Context: an optimization exercise on an open-source flow, tuned for small area. The choices shown serve that exercise and are no tape-out recipe.
At most, simulation tests tie the RTL to the original design; equivalence was not proved.
Not every run is shown, and edits may drop behaviour that the tests do not exercise.
No functional check of the RTL was part of runs 4 and 5.
Power is estimated from default activity; no workload was simulated.

Run 1, register map, names as in the netlist:
Drawn at 3 px/um.
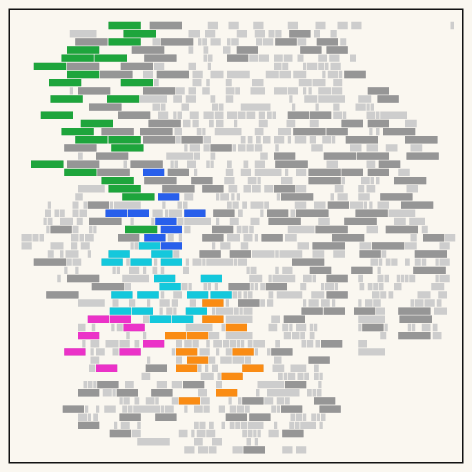
Run 1, a small window of the routed layout:
Region (23, 98) to (53, 128) um. Cells in gray, sequential cells in the stronger gray; small squares are vias.
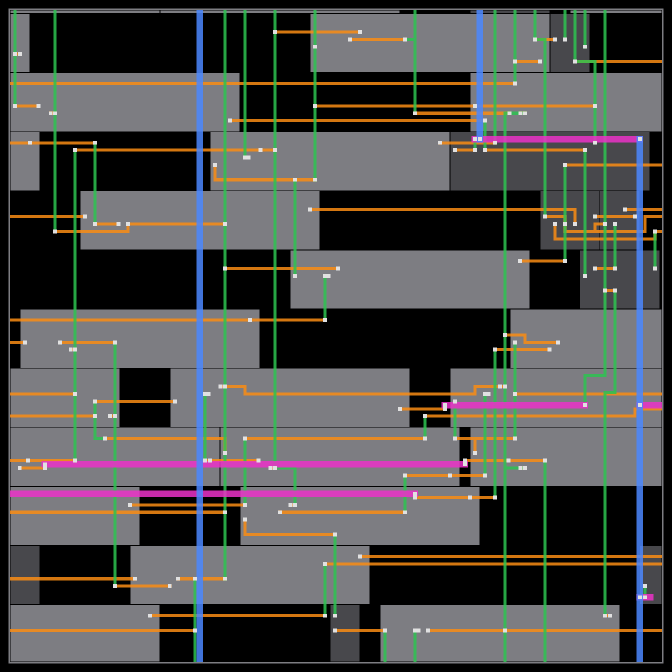
Run 1, signal wires on met1:
Drawn at 2 px/um. Supply wires on this layer in gray. Cells faint in the background.
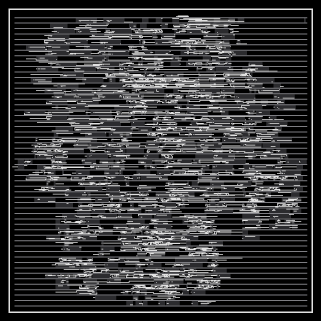
### run.sh
#!/bin/bash
# synth_recipe.tcl (not shown) runs the flow's synth.tcl, then flattens the netlist and writes it again
# the make line also repeats each setting of config.mk as NAME=value (left out here)
make -C /OpenROAD-flow-scripts/flow DESIGN_CONFIG=/design/flow/config.mk WORK_HOME=/design/flow/orfs CLKGATE_MAP_FILE= SYNTH_SCRIPT=/design/flow/synth_recipe.tcl finish
### config.mk
export PLATFORM = sky130hd
export DESIGN_NAME = commu
export DESIGN_NICKNAME = commu
export VERILOG_FILES = /design/flow/design.v
export SDC_FILE = /design/flow/constraint.sdc
export NUM_CORES = 4
export LEC_CHECK = 0
export CAP_MARGIN = 20
export CORE_MARGIN = 2
export CORE_UTILIZATION = 40
export PLACE_DENSITY = 0.6
export SLEW_MARGIN = 20
### constraint.sdc
create_clock -name core_clock -period 10.0 [get_ports {clk}]
set_input_delay 2.0000 -clock core_clock [delete_from_list [all_inputs] [get_ports {clk}]]
set_output_delay 2.0000 -clock core_clock [all_outputs]
set_load 0.01 [all_outputs]
### design.v
module commu
(
	input clk,
	input rst,
	input [3:0]key,
	input RxA,
	input RxB,
	output [5:0]dig,
	output [0:7]seg,
	output TxA,
	output TxB,
	output busy,
	output [3:0] led
);
reg [12:0] kq;
wire kq_j = ((kq & 13'h1eee) == 13'h18c4);
wire smp = ((kq & 13'h1fef) == 13'h1cc7);
wire ph1 = ((kq & 13'h1fd7) == 13'h651);
wire ph2 = ((kq & 13'h1f37) == 13'h1315);
wire ph3 = kq_j;
wire kq_fb = (^(kq & 13'h100d)) ^ 1'b0 ^ kq_j;
always @(posedge clk)
	if (rst) kq <= 13'h10d3;
	else kq <= {~kq[11:0], kq_fb};
reg [2:0] r0, r1, r2, r3;
always @(posedge clk)
	if (rst) begin r0 <= 0; r1 <= 0; r2 <= 0; r3 <= 0; end
	else if (smp) begin
		r0 <= key[0] ? 3'd0 : (r0 == 3'd5 ? 3'd5 : r0 + 1'b1);
		r2 <= key[2] ? 3'd0 : (r2 == 3'd5 ? 3'd5 : r2 + 1'b1);
		r3 <= key[3] ? 3'd0 : (r3 == 3'd5 ? 3'd5 : r3 + 1'b1);
		r1 <= key[1] ? ((r1 == 3'd4 || r1 == 3'd5) ? 3'd6 : 3'd0)
		             : (r1 == 3'd6 ? 3'd1 : (r1 == 3'd5 ? 3'd5 : r1 + 1'b1));
	end
wire f0 = ph2 & (r0 == 3'd4);
wire f1 = ph2 & (r1 == 3'd4);
wire f2 = ph2 & (r2 == 3'd4);
wire f3 = ph2 & (r3 == 3'd4);
wire k1o = ph1 ? ~(r1 == 3'd5 || r1 == 3'd6) : ~(r1 == 3'd4 || r1 == 3'd5);
reg [2:0] cur;
reg [3:0] dat0, dat1, dat2, dat3, dat4, dat5;
reg start, txstate, send_rate, rec_rate;
always @(posedge clk) begin
	if (rst) begin
		cur <= 0; start <= 0; txstate <= 0; send_rate <= 0; rec_rate <= 0;
		dat0 <= 0; dat1 <= 0; dat2 <= 0; dat3 <= 0; dat4 <= 0; dat5 <= 0;
	end else begin
		start <= (cur == 3'd6) & ~k1o;
		if (f0) cur <= (cur == 3'd6) ? 3'd0 : cur + 1'b1;
		if (f1) case (cur)
			3'd0: dat0 <= dat0 + 1'b1;
			3'd1: dat1 <= dat1 + 1'b1;
			3'd2: dat2 <= dat2 + 1'b1;
			3'd3: dat3 <= dat3 + 1'b1;
			3'd4: dat4 <= dat4 + 1'b1;
			3'd5: dat5 <= dat5 + 1'b1;
			default: ;
		endcase
		if (f2) txstate <= ~txstate;
		if (f3 & ~txstate) send_rate <= ~send_rate;
		if (f3 & txstate) rec_rate <= ~rec_rate;
	end
end
reg [8:0] dq;
wire dq_j = ((dq & 9'hff) == 9'h62);
wire dstep = dq_j;
wire dq_fb = (^(dq & 9'h110)) ^ 1'b1 ^ dq_j;
always @(posedge clk)
	if (rst) dq <= 9'hf1;
	else dq <= {~dq[7:0], dq_fb};
reg [2:0] dsel;
always @(posedge clk)
	if (rst) dsel <= 0;
	else if (dstep) dsel <= (dsel == 3'd5) ? 3'd0 : dsel + 1'b1;
assign dig = (dsel == 3'd0) ? 6'b011111 :
             (dsel == 3'd1) ? 6'b101111 :
             (dsel == 3'd2) ? 6'b110111 :
             (dsel == 3'd3) ? 6'b111011 :
             (dsel == 3'd4) ? 6'b111101 :
             (dsel == 3'd5) ? 6'b111110 : 6'b000000;
reg [17:0] bq;
wire bq_j = ((bq & 18'h3ffff) == 18'h3fa63);
wire btick = bq_j;
wire bq_fb = (^(bq & 18'h20400)) ^ 1'b0 ^ bq_j;
always @(posedge clk)
	if (rst) bq <= 18'hb38;
	else bq <= {~bq[16:0], bq_fb};
reg blink;
always @(posedge clk)
	if (rst) blink <= 0;
	else if (btick) blink <= ~blink;
reg [23:0] rdat;
reg rvalid;
reg [3:0] nib;
reg blank;
reg [3:0] dnib, rnib;
always @(*) begin
	case (dsel)
		3'd0: dnib = dat0;
		3'd1: dnib = dat1;
		3'd2: dnib = dat2;
		3'd3: dnib = dat3;
		3'd4: dnib = dat4;
		default: dnib = dat5;
	endcase
	case (dsel)
		3'd0: rnib = rdat[3:0];
		3'd1: rnib = rdat[7:4];
		3'd2: rnib = rdat[11:8];
		3'd3: rnib = rdat[15:12];
		3'd4: rnib = rdat[19:16];
		default: rnib = rdat[23:20];
	endcase
end
always @(posedge clk) begin
	blank <= rst | (blink & (dsel == cur) & ~txstate);
	nib <= txstate ? (rnib & {4{rvalid}}) : dnib;
end
reg [0:7] code;
always @(*)
	case (nib)
		4'h0: code = 8'b0000_0011;
		4'h1: code = 8'b1001_1111;
		4'h2: code = 8'b0010_0101;
		4'h3: code = 8'b0000_1101;
		4'h4: code = 8'b1001_1001;
		4'h5: code = 8'b0100_1001;
		4'h6: code = 8'b0100_0001;
		4'h7: code = 8'b0001_1111;
		4'h8: code = 8'b0000_0001;
		4'h9: code = 8'b0000_1001;
		4'ha: code = 8'b0001_0001;
		4'hb: code = 8'b1100_0001;
		4'hc: code = 8'b0110_0011;
		4'hd: code = 8'b1000_0101;
		4'he: code = 8'b0110_0001;
		default: code = 8'b0111_0001;
	endcase
assign seg = blank ? 8'hff : code;
reg [7:0] hq;
wire hq_j = ((hq & 8'h7f) == 8'h6e);
wire htick = hq_j;
wire hq_fb = (^(hq & 8'hb8)) ^ 1'b0 ^ hq_j;
always @(posedge clk)
	if (rst) hq <= 8'h23;
	else hq <= {~hq[6:0], hq_fb};
reg [6:0] lq;
wire lq_j = ((lq & 7'h1f) == 7'ha);
wire ltick = lq_j;
wire lq_fb = (^(lq & 7'h44)) ^ 1'b1 ^ lq_j;
always @(posedge clk)
	if (rst) lq <= 7'h6b;
	else if (htick) lq <= {~lq[5:0], lq_fb};
reg clk_h, clk_l;
always @(posedge clk)
	if (rst) begin clk_h <= 0; clk_l <= 0; end
	else if (htick) begin
		clk_h <= ~clk_h;
		if (ltick) clk_l <= ~clk_l;
	end
localparam S_IDLE0 = 3'd0, S_IDLE1 = 3'd1, S_BEGIN = 3'd2, S_BIT = 3'd3, S_ZERO = 3'd4, S_NULL = 3'd5;
reg [2:0] sst;
reg [4:0] scnt;
reg [23:0] sbuf;
reg sbuf_clk;
wire ssel = send_rate ? clk_h : clk_l;
wire sstep = ssel & ~sbuf_clk;
always @(posedge clk) begin
	if (rst) sbuf_clk <= 0; else sbuf_clk <= ssel;
	if (rst) sst <= S_IDLE0;
	else if (sstep) case (sst)
		S_IDLE0, S_IDLE1: sst <= start ? S_BEGIN : S_IDLE0;
		S_BEGIN: sst <= S_BIT;
		S_BIT: sst <= S_ZERO;
		S_ZERO: sst <= (scnt == 5'd24) ? S_NULL : S_BIT;
		S_NULL: if (scnt == 5'd6) sst <= S_IDLE1;
		default: sst <= S_IDLE0;
	endcase
	if (sstep) case (sst)
		S_BEGIN: begin scnt <= 0; sbuf <= {dat5, dat4, dat3, dat2, dat1, dat0}; end
		S_BIT: scnt <= scnt + 1'b1;
		S_ZERO: begin if (scnt == 5'd24) scnt <= 1; sbuf[22:0] <= sbuf[23:1]; end
		S_NULL: scnt <= scnt + 1'b1;
		default: ;
	endcase
end
assign TxA = (sst == S_ZERO) & sbuf[0];
assign TxB = (sst == S_ZERO) & ~sbuf[0];
assign busy = (sst == S_IDLE1) | (sst == S_BIT) | (sst == S_ZERO) | (sst == S_NULL);
localparam R_IDLE = 2'd0, R_BIT = 2'd1, R_ZERO = 2'd2, R_NULL = 2'd3;
reg [1:0] rst_q;
reg [4:0] rcnt;
reg [23:0] rbuf;
reg rbuf_clk;
wire rsel = rec_rate ? clk_h : clk_l;
wire rstep = ~rsel & rbuf_clk;
wire rbit = RxA & ~RxB;
always @(posedge clk) begin
	if (rst) rbuf_clk <= 0; else rbuf_clk <= rsel;
	if (rst) begin rst_q <= R_IDLE; rvalid <= 0; end
	else if (rstep) case (rst_q)
		R_IDLE: if (RxA | RxB) rst_q <= R_ZERO;
		R_BIT: rst_q <= R_ZERO;
		R_ZERO: rst_q <= (rcnt == 5'd24) ? R_NULL : R_BIT;
		default: if (rcnt == 5'd6) begin rst_q <= R_IDLE; rvalid <= 1; end
	endcase
	if (rstep) case (rst_q)
		R_IDLE: if (RxA | RxB) begin rcnt <= 1; rbuf <= {rbit, rbuf[23:1]}; end
		R_BIT: begin rcnt <= rcnt + 1'b1; rbuf <= {rbit, rbuf[23:1]}; end
		R_ZERO: if (rcnt == 5'd24) rcnt <= 1;
		default: if (rcnt == 5'd6) rdat <= rbuf; else rcnt <= rcnt + 1'b1;
	endcase
end
reg led1;
always @(posedge clk) led1 <= ~rst & TxA;
wire tx_chg = ph3 & (r2 == 3'd4);
wire rt_chg = ph3 & (r3 == 3'd4);
wire tx_old = txstate ^ tx_chg;
assign led[0] = tx_old;
assign led[1] = led1;
assign led[2] = send_rate ^ (rt_chg & ~tx_old);
assign led[3] = rec_rate ^ (rt_chg & tx_old);
endmodule
==> flow_summary.html, run 1 <==
<table>
<tr><th>Metric</th><th>Value</th></tr>
<tr><th colspan="2">Run status</th></tr>
<tr><td>Result of the run</td><td>finished clean</td></tr>
<tr><th colspan="2">Placed design</th></tr>
<tr><td>Detailed placer's ending HPWL</td><td>10.5 mm</td></tr>
<tr><td>Setup WS pre-CTS</td><td>5.50 ns</td></tr>
<tr><th colspan="2">Routing</th></tr>
<tr><td>Drt first-iter violations</td><td>288</td></tr>
<tr><td>Via count</td><td>5,388</td></tr>
<tr><td>DRT Pass-1 Iters</td><td>6</td></tr>
<tr><td>Wire length after detailed routing</td><td>15.7 mm</td></tr>
<tr><th colspan="2">Power</th></tr>
<tr><td>Power Internal</td><td>1350 uW</td></tr>
<tr><td>Leakage power</td><td>0.00343 uW</td></tr>
<tr><th colspan="2">Global routing</th></tr>
<tr><td>Total gr overflow</td><td>0</td></tr>
<tr><td>Number of antenna violations at the first check in global routing</td><td>0</td></tr>
<tr><th colspan="2">Logic synthesis</th></tr>
<tr><td>Proportion of netlist area held by the largest area contributor</td><td>28.6%</td></tr>
<tr><td>Sequential cell area fraction in the yosys report</td><td>56.7%</td></tr>
<tr><td>Instance count of the mapped netlist</td><td>768</td></tr>
<tr><td>Main flop type after synthesis</td><td>sky130_fd_sc_hd__dfxtp_1</td></tr>
<tr><td>Yosys cell types</td><td>69</td></tr>
<tr><th colspan="2">Final layout</th></tr>
<tr><td>Final net count</td><td>817</td></tr>
<tr><td>Count of antenna diodes in the layout</td><td>0</td></tr>
<tr><td>Area growth from synthesis to final layout</td><td>14.1%</td></tr>
<tr><th colspan="2">Run</th></tr>
<tr><td>Max-cap violation count</td><td>0</td></tr>
<tr><th colspan="2">STA</th></tr>
<tr><td>Final TNS setup</td><td>0 ns</td></tr>
<tr><td>Fin crit share</td><td>50.4%</td></tr>
<tr><td>Fin worst setup slack</td><td>4.96 ns</td></tr>
<tr><td>Highest attainable clock frequency</td><td>198 MHz</td></tr>
<tr><td>Final Hold Viols</td><td>0</td></tr>
<tr><th colspan="2">Floorplanning</th></tr>
<tr><td>Starting utilization of the core area</td><td>40.8%</td></tr>
<tr><td>Number of placed I/O pins</td><td>29</td></tr>
<tr><th colspan="2">Clocking</th></tr>
<tr><td>Deepest clock path buffer count</td><td>3</td></tr>
</table>
Back to the opening pictures, 'register map, names as in the netlist':
- bq: cyan (sequential cells 18)
- hq: magenta (sequential cells 8; where bottom left)
- rbuf: green (sequential cells 24; where top left)
- dq: blue (sequential cells 9)
- kq: orange (sequential cells 13; where bottom middle)

Back to the opening pictures, 'a small window of the routed layout':
- met1: orange
- met2: green
- met3: magenta
- met4: blue
- sequential cells in the window: 18
- cells with their middle in the window: 25
- most frequent: edfxtp_1 (18), o21ai_0 (2)
- netlist names of flops here include: rdat (12), rbuf (6)

Back to the opening pictures, 'signal wires on met1':
- main direction: horizontal
- nets with wire on the layer: 762

run 1: critical path, cell delays in order, from the launching register on:
cell	delay, ns
sky130_fd_sc_hd__dfxtp_1	0.74
sky130_fd_sc_hd__inv_1	0.25
sky130_fd_sc_hd__nor2_1	0.16
sky130_fd_sc_hd__ha_1	0.54
sky130_fd_sc_hd__nor2b_4	0.15
sky130_fd_sc_hd__inv_4	0.13
sky130_fd_sc_hd__clkdlybuf4s50_1	0.55
run 1: synth_stat cells, drive strengths merged (8+ instances only):
cell,n
inv,22
nor4,8
edfxtp,82
or3,8
nand4,9
or2,9
nand3,15
a211oi,8
a21oi,30
mux2,25
nor3,14
xor2,23
xnor2,23
ha,23
o21ai,28
nand2b,28
clkbuf,23
buf,15
nand2,31
mux2i,22
nand3b,10
dfxtp,121
nor2,113
run 1: area by class of cell:
class | instances | area share, %
clock buffers | 24 | 5.68
clock inverters | 16 | 1.58
inverters | 22 | 0.866
multi-input cells | 505 | 35.5
flip-flops and latches | 203 | 49.7
well taps | 275 | 3.50
repair buffers | 32 | 3.18
run 1: power groups by stage:
stage / clock network [uW] / logic [uW] / registers, uW
6_report: 796 / 40.4 / 881
3_3_place_gp: 0 / 40.5 / 899
3_5_place_dp: 0 / 40.7 / 899
4_1_cts: 819 / 40.9 / 881
2_1_floorplan: 0 / 29.7 / 896
5_1_grt: 851 / 45.3 / 883
run 1: through the flow:
stage	hold WS (ns)	cells	instance area, sq um	total power [uW]	utilization [%]
finish	0.391	1077	9830	1720	46.6
global route	0.407	1077	9830	1780	46.6
CTS	0.394	1077	9810	1740	46.5
floorplan	0.366	768	8610	926	-
detailed placement	0.380	1037	9100	940	43.1
global placement	0.372	1036	9080	940	43.1
run 1: cell usage in the layout, fill, tap and decap left out, drive strengths merged, types with 4 or more instances in the layout:
| cell type | synthesis | final |
|---|---|---|
| xnor2 | 23 | 23 |
| clkinv | 0 | 8 |
| o21ai | 28 | 28 |
| a211oi | 8 | 8 |
| buf | 15 | 6 |
| dfxtp | 121 | 121 |
| a22o | 6 | 6 |
| xor2 | 23 | 23 |
| nand4 | 9 | 9 |
| edfxtp | 82 | 82 |
| nor3 | 14 | 14 |
| mux2 | 25 | 25 |
| mux2i | 22 | 22 |
| nor2b | 6 | 6 |
| or2 | 9 | 9 |
| clkbuf | 23 | 24 |
| nor4bb | 4 | 4 |
| nor3b | 6 | 6 |
| and2 | 5 | 5 |
| a21oi | 30 | 30 |
| nor4b | 6 | 6 |
| nand2b | 28 | 28 |
| a211o | 5 | 5 |
| nor4 | 8 | 8 |
| ha | 23 | 23 |
| clkdlybuf4s50 | 0 | 26 |
| or3 | 8 | 8 |
| inv | 22 | 25 |
| a22oi | 5 | 5 |
| nand3 | 15 | 15 |
| nor2 | 113 | 113 |
| nand2 | 31 | 31 |
| nand3b | 10 | 10 |
run 1: flip-flops by register name, summed over array words and instances (netlist names), 4 cells and up:
register	cells
bq	18
sbuf	24
rcnt	5
kq	13
dat0	4
scnt	5
dat3	4
dat4	4
dat2	4
lq	7
dq	9
dat5	4
code	7
rbuf	24
dat1	4
hq	8
rdat	24
run 1: routing by layer:
metal / up-vias / GRT usage (%)
li1: 2751 / -
met1: 2538 / 20.4
met2: 76 / 21.0
met3: 23 / 2.18
met4: 0 / 5.28
met5: - / 0
run 1: kinds of logic (layout without fill, tap and decap cells):
family / count (synthesis) / after routing / share of synthesized area, %
AOI/OAI and AO/OA: 102 / 102 / 7.82
and+or+nand+nor: 285 / 285 / 18.4
muxes: 47 / 47 / 5.83
DFF: 203 / 203 / 56.7
buffers and inverters: 60 / 94 / 3.01
xor gates and xnor gates: 46 / 46 / 4.68
adders and majority gates: 24 / 24 / 3.47
other: 1 / 1 / 0.0436
run 1: final timing paths:
check | startpoint | end | slack, ns
worst min register to register | hq[0]$_SDFF_PP1_ | hq[1]$_SDFF_PP1_ | 0.39
worst max register to register | dsel[0]$_SDFFE_PP0P_ | code[0]$_DFF_P_ | 6.26
worst min-delay path | hq[0]$_SDFF_PP1_ | hq[1]$_SDFF_PP1_ | 0.39
worst max-delay path | dsel[0]$_SDFFE_PP0P_ | dig[0] | 4.96
==> run 1 -> run 2 <==
--- a/config.mk
+++ b/config.mk
@@ -8,5 +8,8 @@
 export CAP_MARGIN = 20
 export CORE_MARGIN = 2
 export CORE_UTILIZATION = 40
+export CTS_BUF_LIST = sky130_fd_sc_hd__clkbuf_4
+export CTS_CLUSTER_DIAMETER = 40
+export CTS_CLUSTER_SIZE = 10
 export PLACE_DENSITY = 0.6
 export SLEW_MARGIN = 20
Run 2, signal wires on met1:
Drawn at 2 px/um. Supply wires on this layer in gray. Cells faint in the background.
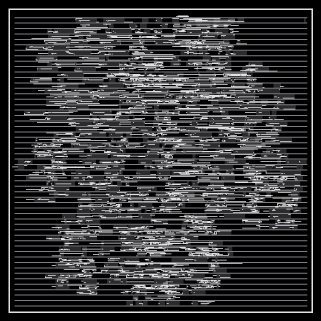
- main direction: horizontal
- wire length on this layer: 7,820 um

Run 2, congestion heat map:
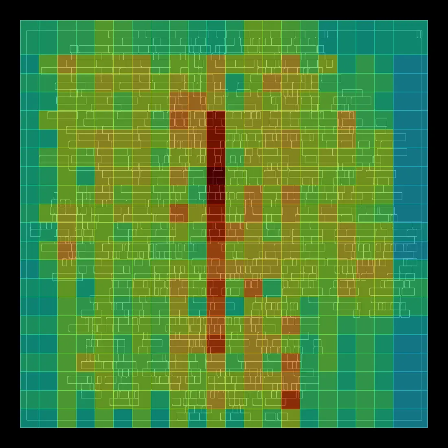
post-detailed-route wirelength per cell: 14.3 um
met3 Track Usage GR: 2.42%
layer carrying the most global-route usage: met2

==> run 2 against run 1 <==
Compared with the run above:
- die area did not move
- critical endpoint unchanged
- wire length fell by 0.72%
- setup slack got worse by 0.17 ns
- clock skew rose by 0.0041 ns
- fmax fell by 3.3%
- highest routed layer unchanged
==> flow_summary.html, run 2 <==
<table>
<tr><th>Metric</th><th>Value</th></tr>
<tr><th colspan="2">Run status</th></tr>
<tr><td>Result of the run</td><td>finished clean</td></tr>
<tr><th colspan="2">Final layout</th></tr>
<tr><td>Commonest non-fill, non-tap cells in the layout</td><td>sky130_fd_sc_hd__dfxtp_1 (121), sky130_fd_sc_hd__nor2_1 (109), sky130_fd_sc_hd__edfxtp_1 (82)</td></tr>
<tr><td>Largest registers ranked by flip-flop count</td><td>rbuf: 24 flops, rdat: 24 flops, sbuf: 24 flops</td></tr>
<tr><td>Area growth from synthesis to final layout</td><td>11.2%</td></tr>
<tr><td>Final net count</td><td>826</td></tr>
<tr><td>Summed area of non-filler cells in the final layout</td><td>9570 sq um</td></tr>
<tr><th colspan="2">Routing</th></tr>
<tr><td>Via count</td><td>5,442</td></tr>
<tr><td>DRT Pass-1 Iters</td><td>5</td></tr>
<tr><td>Drt first-iter violations</td><td>310</td></tr>
<tr><th colspan="2">Critical path</th></tr>
<tr><td>Buffers plus inverters on the worst setup path</td><td>3</td></tr>
<tr><td>Cell Chain, Critical Path</td><td>inv_1 -&gt; nor2_1 -&gt; ha_1 -&gt; nor2b_4 -&gt; inv_4 -&gt; clkdlybuf4s50_1</td></tr>
<tr><td>Slowest cell delay on critical path</td><td>0.77 ns</td></tr>
<tr><th colspan="2">STA</th></tr>
<tr><td>Fin crit share</td><td>52.1%</td></tr>
<tr><td>Fin worst setup slack</td><td>4.79 ns</td></tr>
<tr><th colspan="2">Logic synthesis</th></tr>
<tr><td>Sequential cell area fraction in the yosys report</td><td>56.7%</td></tr>
<tr><td>Proportion of netlist area held by the largest area contributor</td><td>28.6%</td></tr>
<tr><td>Area share of xor/xnor cells in the synthesized design</td><td>4.68%</td></tr>
<tr><td>Main flop type after synthesis</td><td>sky130_fd_sc_hd__dfxtp_1</td></tr>
<tr><td>Most frequent cells after synthesis</td><td>sky130_fd_sc_hd__dfxtp_1 (121), sky130_fd_sc_hd__nor2_1 (112), sky130_fd_sc_hd__edfxtp_1 (82)</td></tr>
<tr><td>Cell with the most instances after synthesis</td><td>sky130_fd_sc_hd__dfxtp_1</td></tr>
<tr><td>Fraction of the mapped netlist area in compound gates</td><td>7.82%</td></tr>
<tr><th colspan="2">Placed design</th></tr>
<tr><td>Setup WS pre-CTS</td><td>5.50 ns</td></tr>
<tr><td>Area post-placement</td><td>9100 sq um</td></tr>
<tr><td>Detailed placer's ending HPWL</td><td>10.5 mm</td></tr>
<tr><th colspan="2">Global routing</th></tr>
<tr><td>Number of antenna violations at the first check in global routing</td><td>1</td></tr>
<tr><th colspan="2">Floorplanning</th></tr>
<tr><td>Starting utilization of the core area</td><td>40.8%</td></tr>
</table>
Run 2, register map, names as in the netlist:
Drawn at 3 px/um.
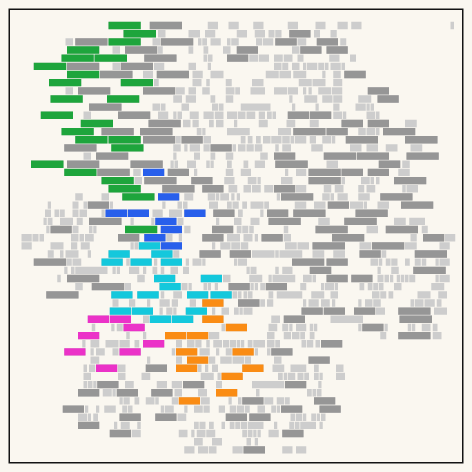
core occupancy in the finished layout: 45.4%
area used by sequential logic in the layout: 4880 sq um
flip-flop and latch share of the layout cell area: 51.0%
Sequential Power: 880 uW

-- run 2: cell counts after synthesis --
Identical to the previous run, type by type.
-- run 2: per-stage QoR --
step	hold WS, ns	utilization, %
after global placement	0.372	43.1
after floorplan	0.366	-
after global routing	0.410	45.4
after CTS	0.404	45.3
after detailed placement	0.380	43.1
final	0.393	45.4
-- run 2: worst paths after layout --
check / start / end / slack [ns] / cells after the start
min reg2reg: dq[7]$_SDFF_PP1_ / dq[8]$_SDFF_PP0_ / 0.39 / 1
min: dq[7]$_SDFF_PP1_ / dq[8]$_SDFF_PP0_ / 0.39 / 1
max: dsel[0]$_SDFFE_PP0P_ / dig[0] / 4.79 / 6
max reg2reg: dsel[0]$_SDFFE_PP0P_ / code[0]$_DFF_P_ / 6.24 / 10
-- run 2: where the power goes --
part / internal [uW] / switching, uW / total, uW
Sequential: 869 / 11.4 / 880
Clock: 260 / 302 / 562
Combinational: 20.0 / 20.3 / 40.4
-- run 2: layout make-up --
| cell class | count | area [sq um] | area share [%] |
|---|---|---|---|
| Timing Repair Buffer | 32 | 313 | 3.27 |
| Tap cell | 275 | 344 | 3.60 |
| Sequential cell | 203 | 4880 | 51.0 |
| Clock inverter | 18 | 185 | 1.93 |
| Multi-Input combinational cell | 505 | 3490 | 36.4 |
| Clock buffer | 36 | 270 | 2.82 |
| Antenna cell | 1 | 2.50 | 0.0261 |
| Inverter | 22 | 85.1 | 0.889 |
-- run 2: cell families (layout without fill, tap and decap cells) --
family | count (synthesis) | count (layout)
multiplexers | 47 | 47
other | 1 | 2
flip-flops | 203 | 203
AND/OR/NAND/NOR | 285 | 285
buffers and inverters | 60 | 108
AO/OA/AOI/OAI | 102 | 102
adder cells (fa/ha/maj) | 24 | 24
XOR/XNOR | 46 | 46
-- run 2: per-layer routing --
metal  routed length (um)  GRT usage [%]  share of wire (%)
met1                 7820           20.3                 50
met5                    0              0                  0
met3                  573           2.42                3.7
met2                 6870           20.8                 44
met4                  347           4.86                2.2
==> run 2 -> run 3 <==
--- a/config.mk
+++ b/config.mk
@@ -8,8 +8,8 @@
 export CAP_MARGIN = 20
 export CORE_MARGIN = 2
 export CORE_UTILIZATION = 40
-export CTS_BUF_LIST = sky130_fd_sc_hd__clkbuf_4
-export CTS_CLUSTER_DIAMETER = 40
-export CTS_CLUSTER_SIZE = 10
+export CTS_BUF_LIST = sky130_fd_sc_hd__clkbuf_8
+export CTS_CLUSTER_DIAMETER = 60
+export CTS_CLUSTER_SIZE = 16
 export PLACE_DENSITY = 0.6
 export SLEW_MARGIN = 20
Run 3, register map, names as in the netlist:
Drawn at 3 px/um.
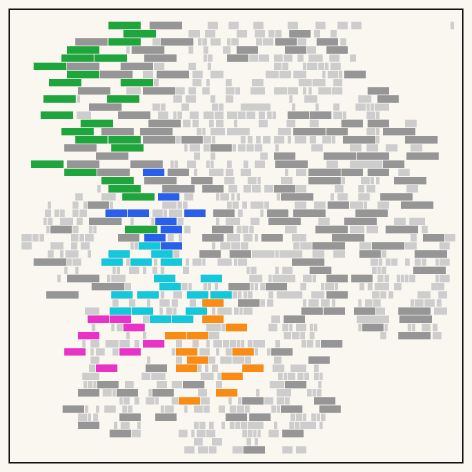
- kq: orange (sequential cells 13; where bottom middle)
- rbuf: green (sequential cells 24; where top left)
- dq: blue (sequential cells 9)
- bq: cyan (sequential cells 18)
- hq: magenta (sequential cells 8; where bottom left)

Run 3, congestion heat map:
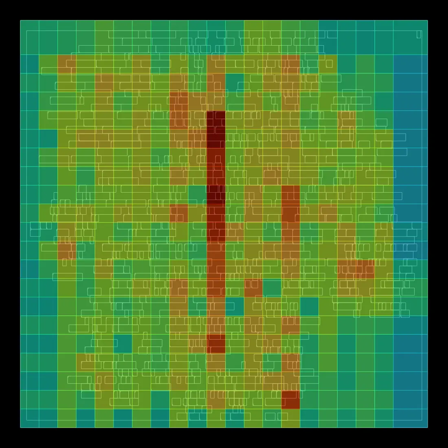
Global Route met1 Usage: 20.7%
post-detailed-route wirelength per cell: 14.6 um
met3 Track Usage GR: 2.21%

==> run 3 against run 2 <==
Compared with the run above:
- setup slack better by 0.15 ns
- register-to-register slack about the same
- total power shrank 2.5%
- synthesized cell count unchanged
- design area fell by 0.68%
- cell count shrank 2.1%
- fmax up 2.9%
- clock power down 6.8%
- highest routed layer unchanged
- utilization decreased by 0.31 points
- die area is the same
==> flow_summary.html, run 3 <==
<table>
<tr><th>Metric</th><th>Value</th></tr>
<tr><th colspan="2">Run status</th></tr>
<tr><td>Result of the run</td><td>finished clean</td></tr>
<tr><th colspan="2">Final layout</th></tr>
<tr><td>Commonest non-fill, non-tap cells in the layout</td><td>sky130_fd_sc_hd__dfxtp_1 (121), sky130_fd_sc_hd__nor2_1 (109), sky130_fd_sc_hd__edfxtp_1 (82)</td></tr>
<tr><td>Area growth from synthesis to final layout</td><td>10.4%</td></tr>
<tr><td>Final net count</td><td>813</td></tr>
<tr><td>Most common library cell in the layout ignoring fill and taps</td><td>sky130_fd_sc_hd__dfxtp_1</td></tr>
<tr><td>Largest registers ranked by flip-flop count</td><td>rbuf: 24 flops, rdat: 24 flops, sbuf: 24 flops</td></tr>
<tr><td>Summed area of non-filler cells in the final layout</td><td>9510 sq um</td></tr>
<tr><td>Count of antenna diodes in the layout</td><td>0</td></tr>
<tr><th colspan="2">Routing</th></tr>
<tr><td>Routed length on met1</td><td>7.92 mm</td></tr>
<tr><td>Drt first-iter violations</td><td>339</td></tr>
<tr><td>Met2 layer wire length in the routed design</td><td>6.80 mm</td></tr>
<tr><td>Met3 routed wirelength</td><td>519 um</td></tr>
<tr><td>Topmost layer with routed signal wires</td><td>met4</td></tr>
<tr><td>Wire length after detailed routing</td><td>15.6 mm</td></tr>
<tr><td>DRT Pass-1 Iters</td><td>5</td></tr>
<tr><td>Via count</td><td>5,380</td></tr>
<tr><th colspan="2">Critical path</th></tr>
<tr><td>Kind of cell adding the most delay to the critical path</td><td>buffers and inverters</td></tr>
<tr><td>Worst Path Max Fanout</td><td>19</td></tr>
<tr><td>Reg2reg setup slack</td><td>6.24 ns</td></tr>
<tr><td>Buffers plus inverters on the worst setup path</td><td>3</td></tr>
<tr><td>Cell Chain, Critical Path</td><td>inv_1 -&gt; nor2_1 -&gt; ha_1 -&gt; nor2b_4 -&gt; inv_4 -&gt; clkdlybuf4s50_1</td></tr>
<tr><td>Critical-path cell with the highest stage delay</td><td>sky130_fd_sc_hd__dfxtp_1</td></tr>
<tr><td>Type of the worst setup path</td><td>reg -&gt; out</td></tr>
<tr><th colspan="2">Logic synthesis</th></tr>
<tr><td>Number of enable-type register cells in the synthesized netlist</td><td>82</td></tr>
<tr><td>Sequential cell area fraction in the yosys report</td><td>56.7%</td></tr>
<tr><td>Syn_nets</td><td>799</td></tr>
<tr><td>Proportion of netlist area held by the largest area contributor</td><td>28.6%</td></tr>
<tr><td>Instance count of the mapped netlist</td><td>768</td></tr>
<tr><td>Cell with the most instances after synthesis</td><td>sky130_fd_sc_hd__dfxtp_1</td></tr>
<tr><td>Main flop type after synthesis</td><td>sky130_fd_sc_hd__dfxtp_1</td></tr>
<tr><th colspan="2">STA</th></tr>
<tr><td>Final TNS setup</td><td>0 ns</td></tr>
<tr><td>Highest attainable clock frequency</td><td>197 MHz</td></tr>
<tr><td>Final Hold Viols</td><td>0</td></tr>
<tr><th colspan="2">Power</th></tr>
<tr><td>Proportion of total power due to net switching</td><td>21.7%</td></tr>
<tr><td>Power Internal</td><td>1130 uW</td></tr>
<tr><td>Share of total power in sequential cells</td><td>60.9%</td></tr>
<tr><td>Proportion of power drawn by the clock network</td><td>36.3%</td></tr>
<tr><td>Combinational power share</td><td>2.8%</td></tr>
<tr><td>Leakage power</td><td>0.00332 uW</td></tr>
<tr><td>Switching Power</td><td>313 uW</td></tr>
<tr><th colspan="2">Global routing</th></tr>
<tr><td>Number of antenna violations at the first check in global routing</td><td>0</td></tr>
<tr><th colspan="2">Placed design</th></tr>
<tr><td>Area post-placement</td><td>9100 sq um</td></tr>
<tr><td>Detailed placer's ending HPWL</td><td>10.5 mm</td></tr>
<tr><th colspan="2">Clocking</th></tr>
<tr><td>Number of buffers created by CTS</td><td>18</td></tr>
<tr><td>Deepest clock path buffer count</td><td>3</td></tr>
<tr><th colspan="2">Floorplanning</th></tr>
<tr><td>Number of placed I/O pins</td><td>29</td></tr>
<tr><th colspan="2">Run</th></tr>
<tr><td>Max-cap violation count</td><td>0</td></tr>
</table>
Run 3, a small window of the routed layout:
Region (23, 98) to (53, 128) um. Cells in gray, sequential cells in the stronger gray; small squares are vias.
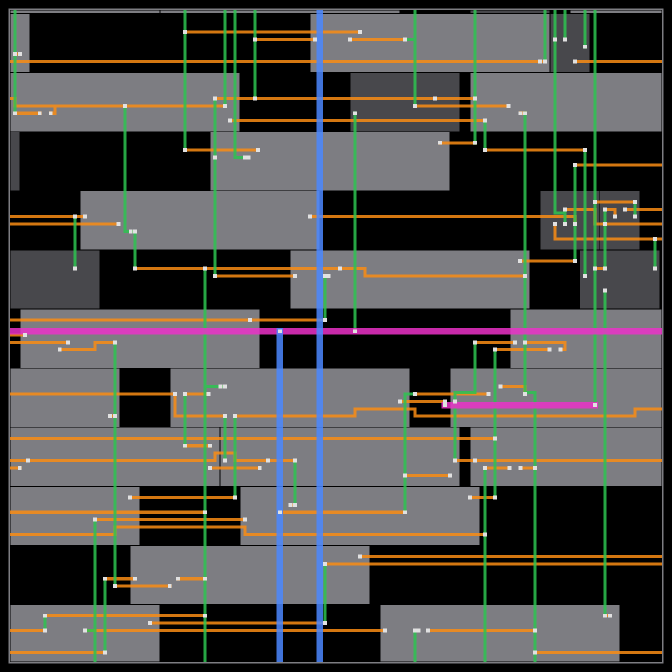

[run 3: cell types whose count changed in the layout (fill, tap and decap cells not counted), moves of 2 or more]
cell,previous run,this run
sky130_fd_sc_hd__clkbuf_4,36,0
sky130_fd_sc_hd__inv_1,21,28
sky130_fd_sc_hd__clkinv_2,2,0
sky130_fd_sc_hd__clkinv_4,3,0
sky130_fd_sc_hd__clkinv_1,4,0
sky130_fd_sc_hd__clkinvlp_4,3,0
sky130_fd_sc_hd__clkbuf_8,0,20
[run 3: power groups by stage]
stage,Clock [uW],Combinational [uW],Sequential [uW]
after detailed placement,0,40.7,899
after CTS,546,40.9,880
after floorplan,0,29.7,896
after global routing,578,45.3,883
after global placement,0,40.5,899
final,524,40.4,880
[run 3: cell type report]
class	count	area, sq um
Clock buffer	20	275
Clock inverter	12	118
Fill cell	2003	11600
Inverter	22	85.1
Multi-Input combinational cell	505	3490
Sequential cell	203	4880
Tap cell	275	344
Timing Repair Buffer	32	313
[run 3: per-layer routing]
layer  up-vias  track usage, %
met3        24            2.21
met2        67            20.8
met1      2559            20.7
li1       2730               -
met4         0            4.44
met5         -               0
[run 3: final timing paths]
path	start	end	depth (start not counted)
worst max-delay path	dsel[0]$_SDFFE_PP0P_	dig[0]	6
worst min-delay path	hq[4]$_SDFF_PP0_	hq[5]$_SDFF_PP1_	1
worst max register to register	dsel[0]$_SDFFE_PP0P_	code[0]$_DFF_P_	10
worst min register to register	hq[4]$_SDFF_PP0_	hq[5]$_SDFF_PP1_	1
[run 3: cells by family after synthesis]
| family | share of synthesized area (%) |
|---|---|
| AOI/OAI and AO/OA | 7.82 |
| xor gates and xnor gates | 4.68 |
| adders and majority gates | 3.47 |
| buffers and inverters | 3.01 |
| DFF | 56.7 |
| muxes | 5.83 |
| other | 0.0436 |
| and+or+nand+nor | 18.4 |
[run 3: per-stage QoR]
stage	power, uW	utilization [%]	setup slack [ns]	std cells	hold slack [ns]
after floorplan	926	-	6.32	768	0.366
after global placement	940	43.1	5.58	1036	0.372
after detailed placement	940	43.1	5.50	1037	0.380
after CTS	1470	45.0	4.91	1069	0.386
after global routing	1510	45.1	4.72	1069	0.393
final	1440	45.1	4.93	1069	0.383
==> run 3 -> run 4 <==
--- a/design.v
+++ b/design.v
@@ -14,14 +14,13 @@
 );
 reg [12:0] kq;
 wire kq_j = ((kq & 13'h1eee) == 13'h18c4);
-wire smp = ((kq & 13'h1fef) == 13'h1cc7);
-wire ph1 = ((kq & 13'h1fd7) == 13'h651);
-wire ph2 = ((kq & 13'h1f37) == 13'h1315);
-wire ph3 = kq_j;
+wire smp = kq_j;
 wire kq_fb = (^(kq & 13'h100d)) ^ 1'b0 ^ kq_j;
 always @(posedge clk)
-	if (rst) kq <= 13'h10d3;
+	if (rst) kq <= 13'h1962;
 	else kq <= {~kq[11:0], kq_fb};
+reg ph1, ph2, ph3;
+always @(posedge clk) begin ph1 <= smp; ph2 <= ph1; ph3 <= ph2; end
 reg [2:0] r0, r1, r2, r3;
 always @(posedge clk)
 	if (rst) begin r0 <= 0; r1 <= 0; r2 <= 0; r3 <= 0; end
@@ -172,20 +171,20 @@
 		S_IDLE0, S_IDLE1: sst <= start ? S_BEGIN : S_IDLE0;
 		S_BEGIN: sst <= S_BIT;
 		S_BIT: sst <= S_ZERO;
-		S_ZERO: sst <= (scnt == 5'd24) ? S_NULL : S_BIT;
+		S_ZERO: sst <= (scnt == 5'd23) ? S_NULL : S_BIT;
 		S_NULL: if (scnt == 5'd6) sst <= S_IDLE1;
 		default: sst <= S_IDLE0;
 	endcase
 	if (sstep) case (sst)
 		S_BEGIN: begin scnt <= 0; sbuf <= {dat5, dat4, dat3, dat2, dat1, dat0}; end
-		S_BIT: scnt <= scnt + 1'b1;
-		S_ZERO: begin if (scnt == 5'd24) scnt <= 1; sbuf[22:0] <= sbuf[23:1]; end
+		S_ZERO: scnt <= (scnt == 5'd23) ? 5'd1 : scnt + 1'b1;
 		S_NULL: scnt <= scnt + 1'b1;
 		default: ;
 	endcase
 end
-assign TxA = (sst == S_ZERO) & sbuf[0];
-assign TxB = (sst == S_ZERO) & ~sbuf[0];
+wire sbit = sbuf[scnt];
+assign TxA = (sst == S_ZERO) & sbit;
+assign TxB = (sst == S_ZERO) & ~sbit;
 assign busy = (sst == S_IDLE1) | (sst == S_BIT) | (sst == S_ZERO) | (sst == S_NULL);
 localparam R_IDLE = 2'd0, R_BIT = 2'd1, R_ZERO = 2'd2, R_NULL = 2'd3;
 reg [1:0] rst_q;
Run 4, logic cells by family:
Drawn at 2 px/um.
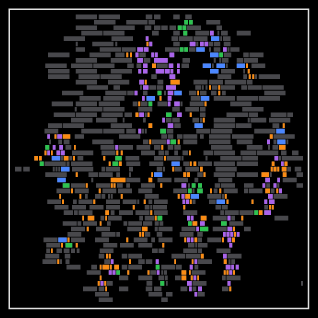
- AND and OR gates: green (cells 31)
- NOR gates: orange (cells 143)
- inverting AOI/OAI gates: purple (cells 97)
- adder and majority cells: blue (cells 21)

Run 4, signal wires on met1:
Drawn at 2 px/um. Supply wires on this layer in gray. Cells faint in the background.
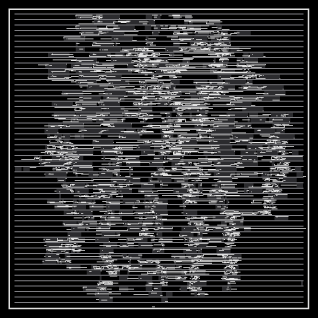
wire length after detailed routing: 15.3 mm
Global Route met1 Usage: 18.3%
via count: 5,277

==> run 4 against run 3 <==
Compared with the run above:
- synthesized cell count shrank 4.4%
- critical path depth is the same
- die area shrank 2.3%
- cell count shrank 4.2%
- largest power group unchanged
- fmax shrank 0.70%
- via count shrank 1.9%
- still clean on timing, DRC and antenna
- area after synthesis shrank 2.4%
- sequential cell count grew 3
- combinational power shrank 8.2%
- critical path type unchanged
==> flow_summary.html, run 4 <==
<table>
<tr><th>Metric</th><th>Value</th></tr>
<tr><th colspan="2">Logic synthesis</th></tr>
<tr><td>Area share of fa/ha/maj cells after synthesis</td><td>3.11%</td></tr>
<tr><td>Post-synthesis simple-gate area fraction</td><td>15.5%</td></tr>
<tr><td>Yosys cell types</td><td>71</td></tr>
<tr><td>Syn_nets</td><td>762</td></tr>
<tr><td>Proportion of synthesized area in mux cells</td><td>5.30%</td></tr>
<tr><td>Cell with the most instances after synthesis</td><td>sky130_fd_sc_hd__dfxtp_1</td></tr>
<tr><td>Number of enable-type register cells in the synthesized netlist</td><td>82</td></tr>
<tr><td>Combinational family with the most area after synthesis</td><td>simple AND/OR/NAND/NOR gates</td></tr>
<tr><td>Area share of xor/xnor cells in the synthesized design</td><td>4.69%</td></tr>
<tr><td>Instance count of the mapped netlist</td><td>734</td></tr>
<tr><td>Most frequent cells after synthesis</td><td>sky130_fd_sc_hd__dfxtp_1 (124), sky130_fd_sc_hd__nor2_1 (106), sky130_fd_sc_hd__edfxtp_1 (82)</td></tr>
<tr><td>Fraction of the mapped netlist area in compound gates</td><td>8.86%</td></tr>
<tr><th colspan="2">Floorplanning</th></tr>
<tr><td>Starting utilization of the core area</td><td>40.3%</td></tr>
<tr><td>Number of placed I/O pins</td><td>29</td></tr>
<tr><th colspan="2">Final layout</th></tr>
<tr><td>Count of antenna diodes in the layout</td><td>0</td></tr>
<tr><td>Summed area of non-filler cells in the final layout</td><td>9130 sq um</td></tr>
<tr><td>Filler cell count in the final layout</td><td>1,944</td></tr>
<tr><td>Area growth from synthesis to final layout</td><td>8.70%</td></tr>
<tr><td>Most common library cell in the layout ignoring fill and taps</td><td>sky130_fd_sc_hd__dfxtp_1</td></tr>
<tr><td>Largest registers ranked by flip-flop count</td><td>rbuf: 24 flops, rdat: 24 flops, sbuf: 24 flops</td></tr>
<tr><td>Commonest non-fill, non-tap cells in the layout</td><td>sky130_fd_sc_hd__dfxtp_1 (124), sky130_fd_sc_hd__nor2_1 (104), sky130_fd_sc_hd__edfxtp_1 (82)</td></tr>
<tr><th colspan="2">Global routing</th></tr>
<tr><td>Number of antenna violations at the first check in global routing</td><td>0</td></tr>
<tr><th colspan="2">Power</th></tr>
<tr><td>Leakage power</td><td>0.00319 uW</td></tr>
<tr><th colspan="2">Placed design</th></tr>
<tr><td>Area post-placement</td><td>8820 sq um</td></tr>
<tr><td>Detailed placer's ending HPWL</td><td>10.5 mm</td></tr>
<tr><th colspan="2">Routing</th></tr>
<tr><td>Drt first-iter violations</td><td>383</td></tr>
<tr><td>Post-detailed-route wirelength per cell</td><td>14.9 um</td></tr>
<tr><td>DRT Pass-1 Iters</td><td>5</td></tr>
<tr><th colspan="2">Critical path</th></tr>
<tr><td>Type of the worst setup path</td><td>reg -&gt; out</td></tr>
<tr><td>Worst Path Max Fanout</td><td>10</td></tr>
<tr><td>Worst Reg2Reg Path Length in Cells</td><td>10</td></tr>
<tr><th colspan="2">STA</th></tr>
<tr><td>Final Hold Viols</td><td>0</td></tr>
<tr><td>Fin crit share</td><td>51.0%</td></tr>
<tr><td>Highest attainable clock frequency</td><td>196 MHz</td></tr>
<tr><th colspan="2">Clocking</th></tr>
<tr><td>Number of buffers created by CTS</td><td>17</td></tr>
<tr><th colspan="2">Run status</th></tr>
<tr><td>Result of the run</td><td>finished clean</td></tr>
</table>
Run 4, register map, names as in the netlist:
Drawn at 3 px/um.
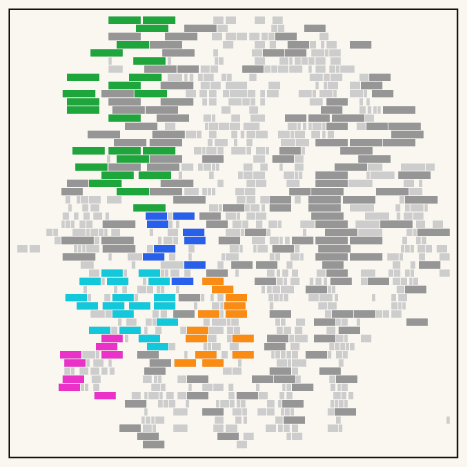
core occupancy in the finished layout: 43.9%
Sequential Power: 889 uW
area used by sequential logic in the layout: 4940 sq um
flip-flop and latch share of the layout cell area: 54.1%

## run 4: cell count changes after synthesis, sizes merged, moves of 5 or more
cell	delta
nand2	-9
nor4	-6
mux4	+7
mux2	-19
xor2	-5
nand3	-5
nand3b	-8
o21ai	-7
nor2	-7
a21oi	+5
a22o	-6
## run 4: critical path, cell delays in order (launching register included)
cell and delay (ns):
sky130_fd_sc_hd__edfxtp_1 0.67, sky130_fd_sc_hd__mux4_2 0.56, sky130_fd_sc_hd__mux4_2 0.47, sky130_fd_sc_hd__inv_1 0.07, sky130_fd_sc_hd__o22ai_1 0.09, sky130_fd_sc_hd__nor3_1 0.16
sky130_fd_sc_hd__clkdlybuf4s50_1 0.57
## run 4: power breakdown
part	switching [uW]	total, uW	leakage (uW)	internal [uW]
registers	8.92	889	0.00175	880
clock network	267	438	0.000177	171
logic	18.6	37.1	0.00125	18.5
total	295	1360	0.00319	1070
## run 4: cell type report
type / count / area [sq um] / share of cell area [%]
Clock inverter: 10 / 51.3 / 0.562
Tap cell: 275 / 344 / 3.77
Sequential cell: 206 / 4940 / 54.1
Clock buffer: 18 / 248 / 2.71
Inverter: 24 / 103 / 1.12
Timing Repair Buffer: 27 / 272 / 2.97
Multi-Input combinational cell: 464 / 3170 / 34.7
## run 4: metrics by stage
| stage | hold WS, ns | std cells | setup slack [ns] | utilization (%) | total power [uW] |
|---|---|---|---|---|---|
| after floorplan | 0.332 | 734 | 6.08 | - | 934 |
| after global placement | 0.342 | 996 | 5.47 | 42.4 | 944 |
| after detailed placement | 0.351 | 996 | 5.44 | 42.4 | 946 |
| after CTS | 0.366 | 1024 | 4.85 | 43.8 | 1390 |
| after global routing | 0.378 | 1024 | 4.67 | 43.9 | 1420 |
| final | 0.366 | 1024 | 4.90 | 43.9 | 1360 |
## run 4: cell families after synthesis
group                      Yosys count
and+or+nand+nor                    251
DFF                                206
AOI/OAI and AO/OA                  111
buffers and inverters               64
xor gates and xnor gates            45
muxes                               35
adders and majority gates           21
other                                1
## run 4: layer usage
metal / share of wire (%) / track usage, % / up-vias
li1: - / - / 2596
met1: 46 / 18.3 / 2582
met2: 49 / 23.5 / 72
met3: 2.7 / 2.02 / 27
met4: 2.5 / 4.67 / 0
met5: 0 / 0 / -
## run 4: path summary, 6_finish.rpt
kind	from	to	slack, ns
setup / recovery	scnt[0]$_DFFE_PP_	TxB	4.90
hold / removal	ph1$_DFF_P_	ph2$_DFF_P_	0.37
setup reg to reg	dsel[2]$_SDFFE_PP0P_	code[0]$_DFF_P_	6.18
hold reg to reg	ph1$_DFF_P_	ph2$_DFF_P_	0.37
==> run 4 -> run 5 <==
--- a/config.mk
+++ b/config.mk
@@ -7,9 +7,9 @@
 export LEC_CHECK = 0
 export CAP_MARGIN = 20
 export CORE_MARGIN = 2
-export CORE_UTILIZATION = 40
+export CORE_UTILIZATION = 65
 export CTS_BUF_LIST = sky130_fd_sc_hd__clkbuf_8
-export CTS_CLUSTER_DIAMETER = 60
-export CTS_CLUSTER_SIZE = 16
-export PLACE_DENSITY = 0.6
+export CTS_CLUSTER_DIAMETER = 50
+export CTS_CLUSTER_SIZE = 20
+export PLACE_DENSITY = 0.8
 export SLEW_MARGIN = 20
Run 5, a small window of the routed layout:
Region (14, 73) to (44, 103) um. Cells in gray, sequential cells in the stronger gray; small squares are vias.
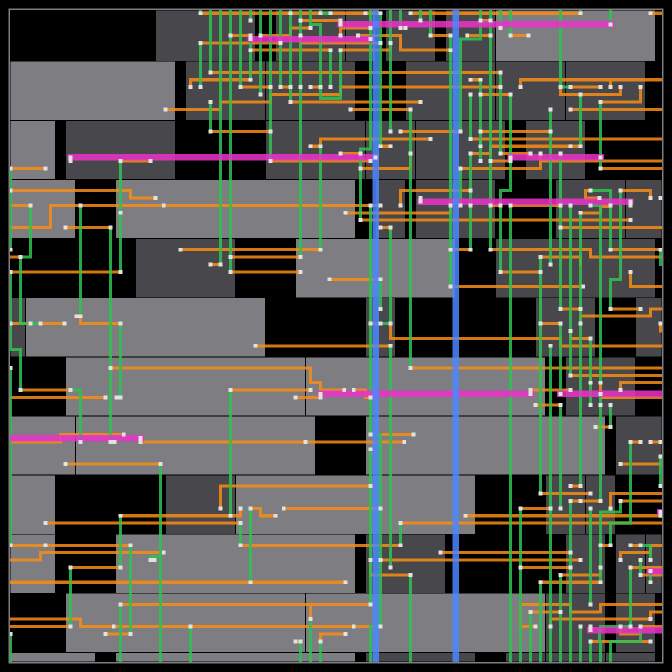
- met2: green
- met4: blue
- met1: orange
- met3: magenta
- cells with their middle in the window: 47
- sequential cells in the window: 13
- netlist names of flops here include: rdat (9), rbuf (2)
- most frequent: edfxtp_1 (11), nor2_1 (4)

Run 5, logic cells by family:
Drawn at 3 px/um.
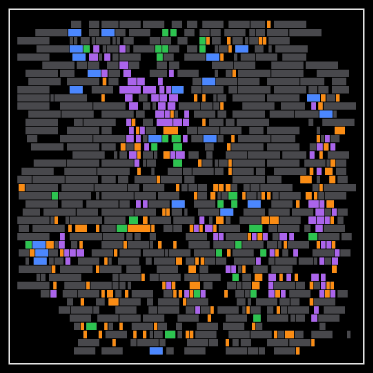
non-filler cells, final: 921
fraction of area in multi-input gates: 35.1%

==> run 5 against run 4 <==
Compared with the run above:
- via count is 0.40% lower
- cell count shrank 10%
- global-route usage up 7.0 points
- still clean on timing, DRC and antenna
- critical path depth shrank 1
- die area shrank 38%
- combinational power about the same
==> flow_summary.html, run 5 <==
<table>
<tr><th>Metric</th><th>Value</th></tr>
<tr><th colspan="2">Final layout</th></tr>
<tr><td>Most common library cell in the layout ignoring fill and taps</td><td>sky130_fd_sc_hd__dfxtp_1</td></tr>
<tr><td>Filler cell count in the final layout</td><td>895</td></tr>
<tr><td>Count of antenna diodes in the layout</td><td>0</td></tr>
<tr><td>Area growth from synthesis to final layout</td><td>7.64%</td></tr>
<tr><td>Share of final-layout standard cells stronger than drive strength 1</td><td>8.14%</td></tr>
<tr><td>Area of the multi-input gates</td><td>3170 sq um</td></tr>
<tr><td>Largest registers ranked by flip-flop count</td><td>rbuf: 24 flops, rdat: 24 flops, sbuf: 24 flops</td></tr>
<tr><td>Final net count</td><td>768</td></tr>
<tr><td>Area used by sequential logic in the layout</td><td>4940 sq um</td></tr>
<tr><th colspan="2">Power</th></tr>
<tr><td>Proportion of total power due to net switching</td><td>22.5%</td></tr>
<tr><td>Power Internal</td><td>1080 uW</td></tr>
<tr><td>Leakage power</td><td>0.00319 uW</td></tr>
<tr><td>Switching Power</td><td>314 uW</td></tr>
<tr><td>Share of total power in sequential cells</td><td>63.6%</td></tr>
<tr><td>Proportion of power drawn by the clock network</td><td>33.7%</td></tr>
<tr><th colspan="2">Critical path</th></tr>
<tr><td>Worst Path Max Fanout</td><td>28</td></tr>
<tr><td>Worst flop-to-flop path endpoint</td><td>code[0]$_DFF_P_</td></tr>
<tr><td>Cell Chain, Critical Path</td><td>and2_1 -&gt; ha_1 -&gt; nor2b_1 -&gt; o21ai_0 -&gt; clkdlybuf4s50_1</td></tr>
<tr><td>Critical-path cell with the highest stage delay</td><td>sky130_fd_sc_hd__dfxtp_1</td></tr>
<tr><td>Startpoint of the lowest-slack register-to-register path</td><td>dsel[2]$_SDFFE_PP0P_</td></tr>
<tr><td>Reg2reg setup slack</td><td>6.04 ns</td></tr>
<tr><td>Slowest cell delay on critical path</td><td>0.98 ns</td></tr>
<tr><th colspan="2">Logic synthesis</th></tr>
<tr><td>Yosys cell types</td><td>71</td></tr>
<tr><td>Number of enable-type register cells in the synthesized netlist</td><td>82</td></tr>
<tr><td>Fraction of registers with async set/reset</td><td>0%</td></tr>
<tr><td>Cell with the most instances after synthesis</td><td>sky130_fd_sc_hd__dfxtp_1</td></tr>
<tr><td>Syn_nets</td><td>762</td></tr>
<tr><td>Most frequent cells after synthesis</td><td>sky130_fd_sc_hd__dfxtp_1 (124), sky130_fd_sc_hd__nor2_1 (106), sky130_fd_sc_hd__edfxtp_1 (82)</td></tr>
<tr><td>Instance count of the mapped netlist</td><td>734</td></tr>
<tr><td>Main flop type after synthesis</td><td>sky130_fd_sc_hd__dfxtp_1</td></tr>
<tr><td>Sequential cell area fraction in the yosys report</td><td>58.9%</td></tr>
<tr><th colspan="2">Global routing</th></tr>
<tr><td>Wire length of the first global-routing pass</td><td>24.0 mm</td></tr>
<tr><td>Largest net degree at the start of global routing</td><td>115</td></tr>
<tr><td>Number of antenna violations at the first check in global routing</td><td>0</td></tr>
<tr><td>Total gr overflow</td><td>0</td></tr>
<tr><th colspan="2">STA</th></tr>
<tr><td>Final TNS setup</td><td>0 ns</td></tr>
<tr><td>Highest attainable clock frequency</td><td>191 MHz</td></tr>
<tr><td>Fin worst setup slack</td><td>4.77 ns</td></tr>
<tr><td>Fin crit share</td><td>52.3%</td></tr>
<tr><th colspan="2">Placed design</th></tr>
<tr><td>Detailed placer's ending HPWL</td><td>10.2 mm</td></tr>
<tr><td>Setup WS pre-CTS</td><td>5.43 ns</td></tr>
<tr><th colspan="2">Min path</th></tr>
<tr><td>Launch point of the worst hold path</td><td>ph1$_DFF_P_</td></tr>
<tr><td>Hold path endpoint</td><td>ph2$_DFF_P_</td></tr>
<tr><td>Hold path depth</td><td>0</td></tr>
<tr><th colspan="2">Clocking</th></tr>
<tr><td>Number of buffers created by CTS</td><td>17</td></tr>
<tr><td>Deepest clock path buffer count</td><td>3</td></tr>
<tr><td>Post-cts hold buffer count</td><td>0</td></tr>
<tr><th colspan="2">Floorplanning</th></tr>
<tr><td>Starting utilization of the core area</td><td>66.6%</td></tr>
<tr><td>Number of placed I/O pins</td><td>29</td></tr>
<tr><th colspan="2">Run</th></tr>
<tr><td>Max-cap violation count</td><td>0</td></tr>
<tr><th colspan="2">Routing</th></tr>
<tr><td>Via count</td><td>5,256</td></tr>
<tr><td>DRT Pass-1 Iters</td><td>5</td></tr>
<tr><td>Drt first-iter violations</td><td>407</td></tr>
<tr><th colspan="2">Run status</th></tr>
<tr><td>Result of the run</td><td>finished clean</td></tr>
</table>
Run 5, signal wires on met1:
Drawn at 3 px/um. Supply wires on this layer in gray. Cells faint in the background.
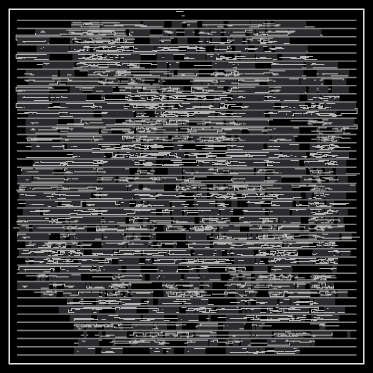
wire length after detailed routing: 14.7 mm
Global Route met1 Usage: 28.6%

[run 5: changes by cell type in the layout (fill, tap and decap cells not counted), sizes merged]
cell      delta
clkinvlp     -1
clkinv       +2
inv          -1
[run 5: per-stage QoR]
stage               cell area [sq um]  hold WS (ns)  utilization (%)  power [uW]  cells
global route                     9040         0.388             71.7        1440    921
CTS                              9030         0.378             71.6        1410    921
detailed placement               8690         0.360             68.9         946    893
floorplan                        8400         0.332                -         934    734
global placement                 8690         0.340             68.9         943    893
finish                           9040         0.380             71.7        1400    921
[run 5: worst max-delay path by stage]
stage / start / to / slack [ns]
floorplan: scnt[0]$_DFFE_PP_ / TxB / 6.08
global placement: dsel[1]$_SDFFE_PP0P_ / dig[4] / 5.48
detailed placement: dsel[1]$_SDFFE_PP0P_ / dig[4] / 5.43
CTS: dsel[1]$_SDFFE_PP0P_ / dig[4] / 4.84
global route: dsel[1]$_SDFFE_PP0P_ / dig[4] / 4.61
finish: dsel[1]$_SDFFE_PP0P_ / dig[4] / 4.77
[run 5: critical path, delay by kind of cell, from the launching register on]
| family | cells | cell delay (ns) |
|---|---|---|
| AND/OR/NAND/NOR | 2 | 0.35 |
| buffers and inverters | 1 | 0.62 |
| AO/OA/AOI/OAI | 1 | 0.32 |
| flip-flops | 1 | 0.98 |
| adder cells (fa/ha/maj) | 1 | 0.45 |
[run 5: layout make-up]
| cell class | instances | area share, % |
|---|---|---|
| Sequential cell | 206 | 54.7 |
| Clock buffer | 18 | 2.74 |
| Timing Repair Buffer | 27 | 2.96 |
| Inverter | 24 | 1.13 |
| Clock inverter | 10 | 1.05 |
| Multi-Input combinational cell | 464 | 35.1 |
| Tap cell | 172 | 2.38 |
[run 5: power by group through the flow]
stage	sequential [uW]	clock [uW]	combinational, uW
global placement	908	0	35.2
CTS	890	479	37.7
global route	892	511	41.8
detailed placement	909	0	37.5
finish	890	471	37.4
floorplan	906	0	27.5
[run 5: cell families after synthesis]
kind of cell / count (synthesis) / share of synthesized area, %
AND/OR/NAND/NOR: 251 / 15.5
flip-flops: 206 / 58.9
AO/OA/AOI/OAI: 111 / 8.86
buffers and inverters: 64 / 3.59
XOR/XNOR: 45 / 4.69
multiplexers: 35 / 5.30
adder cells (fa/ha/maj): 21 / 3.11
other: 1 / 0.0446
[run 5: layer usage]
layer  up-vias  track usage (%)  share of wire [%]  wire [um]
met3        26             3.49                4.3        636
met4         0             5.65                2.2        328
met1      2491             28.6                 45       6660
met5         -                0                  0          0
met2       137             35.0                 48       7050
li1       2602                -                  -          -
==> run 5 -> run 6 <==
--- a/design.v
+++ b/design.v
@@ -25,26 +25,29 @@
 always @(posedge clk)
 	if (rst) begin r0 <= 0; r1 <= 0; r2 <= 0; r3 <= 0; end
 	else if (smp) begin
-		r0 <= key[0] ? 3'd0 : (r0 == 3'd5 ? 3'd5 : r0 + 1'b1);
-		r2 <= key[2] ? 3'd0 : (r2 == 3'd5 ? 3'd5 : r2 + 1'b1);
-		r3 <= key[3] ? 3'd0 : (r3 == 3'd5 ? 3'd5 : r3 + 1'b1);
-		r1 <= key[1] ? ((r1 == 3'd4 || r1 == 3'd5) ? 3'd6 : 3'd0)
-		             : (r1 == 3'd6 ? 3'd1 : (r1 == 3'd5 ? 3'd5 : r1 + 1'b1));
+		r0 <= key[0] ? 3'b000 : {r0[2] | r0[1], r0[0], ~r0[2]};
+		r2 <= key[2] ? 3'b000 : {r2[2] | r2[1], r2[0], ~r2[2]};
+		r3 <= key[3] ? 3'b000 : {r3[2] | r3[1], r3[0], ~r3[2]};
+		r1 <= key[1] ? {1'b0, r1[2] & ~r1[0], 1'b0} : {r1[2] | (r1[1] & r1[0]), r1[0], ~r1[2]};
 	end
-wire f0 = ph2 & (r0 == 3'd4);
-wire f1 = ph2 & (r1 == 3'd4);
-wire f2 = ph2 & (r2 == 3'd4);
-wire f3 = ph2 & (r3 == 3'd4);
-wire k1o = ph1 ? ~(r1 == 3'd5 || r1 == 3'd6) : ~(r1 == 3'd4 || r1 == 3'd5);
+wire r0_4 = r0[1] & ~r0[0];
+wire r1_4 = r1[2] & r1[1] & ~r1[0];
+wire r2_4 = r2[1] & ~r2[0];
+wire r3_4 = r3[1] & ~r3[0];
+wire f0 = ph2 & r0_4;
+wire f1 = ph2 & r1_4;
+wire f2 = ph2 & r2_4;
+wire f3 = ph2 & r3_4;
+wire k1o = ph1 ? ~(~r1[0] & (r1[2] ^ r1[1])) : ~(r1[2] & ~r1[0]);
 reg [2:0] cur;
 reg [3:0] dat0, dat1, dat2, dat3, dat4, dat5;
 reg start, txstate, send_rate, rec_rate;
 always @(posedge clk) begin
+	start <= (cur == 3'd6) & ~k1o;	 
 	if (rst) begin
-		cur <= 0; start <= 0; txstate <= 0; send_rate <= 0; rec_rate <= 0;
+		cur <= 0; txstate <= 0; send_rate <= 0; rec_rate <= 0;
 		dat0 <= 0; dat1 <= 0; dat2 <= 0; dat3 <= 0; dat4 <= 0; dat5 <= 0;
 	end else begin
-		start <= (cur == 3'd6) & ~k1o;
 		if (f0) cur <= (cur == 3'd6) ? 3'd0 : cur + 1'b1;
 		if (f1) case (cur)
 			3'd0: dat0 <= dat0 + 1'b1;
@@ -165,7 +168,7 @@
 wire ssel = send_rate ? clk_h : clk_l;
 wire sstep = ssel & ~sbuf_clk;
 always @(posedge clk) begin
-	if (rst) sbuf_clk <= 0; else sbuf_clk <= ssel;
+	sbuf_clk <= ssel;	 
 	if (rst) sst <= S_IDLE0;
 	else if (sstep) case (sst)
 		S_IDLE0, S_IDLE1: sst <= start ? S_BEGIN : S_IDLE0;
@@ -212,8 +215,8 @@
 end
 reg led1;
 always @(posedge clk) led1 <= ~rst & TxA;
-wire tx_chg = ph3 & (r2 == 3'd4);
-wire rt_chg = ph3 & (r3 == 3'd4);
+wire tx_chg = ph3 & r2_4;
+wire rt_chg = ph3 & r3_4;
 wire tx_old = txstate ^ tx_chg;
 assign led[0] = tx_old;
 assign led[1] = led1;
--- a/config.mk
+++ b/config.mk
@@ -7,9 +7,9 @@
 export LEC_CHECK = 0
 export CAP_MARGIN = 20
 export CORE_MARGIN = 2
-export CORE_UTILIZATION = 65
+export CORE_UTILIZATION = 40
 export CTS_BUF_LIST = sky130_fd_sc_hd__clkbuf_8
-export CTS_CLUSTER_DIAMETER = 50
-export CTS_CLUSTER_SIZE = 20
-export PLACE_DENSITY = 0.8
+export CTS_CLUSTER_DIAMETER = 60
+export CTS_CLUSTER_SIZE = 16
+export PLACE_DENSITY = 0.6
 export SLEW_MARGIN = 20
Run 6, register map, names as in the netlist:
Drawn at 3 px/um.
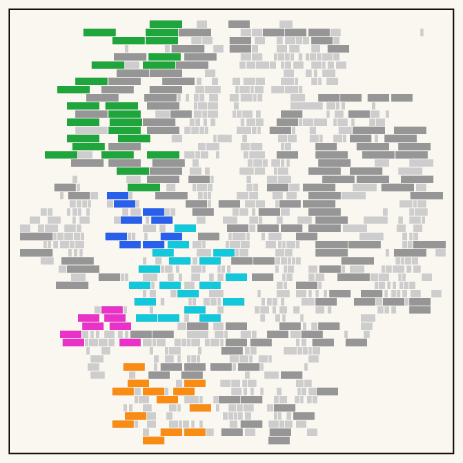
- kq: orange (sequential cells 13)
- bq: cyan (sequential cells 18)
- dq: blue (sequential cells 9; where left middle)
- hq: magenta (sequential cells 8)
- rbuf: green (sequential cells 24; where top left)
- not colored: 134

Run 6, a small window of the routed layout:
Region (22, 96) to (52, 126) um. Cells in gray, sequential cells in the stronger gray; small squares are vias.
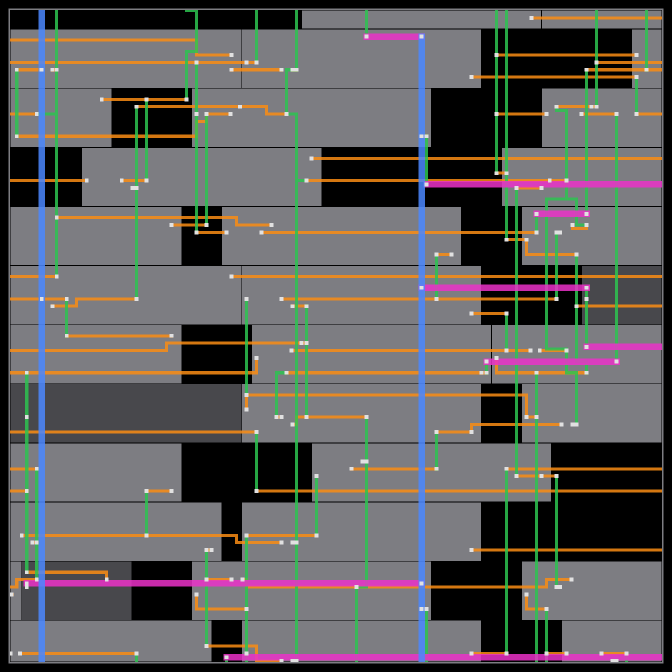

==> run 6 against run 5 <==
Compared with the run above:
- combinational power decreased by 4%
- via count decreased by 2.0%
- utilization decreased by 27 points
- register-to-register slack improved by 0.19 ns
- sequential share of layout area decreased by 0.28 points
- highest routed layer unchanged
- total power increased by 3.6%
- critical path depth increased by 1
==> flow_summary.html, run 6 <==
<table>
<tr><th>Metric</th><th>Value</th></tr>
<tr><th colspan="2">Run status</th></tr>
<tr><td>Result of the run</td><td>finished clean</td></tr>
<tr><th colspan="2">Global routing</th></tr>
<tr><td>Number of antenna violations at the first check in global routing</td><td>0</td></tr>
<tr><td>Wire length of the first global-routing pass</td><td>24.6 mm</td></tr>
<tr><td>Largest net degree at the start of global routing</td><td>113</td></tr>
<tr><td>Total gr overflow</td><td>0</td></tr>
<tr><th colspan="2">Final layout</th></tr>
<tr><td>Area growth from synthesis to final layout</td><td>10.3%</td></tr>
<tr><td>Count of antenna diodes in the layout</td><td>0</td></tr>
<tr><td>Summed area of non-filler cells in the final layout</td><td>9090 sq um</td></tr>
<tr><td>Most common library cell in the layout ignoring fill and taps</td><td>sky130_fd_sc_hd__dfxtp_1</td></tr>
<tr><td>Area of the multi-input gates</td><td>3030 sq um</td></tr>
<tr><td>Area used by sequential logic in the layout</td><td>4940 sq um</td></tr>
<tr><td>Largest registers ranked by flip-flop count</td><td>rbuf: 24 flops, rdat: 24 flops, sbuf: 24 flops</td></tr>
<tr><td>Share of final-layout standard cells stronger than drive strength 1</td><td>8.03%</td></tr>
<tr><td>Final net count</td><td>766</td></tr>
<tr><th colspan="2">Logic synthesis</th></tr>
<tr><td>Syn_nets</td><td>754</td></tr>
<tr><td>Yosys cell types</td><td>72</td></tr>
<tr><td>Register bit total from synthesis</td><td>206</td></tr>
<tr><td>Instance count of the mapped netlist</td><td>725</td></tr>
<tr><td>Cell with the most instances after synthesis</td><td>sky130_fd_sc_hd__dfxtp_1</td></tr>
<tr><td>Main flop type after synthesis</td><td>sky130_fd_sc_hd__dfxtp_1</td></tr>
<tr><td>Fraction of registers with async set/reset</td><td>0%</td></tr>
<tr><td>Most frequent cells after synthesis</td><td>sky130_fd_sc_hd__dfxtp_1 (124), sky130_fd_sc_hd__nor2_1 (107), sky130_fd_sc_hd__edfxtp_1 (82)</td></tr>
<tr><td>Sequential cell area fraction in the yosys report</td><td>60.0%</td></tr>
<tr><td>Proportion of netlist area held by the largest area contributor</td><td>30.1%</td></tr>
<tr><td>Count of yosys warnings during synthesis</td><td>1</td></tr>
<tr><td>Number of enable-type register cells in the synthesized netlist</td><td>82</td></tr>
<tr><th colspan="2">Floorplanning</th></tr>
<tr><td>Core ar.</td><td>20,200 sq um</td></tr>
<tr><td>Number of placed I/O pins</td><td>29</td></tr>
<tr><td>Starting utilization of the core area</td><td>40.7%</td></tr>
<tr><td>Total die area</td><td>21,800 sq um</td></tr>
<tr><th colspan="2">STA</th></tr>
<tr><td>Highest attainable clock frequency</td><td>195 MHz</td></tr>
<tr><td>Slew Viols, Final</td><td>0</td></tr>
<tr><td>Final Hold Viols</td><td>0</td></tr>
<tr><td>Fin crit share</td><td>51.4%</td></tr>
<tr><td>Final TNS setup</td><td>0 ns</td></tr>
<tr><td>Setup Skew</td><td>0.0200 ns</td></tr>
<tr><td>Final number of setup-violating endpoints</td><td>0</td></tr>
<tr><th colspan="2">Critical path</th></tr>
<tr><td>Startpoint of the lowest-slack register-to-register path</td><td>dsel[0]$_SDFFE_PP0P_</td></tr>
<tr><td>Launch point of the worst path</td><td>scnt[0]$_DFFE_PP_</td></tr>
<tr><td>Worst Path Max Fanout</td><td>10</td></tr>
<tr><td>Type of the worst setup path</td><td>reg -&gt; out</td></tr>
<tr><th colspan="2">Placed design</th></tr>
<tr><td>Detailed placer's ending HPWL</td><td>9.93 mm</td></tr>
<tr><td>Area post-placement</td><td>8670 sq um</td></tr>
<tr><th colspan="2">Routing</th></tr>
<tr><td>Drt first-iter violations</td><td>323</td></tr>
<tr><td>DRT Pass-1 Iters</td><td>5</td></tr>
<tr><td>Via density</td><td>5.06</td></tr>
<tr><td>Post-detailed-route wirelength per cell</td><td>14.3 um</td></tr>
<tr><th colspan="2">Clocking</th></tr>
<tr><td>Deepest clock path buffer count</td><td>3</td></tr>
<tr><td>Number of H-tree levels</td><td>1</td></tr>
<tr><td>Post-cts hold buffer count</td><td>0</td></tr>
<tr><td>Number of buffers created by CTS</td><td>19</td></tr>
<tr><th colspan="2">Power</th></tr>
<tr><td>Leakage power</td><td>0.00322 uW</td></tr>
<tr><th colspan="2">Min path</th></tr>
<tr><td>Launch point of the worst hold path</td><td>ph1$_DFF_P_</td></tr>
<tr><th colspan="2">Run</th></tr>
<tr><td>Max-cap violation count</td><td>0</td></tr>
</table>
Run 6, signal wires on met1:
Drawn at 2 px/um. Supply wires on this layer in gray. Cells faint in the background.
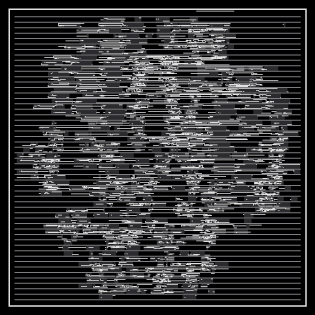
via count: 5,151
Global Route met1 Usage: 18.3%
wire length after detailed routing: 14.5 mm

-- run 6: cell count changes after synthesis, moves of 4 or more --
cell	change
sky130_fd_sc_hd__nand2b_1	-5
sky130_fd_sc_hd__clkbuf_1	-4
sky130_fd_sc_hd__xor2_1	+5
sky130_fd_sc_hd__nor3_1	+6
sky130_fd_sc_hd__o211ai_1	-5
sky130_fd_sc_hd__mux2_2	-6
sky130_fd_sc_hd__xnor2_1	-8
sky130_fd_sc_hd__o21ai_0	-8
sky130_fd_sc_hd__nand2_1	+16
sky130_fd_sc_hd__a31oi_1	-4
-- run 6: metal layers --
metal | vias up | part of all wire [%] | GRT usage, %
met5 | - | 0 | 0
met1 | 2473 | 47 | 18.3
met3 | 30 | 3.7 | 2.59
met4 | 0 | 2.0 | 4.23
li1 | 2568 | - | -
met2 | 80 | 47 | 22.5
-- run 6: power by group --
part / leakage, uW / total, uW / internal [uW] / switching (uW)
logic: 0.00125 / 35.9 / 18.6 / 17.3
registers: 0.00175 / 889 / 880 / 8.65
clock network: 0.000220 / 524 / 240 / 284
total: 0.00322 / 1450 / 1140 / 310
-- run 6: cell families after synthesis --
logic type,synth area share (%)
muxes,4.74
other,0.0455
xor gates and xnor gates,4.46
AOI/OAI and AO/OA,8.15
and+or+nand+nor,15.8
DFF,60.0
adders and majority gates,3.32
buffers and inverters,3.46
-- run 6: path summary, 6_finish.rpt --
kind / endpoint / slack, ns / cells after the start
worst min-delay path: ph2$_DFF_P_ / 0.38 / 0
worst max-delay path: TxB / 4.86 / 6
worst max register to register: code[0]$_DFF_P_ / 6.23 / 10
worst min register to register: ph2$_DFF_P_ / 0.38 / 0
-- run 6: final cells by class --
type,count,share of cell area [%]
inverters,24,1.05
clock buffers,19,2.88
multi-input cells,457,33.3
repair buffers,29,3.25
flip-flops and latches,206,54.4
well taps,270,3.72
clock inverters,12,1.42
-- run 6: metrics by stage --
stage	std cells	util, %	setup WS (ns)	hold slack (ns)	power, uW
final	1017	44.9	4.86	0.376	1450
after CTS	1016	44.8	4.83	0.378	1470
after global placement	985	42.9	5.47	0.357	942
after floorplan	725	-	6.08	0.351	932
after detailed placement	985	42.9	5.39	0.360	944
after global routing	1017	44.9	4.68	0.390	1510
-- run 6: worst max-delay path, cell delays in order (launching register included) --
cell                              delay, ns
sky130_fd_sc_hd__edfxtp_1              0.67
sky130_fd_sc_hd__mux4_2                0.56
sky130_fd_sc_hd__mux4_2                0.48
sky130_fd_sc_hd__inv_1                 0.08
sky130_fd_sc_hd__o22ai_1               0.09
sky130_fd_sc_hd__nor3_1                0.18
sky130_fd_sc_hd__clkdlybuf4s50_1       0.57
==> run 6 -> run 7 <==
==> flow/run.sh (new file) <==
#!/bin/bash
# Standard ORFS layout with smaller port buffers and a clock tree without dummy loads.
set -euo pipefail
export BUFFER_PORTS_ARGS="-buffer_cell sky130_fd_sc_hd__buf_1"
export CTS_ARGS="-sink_clustering_enable -repair_clock_nets -sink_clustering_size 16 -sink_clustering_max_diameter 60 -buf_list sky130_fd_sc_hd__clkbuf_8 -dont_use_dummy_load"
bash standard.sh > standard_flow.log 2>&1
==> standard.sh (new file) <==
#!/bin/bash
# synth_recipe.tcl (not shown) runs the flow's synth.tcl, then flattens the netlist and writes it again
# the make line also repeats each setting of config.mk as NAME=value (left out here)
make -C /OpenROAD-flow-scripts/flow DESIGN_CONFIG=/design/flow/config.mk WORK_HOME=/design/flow/orfs CLKGATE_MAP_FILE= SYNTH_SCRIPT=/design/flow/synth_recipe.tcl "${@:-finish}"
removed: run.sh
Run 7, logic cells by family:
Drawn at 2 px/um.
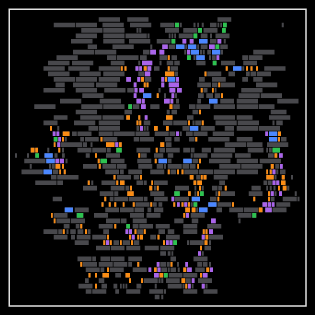
- AND and OR gates: green (cells 23)
- adder and majority cells: blue (cells 22)
- inverting AOI/OAI gates: purple (cells 79)
- NOR gates: orange (cells 149)

Run 7, register map, names as in the netlist:
Drawn at 3 px/um.
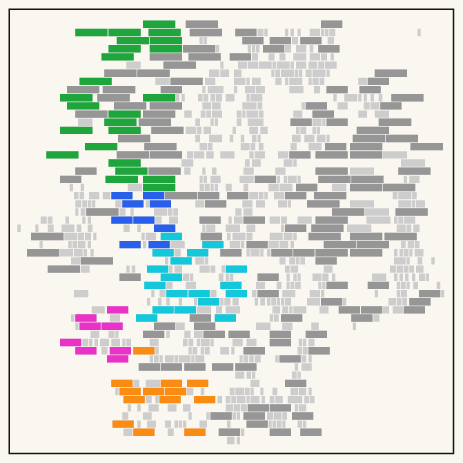
flip-flop and latch share of the layout cell area: 56.3%
core occupancy in the finished layout: 43.4%

==> run 7 against run 6 <==
Compared with the run above:
- largest power group unchanged
- sequential share of layout area grew 1.9 points
- non-clock buffer count shrank 1
- register-to-register slack improved by 0.02 ns
- critical path depth is the same
- setup slack better by 0.48 ns
- global-route usage is 0.44 points lower
- critical endpoint unchanged
- utilization decreased by 1.5 points
==> flow_summary.html, run 7 <==
<table>
<tr><th>Metric</th><th>Value</th></tr>
<tr><th colspan="2">Run</th></tr>
<tr><td>Max-cap violation count</td><td>0</td></tr>
<tr><th colspan="2">Logic synthesis</th></tr>
<tr><td>Syn_nets</td><td>754</td></tr>
<tr><td>Area share of fa/ha/maj cells after synthesis</td><td>3.32%</td></tr>
<tr><td>Count of yosys warnings during synthesis</td><td>1</td></tr>
<tr><td>Main flop type after synthesis</td><td>sky130_fd_sc_hd__dfxtp_1</td></tr>
<tr><td>Most frequent cells after synthesis</td><td>sky130_fd_sc_hd__dfxtp_1 (124), sky130_fd_sc_hd__nor2_1 (107), sky130_fd_sc_hd__edfxtp_1 (82)</td></tr>
<tr><td>Area share of xor/xnor cells in the synthesized design</td><td>4.46%</td></tr>
<tr><td>Proportion of netlist area held by the largest area contributor</td><td>30.1%</td></tr>
<tr><td>Number of enable-type register cells in the synthesized netlist</td><td>82</td></tr>
<tr><th colspan="2">Critical path</th></tr>
<tr><td>Startpoint of the lowest-slack register-to-register path</td><td>dsel[1]$_SDFFE_PP0P_</td></tr>
<tr><td>Type of the worst setup path</td><td>reg -&gt; out</td></tr>
<tr><td>Worst Reg2Reg Path Length in Cells</td><td>10</td></tr>
<tr><td>Worst Path Max Fanout</td><td>10</td></tr>
<tr><th colspan="2">Final layout</th></tr>
<tr><td>Filler cell count in the final layout</td><td>1,843</td></tr>
<tr><td>Commonest non-fill, non-tap cells in the layout</td><td>sky130_fd_sc_hd__dfxtp_1 (124), sky130_fd_sc_hd__nor2_1 (106), sky130_fd_sc_hd__edfxtp_1 (82)</td></tr>
<tr><td>Largest registers ranked by flip-flop count</td><td>rbuf: 24 flops, rdat: 24 flops, sbuf: 24 flops</td></tr>
<tr><td>Most common library cell in the layout ignoring fill and taps</td><td>sky130_fd_sc_hd__dfxtp_1</td></tr>
<tr><td>Share of final-layout standard cells stronger than drive strength 1</td><td>7.08%</td></tr>
<tr><td>Final net count</td><td>765</td></tr>
<tr><th colspan="2">Global routing</th></tr>
<tr><td>Number of antenna violations at the first check in global routing</td><td>0</td></tr>
<tr><td>Total gr overflow</td><td>0</td></tr>
<tr><td>Wire length of the first global-routing pass</td><td>23.8 mm</td></tr>
<tr><td>Largest net degree at the start of global routing</td><td>113</td></tr>
<tr><th colspan="2">Placed design</th></tr>
<tr><td>Setup WS pre-CTS</td><td>5.83 ns</td></tr>
<tr><td>Detailed placer's ending HPWL</td><td>9.89 mm</td></tr>
<tr><th colspan="2">Routing</th></tr>
<tr><td>Via density</td><td>5.06</td></tr>
<tr><td>DRT Pass-1 Iters</td><td>4</td></tr>
<tr><td>Via count</td><td>5,083</td></tr>
<tr><th colspan="2">Clocking</th></tr>
<tr><td>Number of buffers created by CTS</td><td>19</td></tr>
<tr><td>Deepest clock path buffer count</td><td>3</td></tr>
<tr><td>Post-cts hold buffer count</td><td>0</td></tr>
<tr><th colspan="2">Power</th></tr>
<tr><td>Combinational power share</td><td>2.4%</td></tr>
<tr><td>Switching Power</td><td>273 uW</td></tr>
<tr><td>Proportion of power drawn by the clock network</td><td>31.2%</td></tr>
<tr><td>Power Internal</td><td>1070 uW</td></tr>
<tr><th colspan="2">STA</th></tr>
<tr><td>Min Hold Slack</td><td>0.372 ns</td></tr>
<tr><td>Fin worst setup slack</td><td>5.34 ns</td></tr>
<tr><td>Highest attainable clock frequency</td><td>215 MHz</td></tr>
<tr><td>Final TNS setup</td><td>0 ns</td></tr>
<tr><th colspan="2">Min path</th></tr>
<tr><td>Hold path depth</td><td>0</td></tr>
<tr><td>Launch point of the worst hold path</td><td>ph1$_DFF_P_</td></tr>
<tr><th colspan="2">Floorplanning</th></tr>
<tr><td>Starting utilization of the core area</td><td>40.7%</td></tr>
<tr><td>Number of placed I/O pins</td><td>29</td></tr>
<tr><th colspan="2">Run status</th></tr>
<tr><td>Result of the run</td><td>finished clean</td></tr>
</table>
Run 7, a small window of the routed layout:
Region (22, 96) to (52, 126) um. Cells in gray, sequential cells in the stronger gray; small squares are vias.
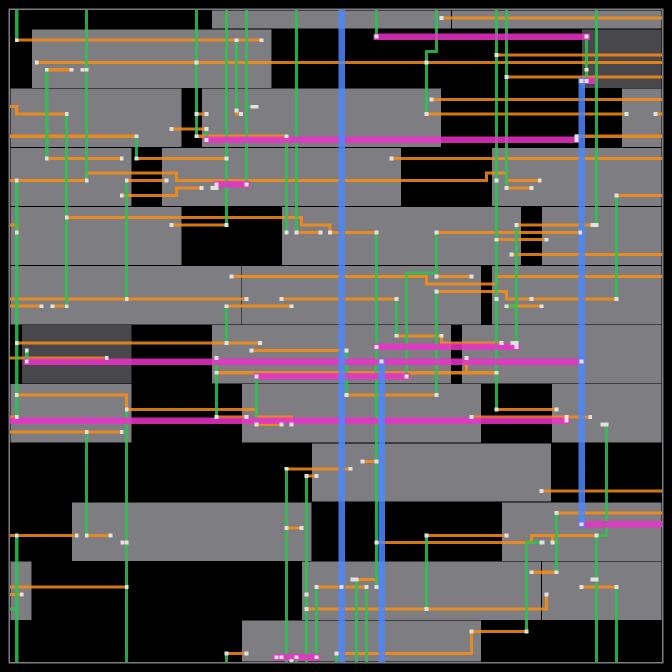
- met3: magenta
- met2: green
- met4: blue
- met1: orange
- netlist names of flops here include: rdat (12), rbuf (10)
- sequential cells in the window: 22
- most frequent: edfxtp_1 (22), clkbuf_8 (2)
- cells with their middle in the window: 24

-- run 7: cell counts after synthesis --
No cell type changed its count.
-- run 7: how the worst max path moves through the flow --
stage	startpoint	end	slack, ns	depth (start not counted)
after global placement	scnt[0]$_DFFE_PP_	TxB	5.84	6
final	scnt[0]$_DFFE_PP_	TxB	5.34	6
after global routing	dsel[0]$_SDFFE_PP0P_	dig[5]	5.15	6
after floorplan	scnt[0]$_DFFE_PP_	TxB	6.08	6
after CTS	scnt[0]$_DFFE_PP_	TxB	5.27	6
after detailed placement	scnt[0]$_DFFE_PP_	TxB	5.83	6
-- run 7: worst max-delay path, stage by stage, from the launching register on --
cell and delay, ns:
sky130_fd_sc_hd__edfxtp_1 0.65, sky130_fd_sc_hd__mux4_2 0.56, sky130_fd_sc_hd__mux4_2 0.47, sky130_fd_sc_hd__inv_1 0.07, sky130_fd_sc_hd__o22ai_1 0.09, sky130_fd_sc_hd__nor3_1 0.14
sky130_fd_sc_hd__buf_1 0.17
-- run 7: layout make-up --
class | count | area [sq um] | share of cell area (%)
clock buffers | 19 | 262 | 2.98
repair buffers | 28 | 113 | 1.28
flip-flops and latches | 206 | 4940 | 56.3
inverters | 24 | 95.1 | 1.08
multi-input cells | 457 | 3030 | 34.5
well taps | 270 | 338 | 3.85
-- run 7: power groups by stage --
| stage | Combinational [uW] | Sequential (uW) | Clock [uW] |
|---|---|---|---|
| floorplan | 26.2 | 906 | 0 |
| detailed placement | 32.4 | 908 | 0 |
| global route | 36.4 | 891 | 468 |
| finish | 32.2 | 889 | 417 |
| CTS | 32.6 | 889 | 439 |
| global placement | 31.1 | 908 | 0 |
-- run 7: cells by family after synthesis --
group,after synthesis
simple gates,263
flops,206
compound gates,99
buf+inv,62
xor+xnor,42
mux,30
fa+ha+maj,22
other cells,1
-- run 7: stage by stage --
stage          utilization (%)  std cells  instance area (sq um)
5_1_grt                   43.4       1004                   8780
3_3_place_gp              42.1        985                   8510
6_report                  43.4       1004                   8780
2_1_floorplan                -        725                   8240
3_5_place_dp              42.1        985                   8510
4_1_cts                   43.4       1004                   8770
-- run 7: routing by layer --
metal / share of wire [%] / vias to the layer above / track usage (%)
met1: 46 / 2434 / 17.1
met4: 2.2 / 0 / 4.38
met2: 48 / 73 / 22.7
li1: - / 2550 / -
met5: 0 / - / 0
met3: 3.2 / 26 / 2.04
==> run 7 -> run 8 <==
--- a/design.v
+++ b/design.v
@@ -42,6 +42,9 @@
 reg [2:0] cur;
 reg [3:0] dat0, dat1, dat2, dat3, dat4, dat5;
 reg start, txstate, send_rate, rec_rate;
+function [3:0] inc_mask(input en, input [3:0] d);
+	inc_mask = {en & d[2] & d[1] & d[0], en & d[1] & d[0], en & d[0], en};
+endfunction
 always @(posedge clk) begin
 	start <= (cur == 3'd6) & ~k1o;	 
 	if (rst) begin
@@ -49,15 +52,12 @@
 		dat0 <= 0; dat1 <= 0; dat2 <= 0; dat3 <= 0; dat4 <= 0; dat5 <= 0;
 	end else begin
 		if (f0) cur <= (cur == 3'd6) ? 3'd0 : cur + 1'b1;
-		if (f1) case (cur)
-			3'd0: dat0 <= dat0 + 1'b1;
-			3'd1: dat1 <= dat1 + 1'b1;
-			3'd2: dat2 <= dat2 + 1'b1;
-			3'd3: dat3 <= dat3 + 1'b1;
-			3'd4: dat4 <= dat4 + 1'b1;
-			3'd5: dat5 <= dat5 + 1'b1;
-			default: ;
-		endcase
+		dat0 <= dat0 ^ inc_mask(f1 & (cur == 3'd0), dat0);
+		dat1 <= dat1 ^ inc_mask(f1 & (cur == 3'd1), dat1);
+		dat2 <= dat2 ^ inc_mask(f1 & (cur == 3'd2), dat2);
+		dat3 <= dat3 ^ inc_mask(f1 & (cur == 3'd3), dat3);
+		dat4 <= dat4 ^ inc_mask(f1 & (cur == 3'd4), dat4);
+		dat5 <= dat5 ^ inc_mask(f1 & (cur == 3'd5), dat5);
 		if (f2) txstate <= ~txstate;
 		if (f3 & ~txstate) send_rate <= ~send_rate;
 		if (f3 & txstate) rec_rate <= ~rec_rate;
@@ -74,12 +74,14 @@
 always @(posedge clk)
 	if (rst) dsel <= 0;
 	else if (dstep) dsel <= (dsel == 3'd5) ? 3'd0 : dsel + 1'b1;
-assign dig = (dsel == 3'd0) ? 6'b011111 :
-             (dsel == 3'd1) ? 6'b101111 :
-             (dsel == 3'd2) ? 6'b110111 :
-             (dsel == 3'd3) ? 6'b111011 :
-             (dsel == 3'd4) ? 6'b111101 :
-             (dsel == 3'd5) ? 6'b111110 : 6'b000000;
+wire [5:0] don;
+assign don[0] = ~dsel[2] & ~dsel[1] & ~dsel[0];
+assign don[1] = ~dsel[2] & ~dsel[1] & dsel[0];
+assign don[2] = dsel[1] & ~dsel[0];
+assign don[3] = dsel[1] & dsel[0];
+assign don[4] = dsel[2] & ~dsel[0];
+assign don[5] = dsel[2] & dsel[0];
+assign dig = ~{don[0], don[1], don[2], don[3], don[4], don[5]};
 reg [17:0] bq;
 wire bq_j = ((bq & 18'h3ffff) == 18'h3fa63);
 wire btick = bq_j;
@@ -95,50 +97,34 @@
 reg rvalid;
 reg [3:0] nib;
 reg blank;
-reg [3:0] dnib, rnib;
-always @(*) begin
-	case (dsel)
-		3'd0: dnib = dat0;
-		3'd1: dnib = dat1;
-		3'd2: dnib = dat2;
-		3'd3: dnib = dat3;
-		3'd4: dnib = dat4;
-		default: dnib = dat5;
-	endcase
-	case (dsel)
-		3'd0: rnib = rdat[3:0];
-		3'd1: rnib = rdat[7:4];
-		3'd2: rnib = rdat[11:8];
-		3'd3: rnib = rdat[15:12];
-		3'd4: rnib = rdat[19:16];
-		default: rnib = rdat[23:20];
-	endcase
-end
+wire [5:0] sd = don & {6{~txstate}};
+wire [5:0] sr = don & {6{txstate & rvalid}};
+wire [3:0] dnib = ({4{sd[0]}} & dat0) | ({4{sd[1]}} & dat1) | ({4{sd[2]}} & dat2) |
+                  ({4{sd[3]}} & dat3) | ({4{sd[4]}} & dat4) | ({4{sd[5]}} & dat5);
+wire [3:0] rnib = ({4{sr[0]}} & rdat[3:0]) | ({4{sr[1]}} & rdat[7:4]) | ({4{sr[2]}} & rdat[11:8]) |
+                  ({4{sr[3]}} & rdat[15:12]) | ({4{sr[4]}} & rdat[19:16]) | ({4{sr[5]}} & rdat[23:20]);
 always @(posedge clk) begin
 	blank <= rst | (blink & (dsel == cur) & ~txstate);
-	nib <= txstate ? (rnib & {4{rvalid}}) : dnib;
-end
-reg [0:7] code;
-always @(*)
-	case (nib)
-		4'h0: code = 8'b0000_0011;
-		4'h1: code = 8'b1001_1111;
-		4'h2: code = 8'b0010_0101;
-		4'h3: code = 8'b0000_1101;
-		4'h4: code = 8'b1001_1001;
-		4'h5: code = 8'b0100_1001;
-		4'h6: code = 8'b0100_0001;
-		4'h7: code = 8'b0001_1111;
-		4'h8: code = 8'b0000_0001;
-		4'h9: code = 8'b0000_1001;
-		4'ha: code = 8'b0001_0001;
-		4'hb: code = 8'b1100_0001;
-		4'hc: code = 8'b0110_0011;
-		4'hd: code = 8'b1000_0101;
-		4'he: code = 8'b0110_0001;
-		default: code = 8'b0111_0001;
-	endcase
-assign seg = blank ? 8'hff : code;
+	nib <= dnib | rnib;
+end
+wire [0:7] code;
+localparam [15:0] SEG0 = 16'h2812;
+localparam [15:0] SEG1 = 16'hd860;
+localparam [15:0] SEG2 = 16'hd004;
+localparam [15:0] SEG3 = 16'h8492;
+localparam [15:0] SEG4 = 16'h02ba;
+localparam [15:0] SEG5 = 16'h208e;
+localparam [15:0] SEG6 = 16'h1083;
+localparam [15:0] SEG7 = 16'hffff;
+assign code[0] = blank | SEG0[nib];
+assign code[1] = blank | SEG1[nib];
+assign code[2] = blank | SEG2[nib];
+assign code[3] = blank | SEG3[nib];
+assign code[4] = blank | SEG4[nib];
+assign code[5] = blank | SEG5[nib];
+assign code[6] = blank | SEG6[nib];
+assign code[7] = 1'b1;
+assign seg = code;
 reg [7:0] hq;
 wire hq_j = ((hq & 8'h7f) == 8'h6e);
 wire htick = hq_j;
--- a/config.mk
+++ b/config.mk
@@ -8,8 +8,5 @@
 export CAP_MARGIN = 20
 export CORE_MARGIN = 2
 export CORE_UTILIZATION = 40
-export CTS_BUF_LIST = sky130_fd_sc_hd__clkbuf_8
-export CTS_CLUSTER_DIAMETER = 60
-export CTS_CLUSTER_SIZE = 16
 export PLACE_DENSITY = 0.6
 export SLEW_MARGIN = 20
Run 8, signal wires on met1:
Drawn at 2 px/um. Supply wires on this layer in gray. Cells faint in the background.
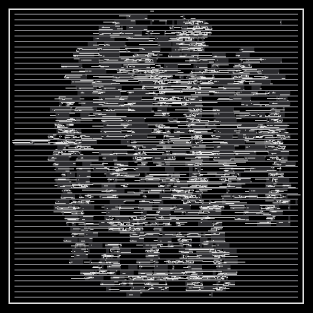
via count: 5,002
wire length after detailed routing: 14.2 mm

Run 8, logic cells by family:
Drawn at 2 px/um.
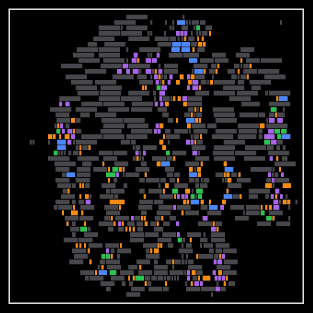
- inverting AOI/OAI gates: purple (cells 83)
- adder and majority cells: blue (cells 20)
- NOR gates: orange (cells 154)
- AND and OR gates: green (cells 24)

==> run 8 against run 7 <==
Compared with the run above:
- count of clock-buffer cells in the layout shrank 3
- critical endpoint unchanged
- global-route usage grew 0.11 points
- critical path depth is the same
- setup slack lost 0.13 ns
- fmax shrank 2.8%
- area after synthesis shrank 1.7%
- clock skew shrank 0.0044 ns
- sequential power shrank 1%
- design area shrank 1.8%
- synthesized cell count shrank 1.8%
- die area shrank 1.7%
- total power shrank 3.7%
==> flow_summary.html, run 8 <==
<table>
<tr><th>Metric</th><th>Value</th></tr>
<tr><th colspan="2">Floorplanning</th></tr>
<tr><td>Total die area</td><td>21,400 sq um</td></tr>
<tr><td>Starting utilization of the core area</td><td>40.4%</td></tr>
<tr><td>Number of placed I/O pins</td><td>29</td></tr>
<tr><th colspan="2">Placed design</th></tr>
<tr><td>Detailed placer's ending HPWL</td><td>9.77 mm</td></tr>
<tr><th colspan="2">Logic synthesis</th></tr>
<tr><td>Most frequent cells after synthesis</td><td>sky130_fd_sc_hd__dfxtp_1 (121), sky130_fd_sc_hd__nor2_1 (109), sky130_fd_sc_hd__edfxtp_1 (82)</td></tr>
<tr><td>Sequential cell area fraction in the yosys report</td><td>60.3%</td></tr>
<tr><td>Proportion of netlist area held by the largest area contributor</td><td>30.4%</td></tr>
<tr><td>Number of enable-type register cells in the synthesized netlist</td><td>82</td></tr>
<tr><td>Instance count of the mapped netlist</td><td>712</td></tr>
<tr><td>Syn_nets</td><td>740</td></tr>
<tr><th colspan="2">Final layout</th></tr>
<tr><td>Commonest non-fill, non-tap cells in the layout</td><td>sky130_fd_sc_hd__dfxtp_1 (121), sky130_fd_sc_hd__nor2_1 (108), sky130_fd_sc_hd__edfxtp_1 (82)</td></tr>
<tr><td>Area used by sequential logic in the layout</td><td>4880 sq um</td></tr>
<tr><th colspan="2">Power</th></tr>
<tr><td>Proportion of power drawn by the clock network</td><td>29.8%</td></tr>
<tr><th colspan="2">Critical path</th></tr>
<tr><td>Critical-path cell with the highest stage delay</td><td>sky130_fd_sc_hd__edfxtp_1</td></tr>
<tr><td>Crit path top cell by count</td><td>sky130_fd_sc_hd__a2111oi_0</td></tr>
<tr><td>Type of the worst setup path</td><td>reg -&gt; out</td></tr>
<tr><td>Worst Reg2Reg Path Length in Cells</td><td>4</td></tr>
<tr><td>Buffers plus inverters on the worst setup path</td><td>1</td></tr>
<tr><th colspan="2">Routing</th></tr>
<tr><td>DRT Pass-1 Iters</td><td>4</td></tr>
<tr><td>Routed length on met1</td><td>6.40 mm</td></tr>
<tr><td>Met3 routed wirelength</td><td>557 um</td></tr>
<tr><td>Met2 layer wire length in the routed design</td><td>6.97 mm</td></tr>
<tr><th colspan="2">STA</th></tr>
<tr><td>Highest attainable clock frequency</td><td>209 MHz</td></tr>
<tr><td>Final Hold Viols</td><td>0</td></tr>
<tr><th colspan="2">Clocking</th></tr>
<tr><td>Number of H-tree levels</td><td>1</td></tr>
<tr><td>Number of buffers created by CTS</td><td>16</td></tr>
<tr><th colspan="2">Global routing</th></tr>
<tr><td>Wire length of the first global-routing pass</td><td>23.7 mm</td></tr>
<tr><th colspan="2">Run status</th></tr>
<tr><td>Result of the run</td><td>finished clean</td></tr>
</table>
Run 8, register map, names as in the netlist:
Drawn at 3 px/um.
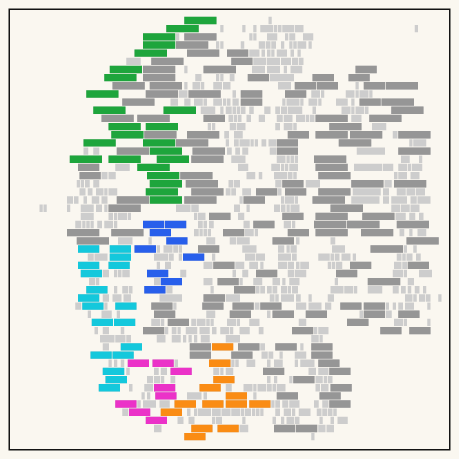
- hq: magenta (sequential cells 8)
- kq: orange (sequential cells 13; where bottom middle)
- rbuf: green (sequential cells 24)
- dq: blue (sequential cells 9)
- bq: cyan (sequential cells 18)
- not colored: 131

[run 8: changes by cell type in the layout (fill, tap and decap cells not counted), moves of 5 or more]
cell | before | now
sky130_fd_sc_hd__nor2b_1 | 8 | 18
sky130_fd_sc_hd__a21oi_1 | 36 | 29
sky130_fd_sc_hd__mux2i_1 | 21 | 14
sky130_fd_sc_hd__a221oi_1 | 1 | 7
sky130_fd_sc_hd__mux4_2 | 7 | 1
sky130_fd_sc_hd__nor3_1 | 20 | 14
sky130_fd_sc_hd__mux2_2 | 0 | 5
sky130_fd_sc_hd__nand2_1 | 38 | 43
sky130_fd_sc_hd__nand4_1 | 8 | 3
sky130_fd_sc_hd__or2_2 | 8 | 3
sky130_fd_sc_hd__xnor2_1 | 19 | 24
sky130_fd_sc_hd__xor2_1 | 23 | 18
[run 8: how the worst max path moves through the flow]
stage                 startpoint  slack [ns]  cells past startpoint  end
3_5_place_dp   scnt[0]$_DFFE_PP_        5.74                      6  TxB
6_report       scnt[0]$_DFFE_PP_        5.21                      6  TxB
5_1_grt        scnt[0]$_DFFE_PP_        4.87                      6  TxB
2_1_floorplan  scnt[0]$_DFFE_PP_        6.24                      6  TxB
4_1_cts        scnt[0]$_DFFE_PP_        5.17                      6  TxB
3_3_place_gp   scnt[0]$_DFFE_PP_        5.82                      6  TxB
[run 8: routing by layer]
metal  track usage [%]  vias up
li1                  -     2493
met1              16.8     2408
met2              23.5       80
met3              2.19       21
met4              3.93        0
met5                 0        -
[run 8: power by group through the flow]
stage	Clock [uW]	Combinational (uW)	Sequential, uW
6_report	384	29.4	876
5_1_grt	433	33.5	878
4_1_cts	401	30.1	876
3_5_place_dp	0	29.8	895
3_3_place_gp	0	28.8	894
2_1_floorplan	0	23.9	893
[run 8: area by class of cell]
cell class	count	share of cell area, %
Sequential cell	203	56.7
Multi-Input combinational cell	452	34.4
Tap cell	270	3.92
Clock buffer	16	2.55
Timing Repair Buffer	31	1.57
Inverter	20	0.871
[run 8: metrics by stage]
| stage | setup slack, ns | hold slack [ns] | area (sq um) | std cells |
|---|---|---|---|---|
| finish | 5.21 | 0.375 | 8620 | 992 |
| floorplan | 6.24 | 0.351 | 8100 | 712 |
| detailed placement | 5.74 | 0.360 | 8400 | 976 |
| global placement | 5.82 | 0.358 | 8400 | 976 |
| CTS | 5.17 | 0.375 | 8620 | 992 |
| global route | 4.87 | 0.387 | 8620 | 992 |
[run 8: kinds of logic (layout without fill, tap and decap cells)]
logic type | Yosys count | in the layout | synth area share (%)
compound gates | 96 | 96 | 7.92
xor+xnor | 42 | 42 | 4.54
fa+ha+maj | 20 | 20 | 3.09
buf+inv | 57 | 67 | 3.17
flops | 203 | 203 | 60.3
mux | 24 | 24 | 4.00
other cells | 1 | 1 | 0.0463
simple gates | 269 | 269 | 16.9
==> run 8 -> run 9 <==
==> flow/run.sh (replaced) <==
#!/bin/bash
# Standard ORFS layout with smaller port buffers and a clock tree without dummy loads.
set -euo pipefail
export BUFFER_PORTS_ARGS="-buffer_cell sky130_fd_sc_hd__buf_1"
export CTS_ARGS="-sink_clustering_enable -repair_clock_nets -sink_clustering_size 10 -sink_clustering_max_diameter 40 -buf_list sky130_fd_sc_hd__clkbuf_4 -dont_use_dummy_load"
bash standard.sh > standard_flow.log 2>&1
Run 9, a small window of the routed layout:
Region (22, 95) to (52, 125) um. Cells in gray, sequential cells in the stronger gray; small squares are vias.
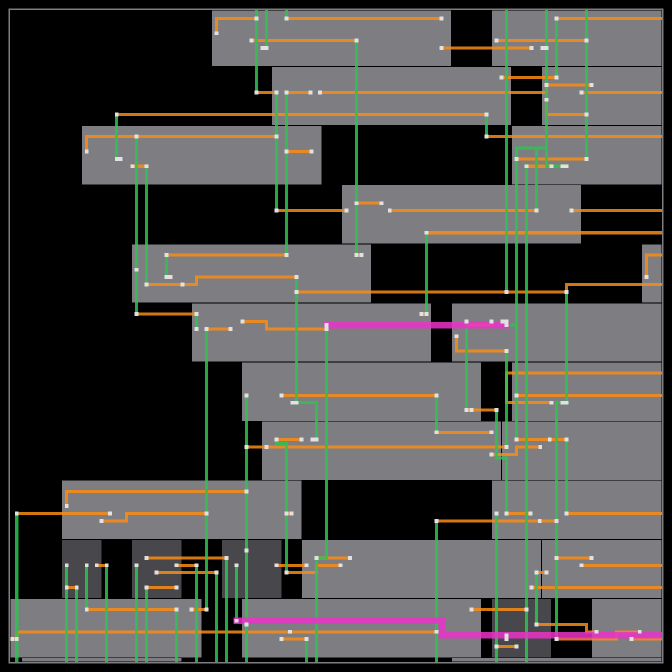
- met1: orange
- met2: green
- met3: magenta
- netlist names of flops here include: rbuf (11), rdat (9)
- cells with their middle in the window: 24
- most frequent: edfxtp_1 (20), clkbuf_4 (2)
- sequential cells in the window: 20

Run 9, register map, names as in the netlist:
Drawn at 3 px/um.
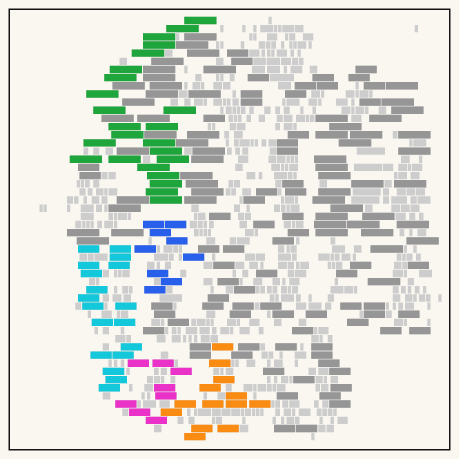
flip-flop and latch share of the layout cell area: 56.7%
Sequential Power: 876 uW
core occupancy in the finished layout: 43.0%

==> run 9 against run 8 <==
Compared with the run above:
- still clean on timing, DRC and antenna
- critical path depth did not move
- count of clock-buffer cells in the layout rose by 12
- sequential cell count did not move
- synthesized cell count did not move
- cell count rose by 1.3%
- global-route usage rose by 0.19 points
- first-iteration DRC count rose by 0.34%
- highest routed layer unchanged
==> flow_summary.html, run 9 <==
<table>
<tr><th>Metric</th><th>Value</th></tr>
<tr><th colspan="2">Logic synthesis</th></tr>
<tr><td>Main flop type after synthesis</td><td>sky130_fd_sc_hd__dfxtp_1</td></tr>
<tr><td>Fraction of the mapped netlist area in compound gates</td><td>7.92%</td></tr>
<tr><td>Sequential cell area fraction in the yosys report</td><td>60.3%</td></tr>
<tr><td>Area share of fa/ha/maj cells after synthesis</td><td>3.09%</td></tr>
<tr><td>Cell with the most instances after synthesis</td><td>sky130_fd_sc_hd__dfxtp_1</td></tr>
<tr><td>Number of enable-type register cells in the synthesized netlist</td><td>82</td></tr>
<tr><td>Post-synthesis simple-gate area fraction</td><td>16.9%</td></tr>
<tr><td>Fraction of registers with async set/reset</td><td>0%</td></tr>
<tr><td>Proportion of synthesized area in mux cells</td><td>4.00%</td></tr>
<tr><th colspan="2">Final layout</th></tr>
<tr><td>Most common library cell in the layout ignoring fill and taps</td><td>sky130_fd_sc_hd__dfxtp_1</td></tr>
<tr><td>Area used by sequential logic in the layout</td><td>4880 sq um</td></tr>
<tr><td>Area growth from synthesis to final layout</td><td>6.32%</td></tr>
<tr><td>Filler cell count in the final layout</td><td>1,943</td></tr>
<tr><th colspan="2">Critical path</th></tr>
<tr><td>Cell Chain, Critical Path</td><td>and2b_2 -&gt; a2111oi_0 -&gt; a2111oi_0 -&gt; a221oi_2 -&gt; nor3b_2 -&gt; buf_1</td></tr>
<tr><td>Worst Path Max Fanout</td><td>14</td></tr>
<tr><td>Worst Reg2Reg Path Length in Cells</td><td>4</td></tr>
<tr><td>Launch point of the worst path</td><td>scnt[0]$_DFFE_PP_</td></tr>
<tr><td>Endpoint of the worst setup timing path</td><td>TxB</td></tr>
<tr><th colspan="2">Clocking</th></tr>
<tr><td>Number of buffers created by CTS</td><td>28</td></tr>
<tr><td>Post-cts hold buffer count</td><td>0</td></tr>
<tr><th colspan="2">Routing</th></tr>
<tr><td>Via count</td><td>5,077</td></tr>
<tr><td>Drt first-iter violations</td><td>297</td></tr>
<tr><td>Via density</td><td>5.05</td></tr>
<tr><th colspan="2">Run status</th></tr>
<tr><td>Result of the run</td><td>finished clean</td></tr>
<tr><th colspan="2">Floorplanning</th></tr>
<tr><td>Total die area</td><td>21,400 sq um</td></tr>
<tr><td>Core ar.</td><td>20,000 sq um</td></tr>
<tr><th colspan="2">STA</th></tr>
<tr><td>Final Hold Viols</td><td>0</td></tr>
<tr><td>Final TNS setup</td><td>0 ns</td></tr>
<tr><th colspan="2">Power</th></tr>
<tr><td>Proportion of total power due to net switching</td><td>20.9%</td></tr>
<tr><td>Proportion of power drawn by the clock network</td><td>29.0%</td></tr>
<tr><th colspan="2">Global routing</th></tr>
<tr><td>Wire length of the first global-routing pass</td><td>24.1 mm</td></tr>
</table>
Run 9, logic cells by family:
Drawn at 2 px/um.
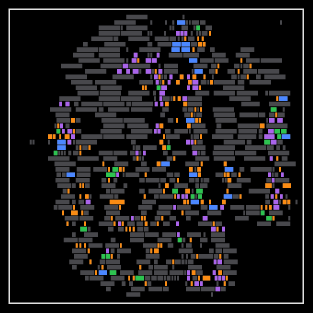
- adder and majority cells: blue (cells 20)
- NOR gates: orange (cells 154)
- inverting AOI/OAI gates: purple (cells 83)
- AND and OR gates: green (cells 24)

## run 9: power groups by stage
stage / combinational [uW] / clock [uW] / sequential (uW)
final: 29.4 / 370 / 876
after global placement: 28.8 / 0 / 894
after global routing: 33.5 / 425 / 878
after detailed placement: 29.8 / 0 / 895
after CTS: 30.1 / 392 / 876
after floorplan: 23.9 / 0 / 893
## run 9: worst register-to-register path, stage by stage, from the launching register on
cell and delay [ns]:
sky130_fd_sc_hd__dfxtp_1 0.41, sky130_fd_sc_hd__mux2i_1 0.27, sky130_fd_sc_hd__nand2_1 0.24, sky130_fd_sc_hd__or3_1 0.43
sky130_fd_sc_hd__inv_1 0.65
## run 9: through the flow
| step | instances | area, sq um | hold WS [ns] | worst slack, ns | utilization, % |
|---|---|---|---|---|---|
| after global routing | 1005 | 8610 | 0.349 | 4.70 | 43.0 |
| after global placement | 976 | 8400 | 0.358 | 5.82 | 41.9 |
| after CTS | 1004 | 8610 | 0.354 | 5.00 | 43.0 |
| after detailed placement | 976 | 8400 | 0.360 | 5.74 | 41.9 |
| final | 1005 | 8610 | 0.348 | 5.08 | 43.0 |
| after floorplan | 712 | 8100 | 0.351 | 6.24 | - |
## run 9: worst min-delay path by stage
stage	from	end	slack [ns]	cells after the start
finish	bq[13]$_SDFF_PP0_	bq[14]$_SDFF_PP0_	0.35	1
global route	bq[13]$_SDFF_PP0_	bq[14]$_SDFF_PP0_	0.35	1
CTS	bq[13]$_SDFF_PP0_	bq[14]$_SDFF_PP0_	0.35	1
detailed placement	ph1$_DFF_P_	ph2$_DFF_P_	0.36	0
global placement	ph1$_DFF_P_	ph2$_DFF_P_	0.36	0
floorplan	ph1$_DFF_P_	ph2$_DFF_P_	0.35	0
## run 9: logic make-up after synthesis
logic type,count (synthesis)
buf+inv,57
simple gates,269
flops,203
fa+ha+maj,20
mux,24
other cells,1
xor+xnor,42
compound gates,96
## run 9: routing by layer
metal  global-route usage (%)  wire (um)
met1                     16.6       6410
met2                     23.9       7020
met3                     2.38        564
met4                     4.90        349
met5                        0          0
## run 9: layout make-up
cell class                      count  share of cell area (%)
Antenna cell                        1                  0.0291
Clock buffer                       28                    2.44
Inverter                           20                   0.872
Multi-Input combinational cell    452                    34.4
Sequential cell                   203                    56.7
Tap cell                          270                    3.92
Timing Repair Buffer               31                    1.57
==> run 9 -> run 10 <==
--- a/design.v
+++ b/design.v
@@ -146,58 +146,43 @@
 		clk_h <= ~clk_h;
 		if (ltick) clk_l <= ~clk_l;
 	end
-localparam S_IDLE0 = 3'd0, S_IDLE1 = 3'd1, S_BEGIN = 3'd2, S_BIT = 3'd3, S_ZERO = 3'd4, S_NULL = 3'd5;
-reg [2:0] sst;
-reg [4:0] scnt;
+reg [5:0] sk;
 reg [23:0] sbuf;
 reg sbuf_clk;
 wire ssel = send_rate ? clk_h : clk_l;
 wire sstep = ssel & ~sbuf_clk;
+wire s_idle = sk[5] & sk[4] & ~sk[3] & sk[2] & sk[1];	 
+wire s_load = sk[5] & sk[4] & sk[3];			 
 always @(posedge clk) begin
 	sbuf_clk <= ssel;	 
-	if (rst) sst <= S_IDLE0;
-	else if (sstep) case (sst)
-		S_IDLE0, S_IDLE1: sst <= start ? S_BEGIN : S_IDLE0;
-		S_BEGIN: sst <= S_BIT;
-		S_BIT: sst <= S_ZERO;
-		S_ZERO: sst <= (scnt == 5'd23) ? S_NULL : S_BIT;
-		S_NULL: if (scnt == 5'd6) sst <= S_IDLE1;
-		default: sst <= S_IDLE0;
-	endcase
-	if (sstep) case (sst)
-		S_BEGIN: begin scnt <= 0; sbuf <= {dat5, dat4, dat3, dat2, dat1, dat0}; end
-		S_ZERO: scnt <= (scnt == 5'd23) ? 5'd1 : scnt + 1'b1;
-		S_NULL: scnt <= scnt + 1'b1;
-		default: ;
-	endcase
+	if (rst) sk <= 6'd55;
+	else if (sstep) sk <= s_idle ? (start ? 6'd63 : 6'd55) : sk + 1'b1;
+	if (sstep & s_load) sbuf <= {dat5, dat4, dat3, dat2, dat1, dat0};
 end
-wire sbit = sbuf[scnt];
-assign TxA = (sst == S_ZERO) & sbit;
-assign TxB = (sst == S_ZERO) & ~sbit;
-assign busy = (sst == S_IDLE1) | (sst == S_BIT) | (sst == S_ZERO) | (sst == S_NULL);
-localparam R_IDLE = 2'd0, R_BIT = 2'd1, R_ZERO = 2'd2, R_NULL = 2'd3;
-reg [1:0] rst_q;
-reg [4:0] rcnt;
+wire s_sym = sk[0] & ~(sk[5] & sk[4]);			 
+wire sbit = sbuf[sk[5:1]];
+assign TxA = s_sym & sbit;
+assign TxB = s_sym & ~sbit;
+assign busy = ~(sk[5] & sk[4] & sk[2] & sk[1] & sk[0]);	 
+reg [5:0] rk;
 reg [23:0] rbuf;
 reg rbuf_clk;
 wire rsel = rec_rate ? clk_h : clk_l;
 wire rstep = ~rsel & rbuf_clk;
 wire rbit = RxA & ~RxB;
+wire r_idle = rk[5] & rk[4] & rk[2] & rk[0];		 
+wire r_copy = rk[5] & rk[4] & rk[2] & ~rk[0];		 
+wire r_bit = rk[0] & ~(rk[5] & (rk[4] | (rk[3] & rk[2] & rk[1])));	 
 always @(posedge clk) begin
 	if (rst) rbuf_clk <= 0; else rbuf_clk <= rsel;
-	if (rst) begin rst_q <= R_IDLE; rvalid <= 0; end
-	else if (rstep) case (rst_q)
-		R_IDLE: if (RxA | RxB) rst_q <= R_ZERO;
-		R_BIT: rst_q <= R_ZERO;
-		R_ZERO: rst_q <= (rcnt == 5'd24) ? R_NULL : R_BIT;
-		default: if (rcnt == 5'd6) begin rst_q <= R_IDLE; rvalid <= 1; end
-	endcase
-	if (rstep) case (rst_q)
-		R_IDLE: if (RxA | RxB) begin rcnt <= 1; rbuf <= {rbit, rbuf[23:1]}; end
-		R_BIT: begin rcnt <= rcnt + 1'b1; rbuf <= {rbit, rbuf[23:1]}; end
-		R_ZERO: if (rcnt == 5'd24) rcnt <= 1;
-		default: if (rcnt == 5'd6) rdat <= rbuf; else rcnt <= rcnt + 1'b1;
-	endcase
+	if (rst) begin rk <= 6'd53; rvalid <= 0; end
+	else if (rstep) begin
+		if (r_idle) begin if (RxA | RxB) rk <= 6'd0; end
+		else rk <= r_copy ? 6'd53 : rk + 1'b1;
+		if (r_copy) rvalid <= 1;
+	end
+	if (rstep & (r_bit | (r_idle & (RxA | RxB)))) rbuf <= {rbit, rbuf[23:1]};
+	if (rstep & r_copy) rdat <= rbuf;
 end
 reg led1;
 always @(posedge clk) led1 <= ~rst & TxA;
==> flow/run.sh (replaced) <==
#!/bin/bash
# Standard ORFS layout with smaller port buffers and a clock tree without dummy loads.
set -euo pipefail
export BUFFER_PORTS_ARGS="-buffer_cell sky130_fd_sc_hd__buf_1"
export CTS_ARGS="-sink_clustering_enable -repair_clock_nets -sink_clustering_size 12 -sink_clustering_max_diameter 50 -buf_list sky130_fd_sc_hd__clkbuf_8 -dont_use_dummy_load"
bash standard.sh > standard_flow.log 2>&1
Run 10, signal wires on met1:
Drawn at 2 px/um. Supply wires on this layer in gray. Cells faint in the background.
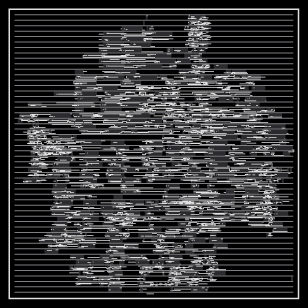
- share of all routed wire: 46%
- longest straight run: 37.3 um

Run 10, congestion heat map:
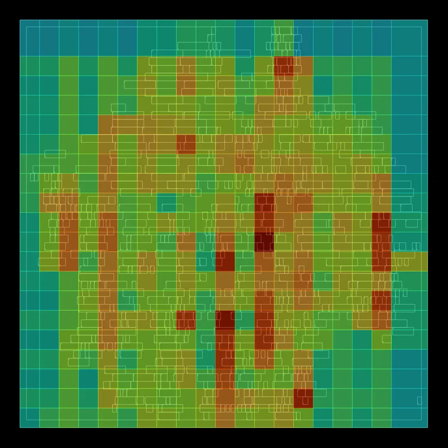
Overall Global Routing Usage: 14.7%
global-route met2 utilization: 24.2%
Global Route met1 Usage: 18.5%

==> run 10 against run 9 <==
Compared with the run above:
- sequential cell count is 3 lower
- via count is 2.7% lower
- die area is 3.3% lower
- register-to-register slack better by 0.18 ns
- count of clock-buffer cells in the layout is 11 lower
- cell count is 3.0% lower
- first-iteration DRC count is 17% lower
- setup slack better by 0.23 ns
- area after synthesis is 3.4% lower
- critical path type unchanged
- critical endpoint unchanged
- largest power group unchanged
- highest routed layer unchanged
==> flow_summary.html, run 10 <==
<table>
<tr><th>Metric</th><th>Value</th></tr>
<tr><th colspan="2">Logic synthesis</th></tr>
<tr><td>Combinational family with the most area after synthesis</td><td>simple AND/OR/NAND/NOR gates</td></tr>
<tr><td>Fraction of registers with async set/reset</td><td>0%</td></tr>
<tr><td>Fraction of the mapped netlist area in compound gates</td><td>8.52%</td></tr>
<tr><td>Most frequent cells after synthesis</td><td>sky130_fd_sc_hd__dfxtp_1 (128), sky130_fd_sc_hd__nor2_1 (91), sky130_fd_sc_hd__edfxtp_1 (72)</td></tr>
<tr><td>Instance count of the mapped netlist</td><td>701</td></tr>
<tr><td>Yosys cell types</td><td>61</td></tr>
<tr><th colspan="2">Placed design</th></tr>
<tr><td>Placed instance count</td><td>958</td></tr>
<tr><td>Area post-placement</td><td>8130 sq um</td></tr>
<tr><th colspan="2">Final layout</th></tr>
<tr><td>Count of antenna diodes in the layout</td><td>0</td></tr>
<tr><td>Share of final-layout standard cells stronger than drive strength 1</td><td>5.21%</td></tr>
<tr><td>Area growth from synthesis to final layout</td><td>6.99%</td></tr>
<tr><td>Commonest non-fill, non-tap cells in the layout</td><td>sky130_fd_sc_hd__dfxtp_1 (128), sky130_fd_sc_hd__nor2_1 (90), sky130_fd_sc_hd__edfxtp_1 (72)</td></tr>
<tr><td>Summed area of non-filler cells in the final layout</td><td>8370 sq um</td></tr>
<tr><td>Area used by sequential logic in the layout</td><td>4720 sq um</td></tr>
<tr><th colspan="2">Power</th></tr>
<tr><td>Leakage power</td><td>0.00288 uW</td></tr>
<tr><th colspan="2">Clocking</th></tr>
<tr><td>Number of H-tree levels</td><td>4</td></tr>
<tr><th colspan="2">Floorplanning</th></tr>
<tr><td>Total die area</td><td>20,700 sq um</td></tr>
<tr><td>Number of placed I/O pins</td><td>29</td></tr>
<tr><th colspan="2">Min path</th></tr>
<tr><td>Hold path endpoint</td><td>kq[11]$_SDFF_PP1_</td></tr>
<tr><th colspan="2">STA</th></tr>
<tr><td>Highest attainable clock frequency</td><td>213 MHz</td></tr>
<tr><th colspan="2">Critical path</th></tr>
<tr><td>Worst Reg2Reg Path Length in Cells</td><td>5</td></tr>
<tr><td>Type of the worst setup path</td><td>reg -&gt; out</td></tr>
<tr><th colspan="2">Routing</th></tr>
<tr><td>Via count</td><td>4,939</td></tr>
<tr><th colspan="2">Global routing</th></tr>
<tr><td>Number of antenna violations at the first check in global routing</td><td>0</td></tr>
<tr><th colspan="2">Run status</th></tr>
<tr><td>Result of the run</td><td>finished clean</td></tr>
</table>
Run 10, register map, names as in the netlist:
Drawn at 3 px/um.
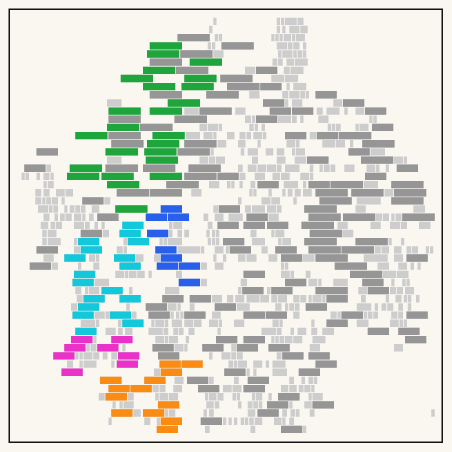
- kq: orange (sequential cells 13)
- bq: cyan (sequential cells 18)
- hq: magenta (sequential cells 8; where bottom left)
- rbuf: green (sequential cells 24)
- dq: blue (sequential cells 9)
- not colored: 128

## run 10: through the flow
| step | setup slack (ns) | util (%) |
|---|---|---|
| finish | 5.31 | 43.3 |
| global placement | 6.06 | 42.1 |
| CTS | 5.29 | 43.3 |
| floorplan | 6.34 | - |
| detailed placement | 5.81 | 42.1 |
| global route | 5.12 | 43.3 |
## run 10: logic make-up (layout without fill, tap and decap cells)
| group | count (synthesis) | after routing |
|---|---|---|
| XOR/XNOR | 39 | 39 |
| other | 1 | 1 |
| AND/OR/NAND/NOR | 261 | 261 |
| multiplexers | 32 | 32 |
| flip-flops | 200 | 200 |
| AO/OA/AOI/OAI | 99 | 99 |
| buffers and inverters | 52 | 61 |
| adder cells (fa/ha/maj) | 17 | 17 |
## run 10: where the power goes
| group | switching [uW] | total, uW | leakage (uW) | internal [uW] |
|---|---|---|---|---|
| combinational | 17.4 | 31.0 | 0.00107 | 13.6 |
| clock | 234 | 385 | 0.000122 | 151 |
| sequential | 8.69 | 859 | 0.00169 | 850 |
## run 10: worst max path at each step
stage	slack (ns)	startpoint	cells past startpoint	endpoint
finish	5.31	sk[3]$_SDFFE_PP0P_	6	TxB
global route	5.12	sk[3]$_SDFFE_PP0P_	6	TxB
CTS	5.29	sk[3]$_SDFFE_PP0P_	6	TxB
detailed placement	5.81	sk[3]$_SDFFE_PP0P_	6	TxB
global placement	6.06	sk[3]$_SDFFE_PP0P_	6	TxB
floorplan	6.34	sk[1]$_SDFFE_PP1P_	6	TxB
## run 10: layout make-up
cell class | count | area share [%]
multi-input combinational | 449 | 34.7
timing repair buffer | 30 | 1.52
tap | 265 | 3.96
sequential | 200 | 56.4
clock buffer | 17 | 2.79
inverter | 14 | 0.628
## run 10: critical path, cell delays in order (launching register included)
cell and delay, ns:
sky130_fd_sc_hd__dfxtp_1 0.72, sky130_fd_sc_hd__nor2b_1 0.10, sky130_fd_sc_hd__a2111oi_0 0.60, sky130_fd_sc_hd__a311oi_1 0.10
sky130_fd_sc_hd__o311ai_1 0.37, sky130_fd_sc_hd__nor2b_1 0.18, sky130_fd_sc_hd__buf_1 0.16
## run 10: routing by layer
layer | up-vias | global-route usage, % | part of all wire (%)
li1 | 2480 | - | -
met1 | 2359 | 18.5 | 46
met2 | 75 | 24.2 | 49
met3 | 25 | 3.40 | 2.5
met4 | 0 | 6.24 | 2.2
met5 | - | 0 | 0

## separate check: timing with driven ports
The results above use ideal ports. As a check the final layouts listed here were re-extracted and re-timed, cells and wires unchanged.
Step 1 (the two cells are an assumption about what drives the block):
set clk [get_ports {clk}]
set_driving_cell -lib_cell sky130_fd_sc_hd__clkbuf_16 $clk
set_driving_cell -lib_cell sky130_fd_sc_hd__buf_2 [delete_from_list [all_inputs] $clk]
Step 2, shift: input delay + t, output delay - t, t = (earliest + latest rising clock arrival at the registers) / 2. This alone moves slack from input paths to output paths.
Slacks: ideal ports / drivers / drivers and shift; pairs: ideal ports / drivers.
run	t, ns	slack for setup (ns)	latest minus earliest clock arrival (ns)
run 1	0.544	4.957 / 4.911 / 5.454	0.027 / 0.027
run 2	0.686	4.787 / 4.751 / 5.438	0.031 / 0.031
run 3	0.548	4.933 / 4.894 / 5.442	0.029 / 0.030
run 4	0.542	4.898 / 4.859 / 5.401	0.023 / 0.023
run 5	0.527	4.766 / 4.731 / 5.258	0.022 / 0.022
run 6	0.541	4.864 / 4.826 / 5.367	0.020 / 0.020
run 7	0.517	5.345 / 5.307 / 5.824	0.040 / 0.040
run 8	0.520	5.210 / 5.175 / 5.694	0.035 / 0.035
run 9	0.634	5.081 / 5.046 / 5.680	0.068 / 0.068
run 10	0.496	5.315 / 5.277 / 5.773	0.040 / 0.040
After both steps setup and hold are still met in every run listed.
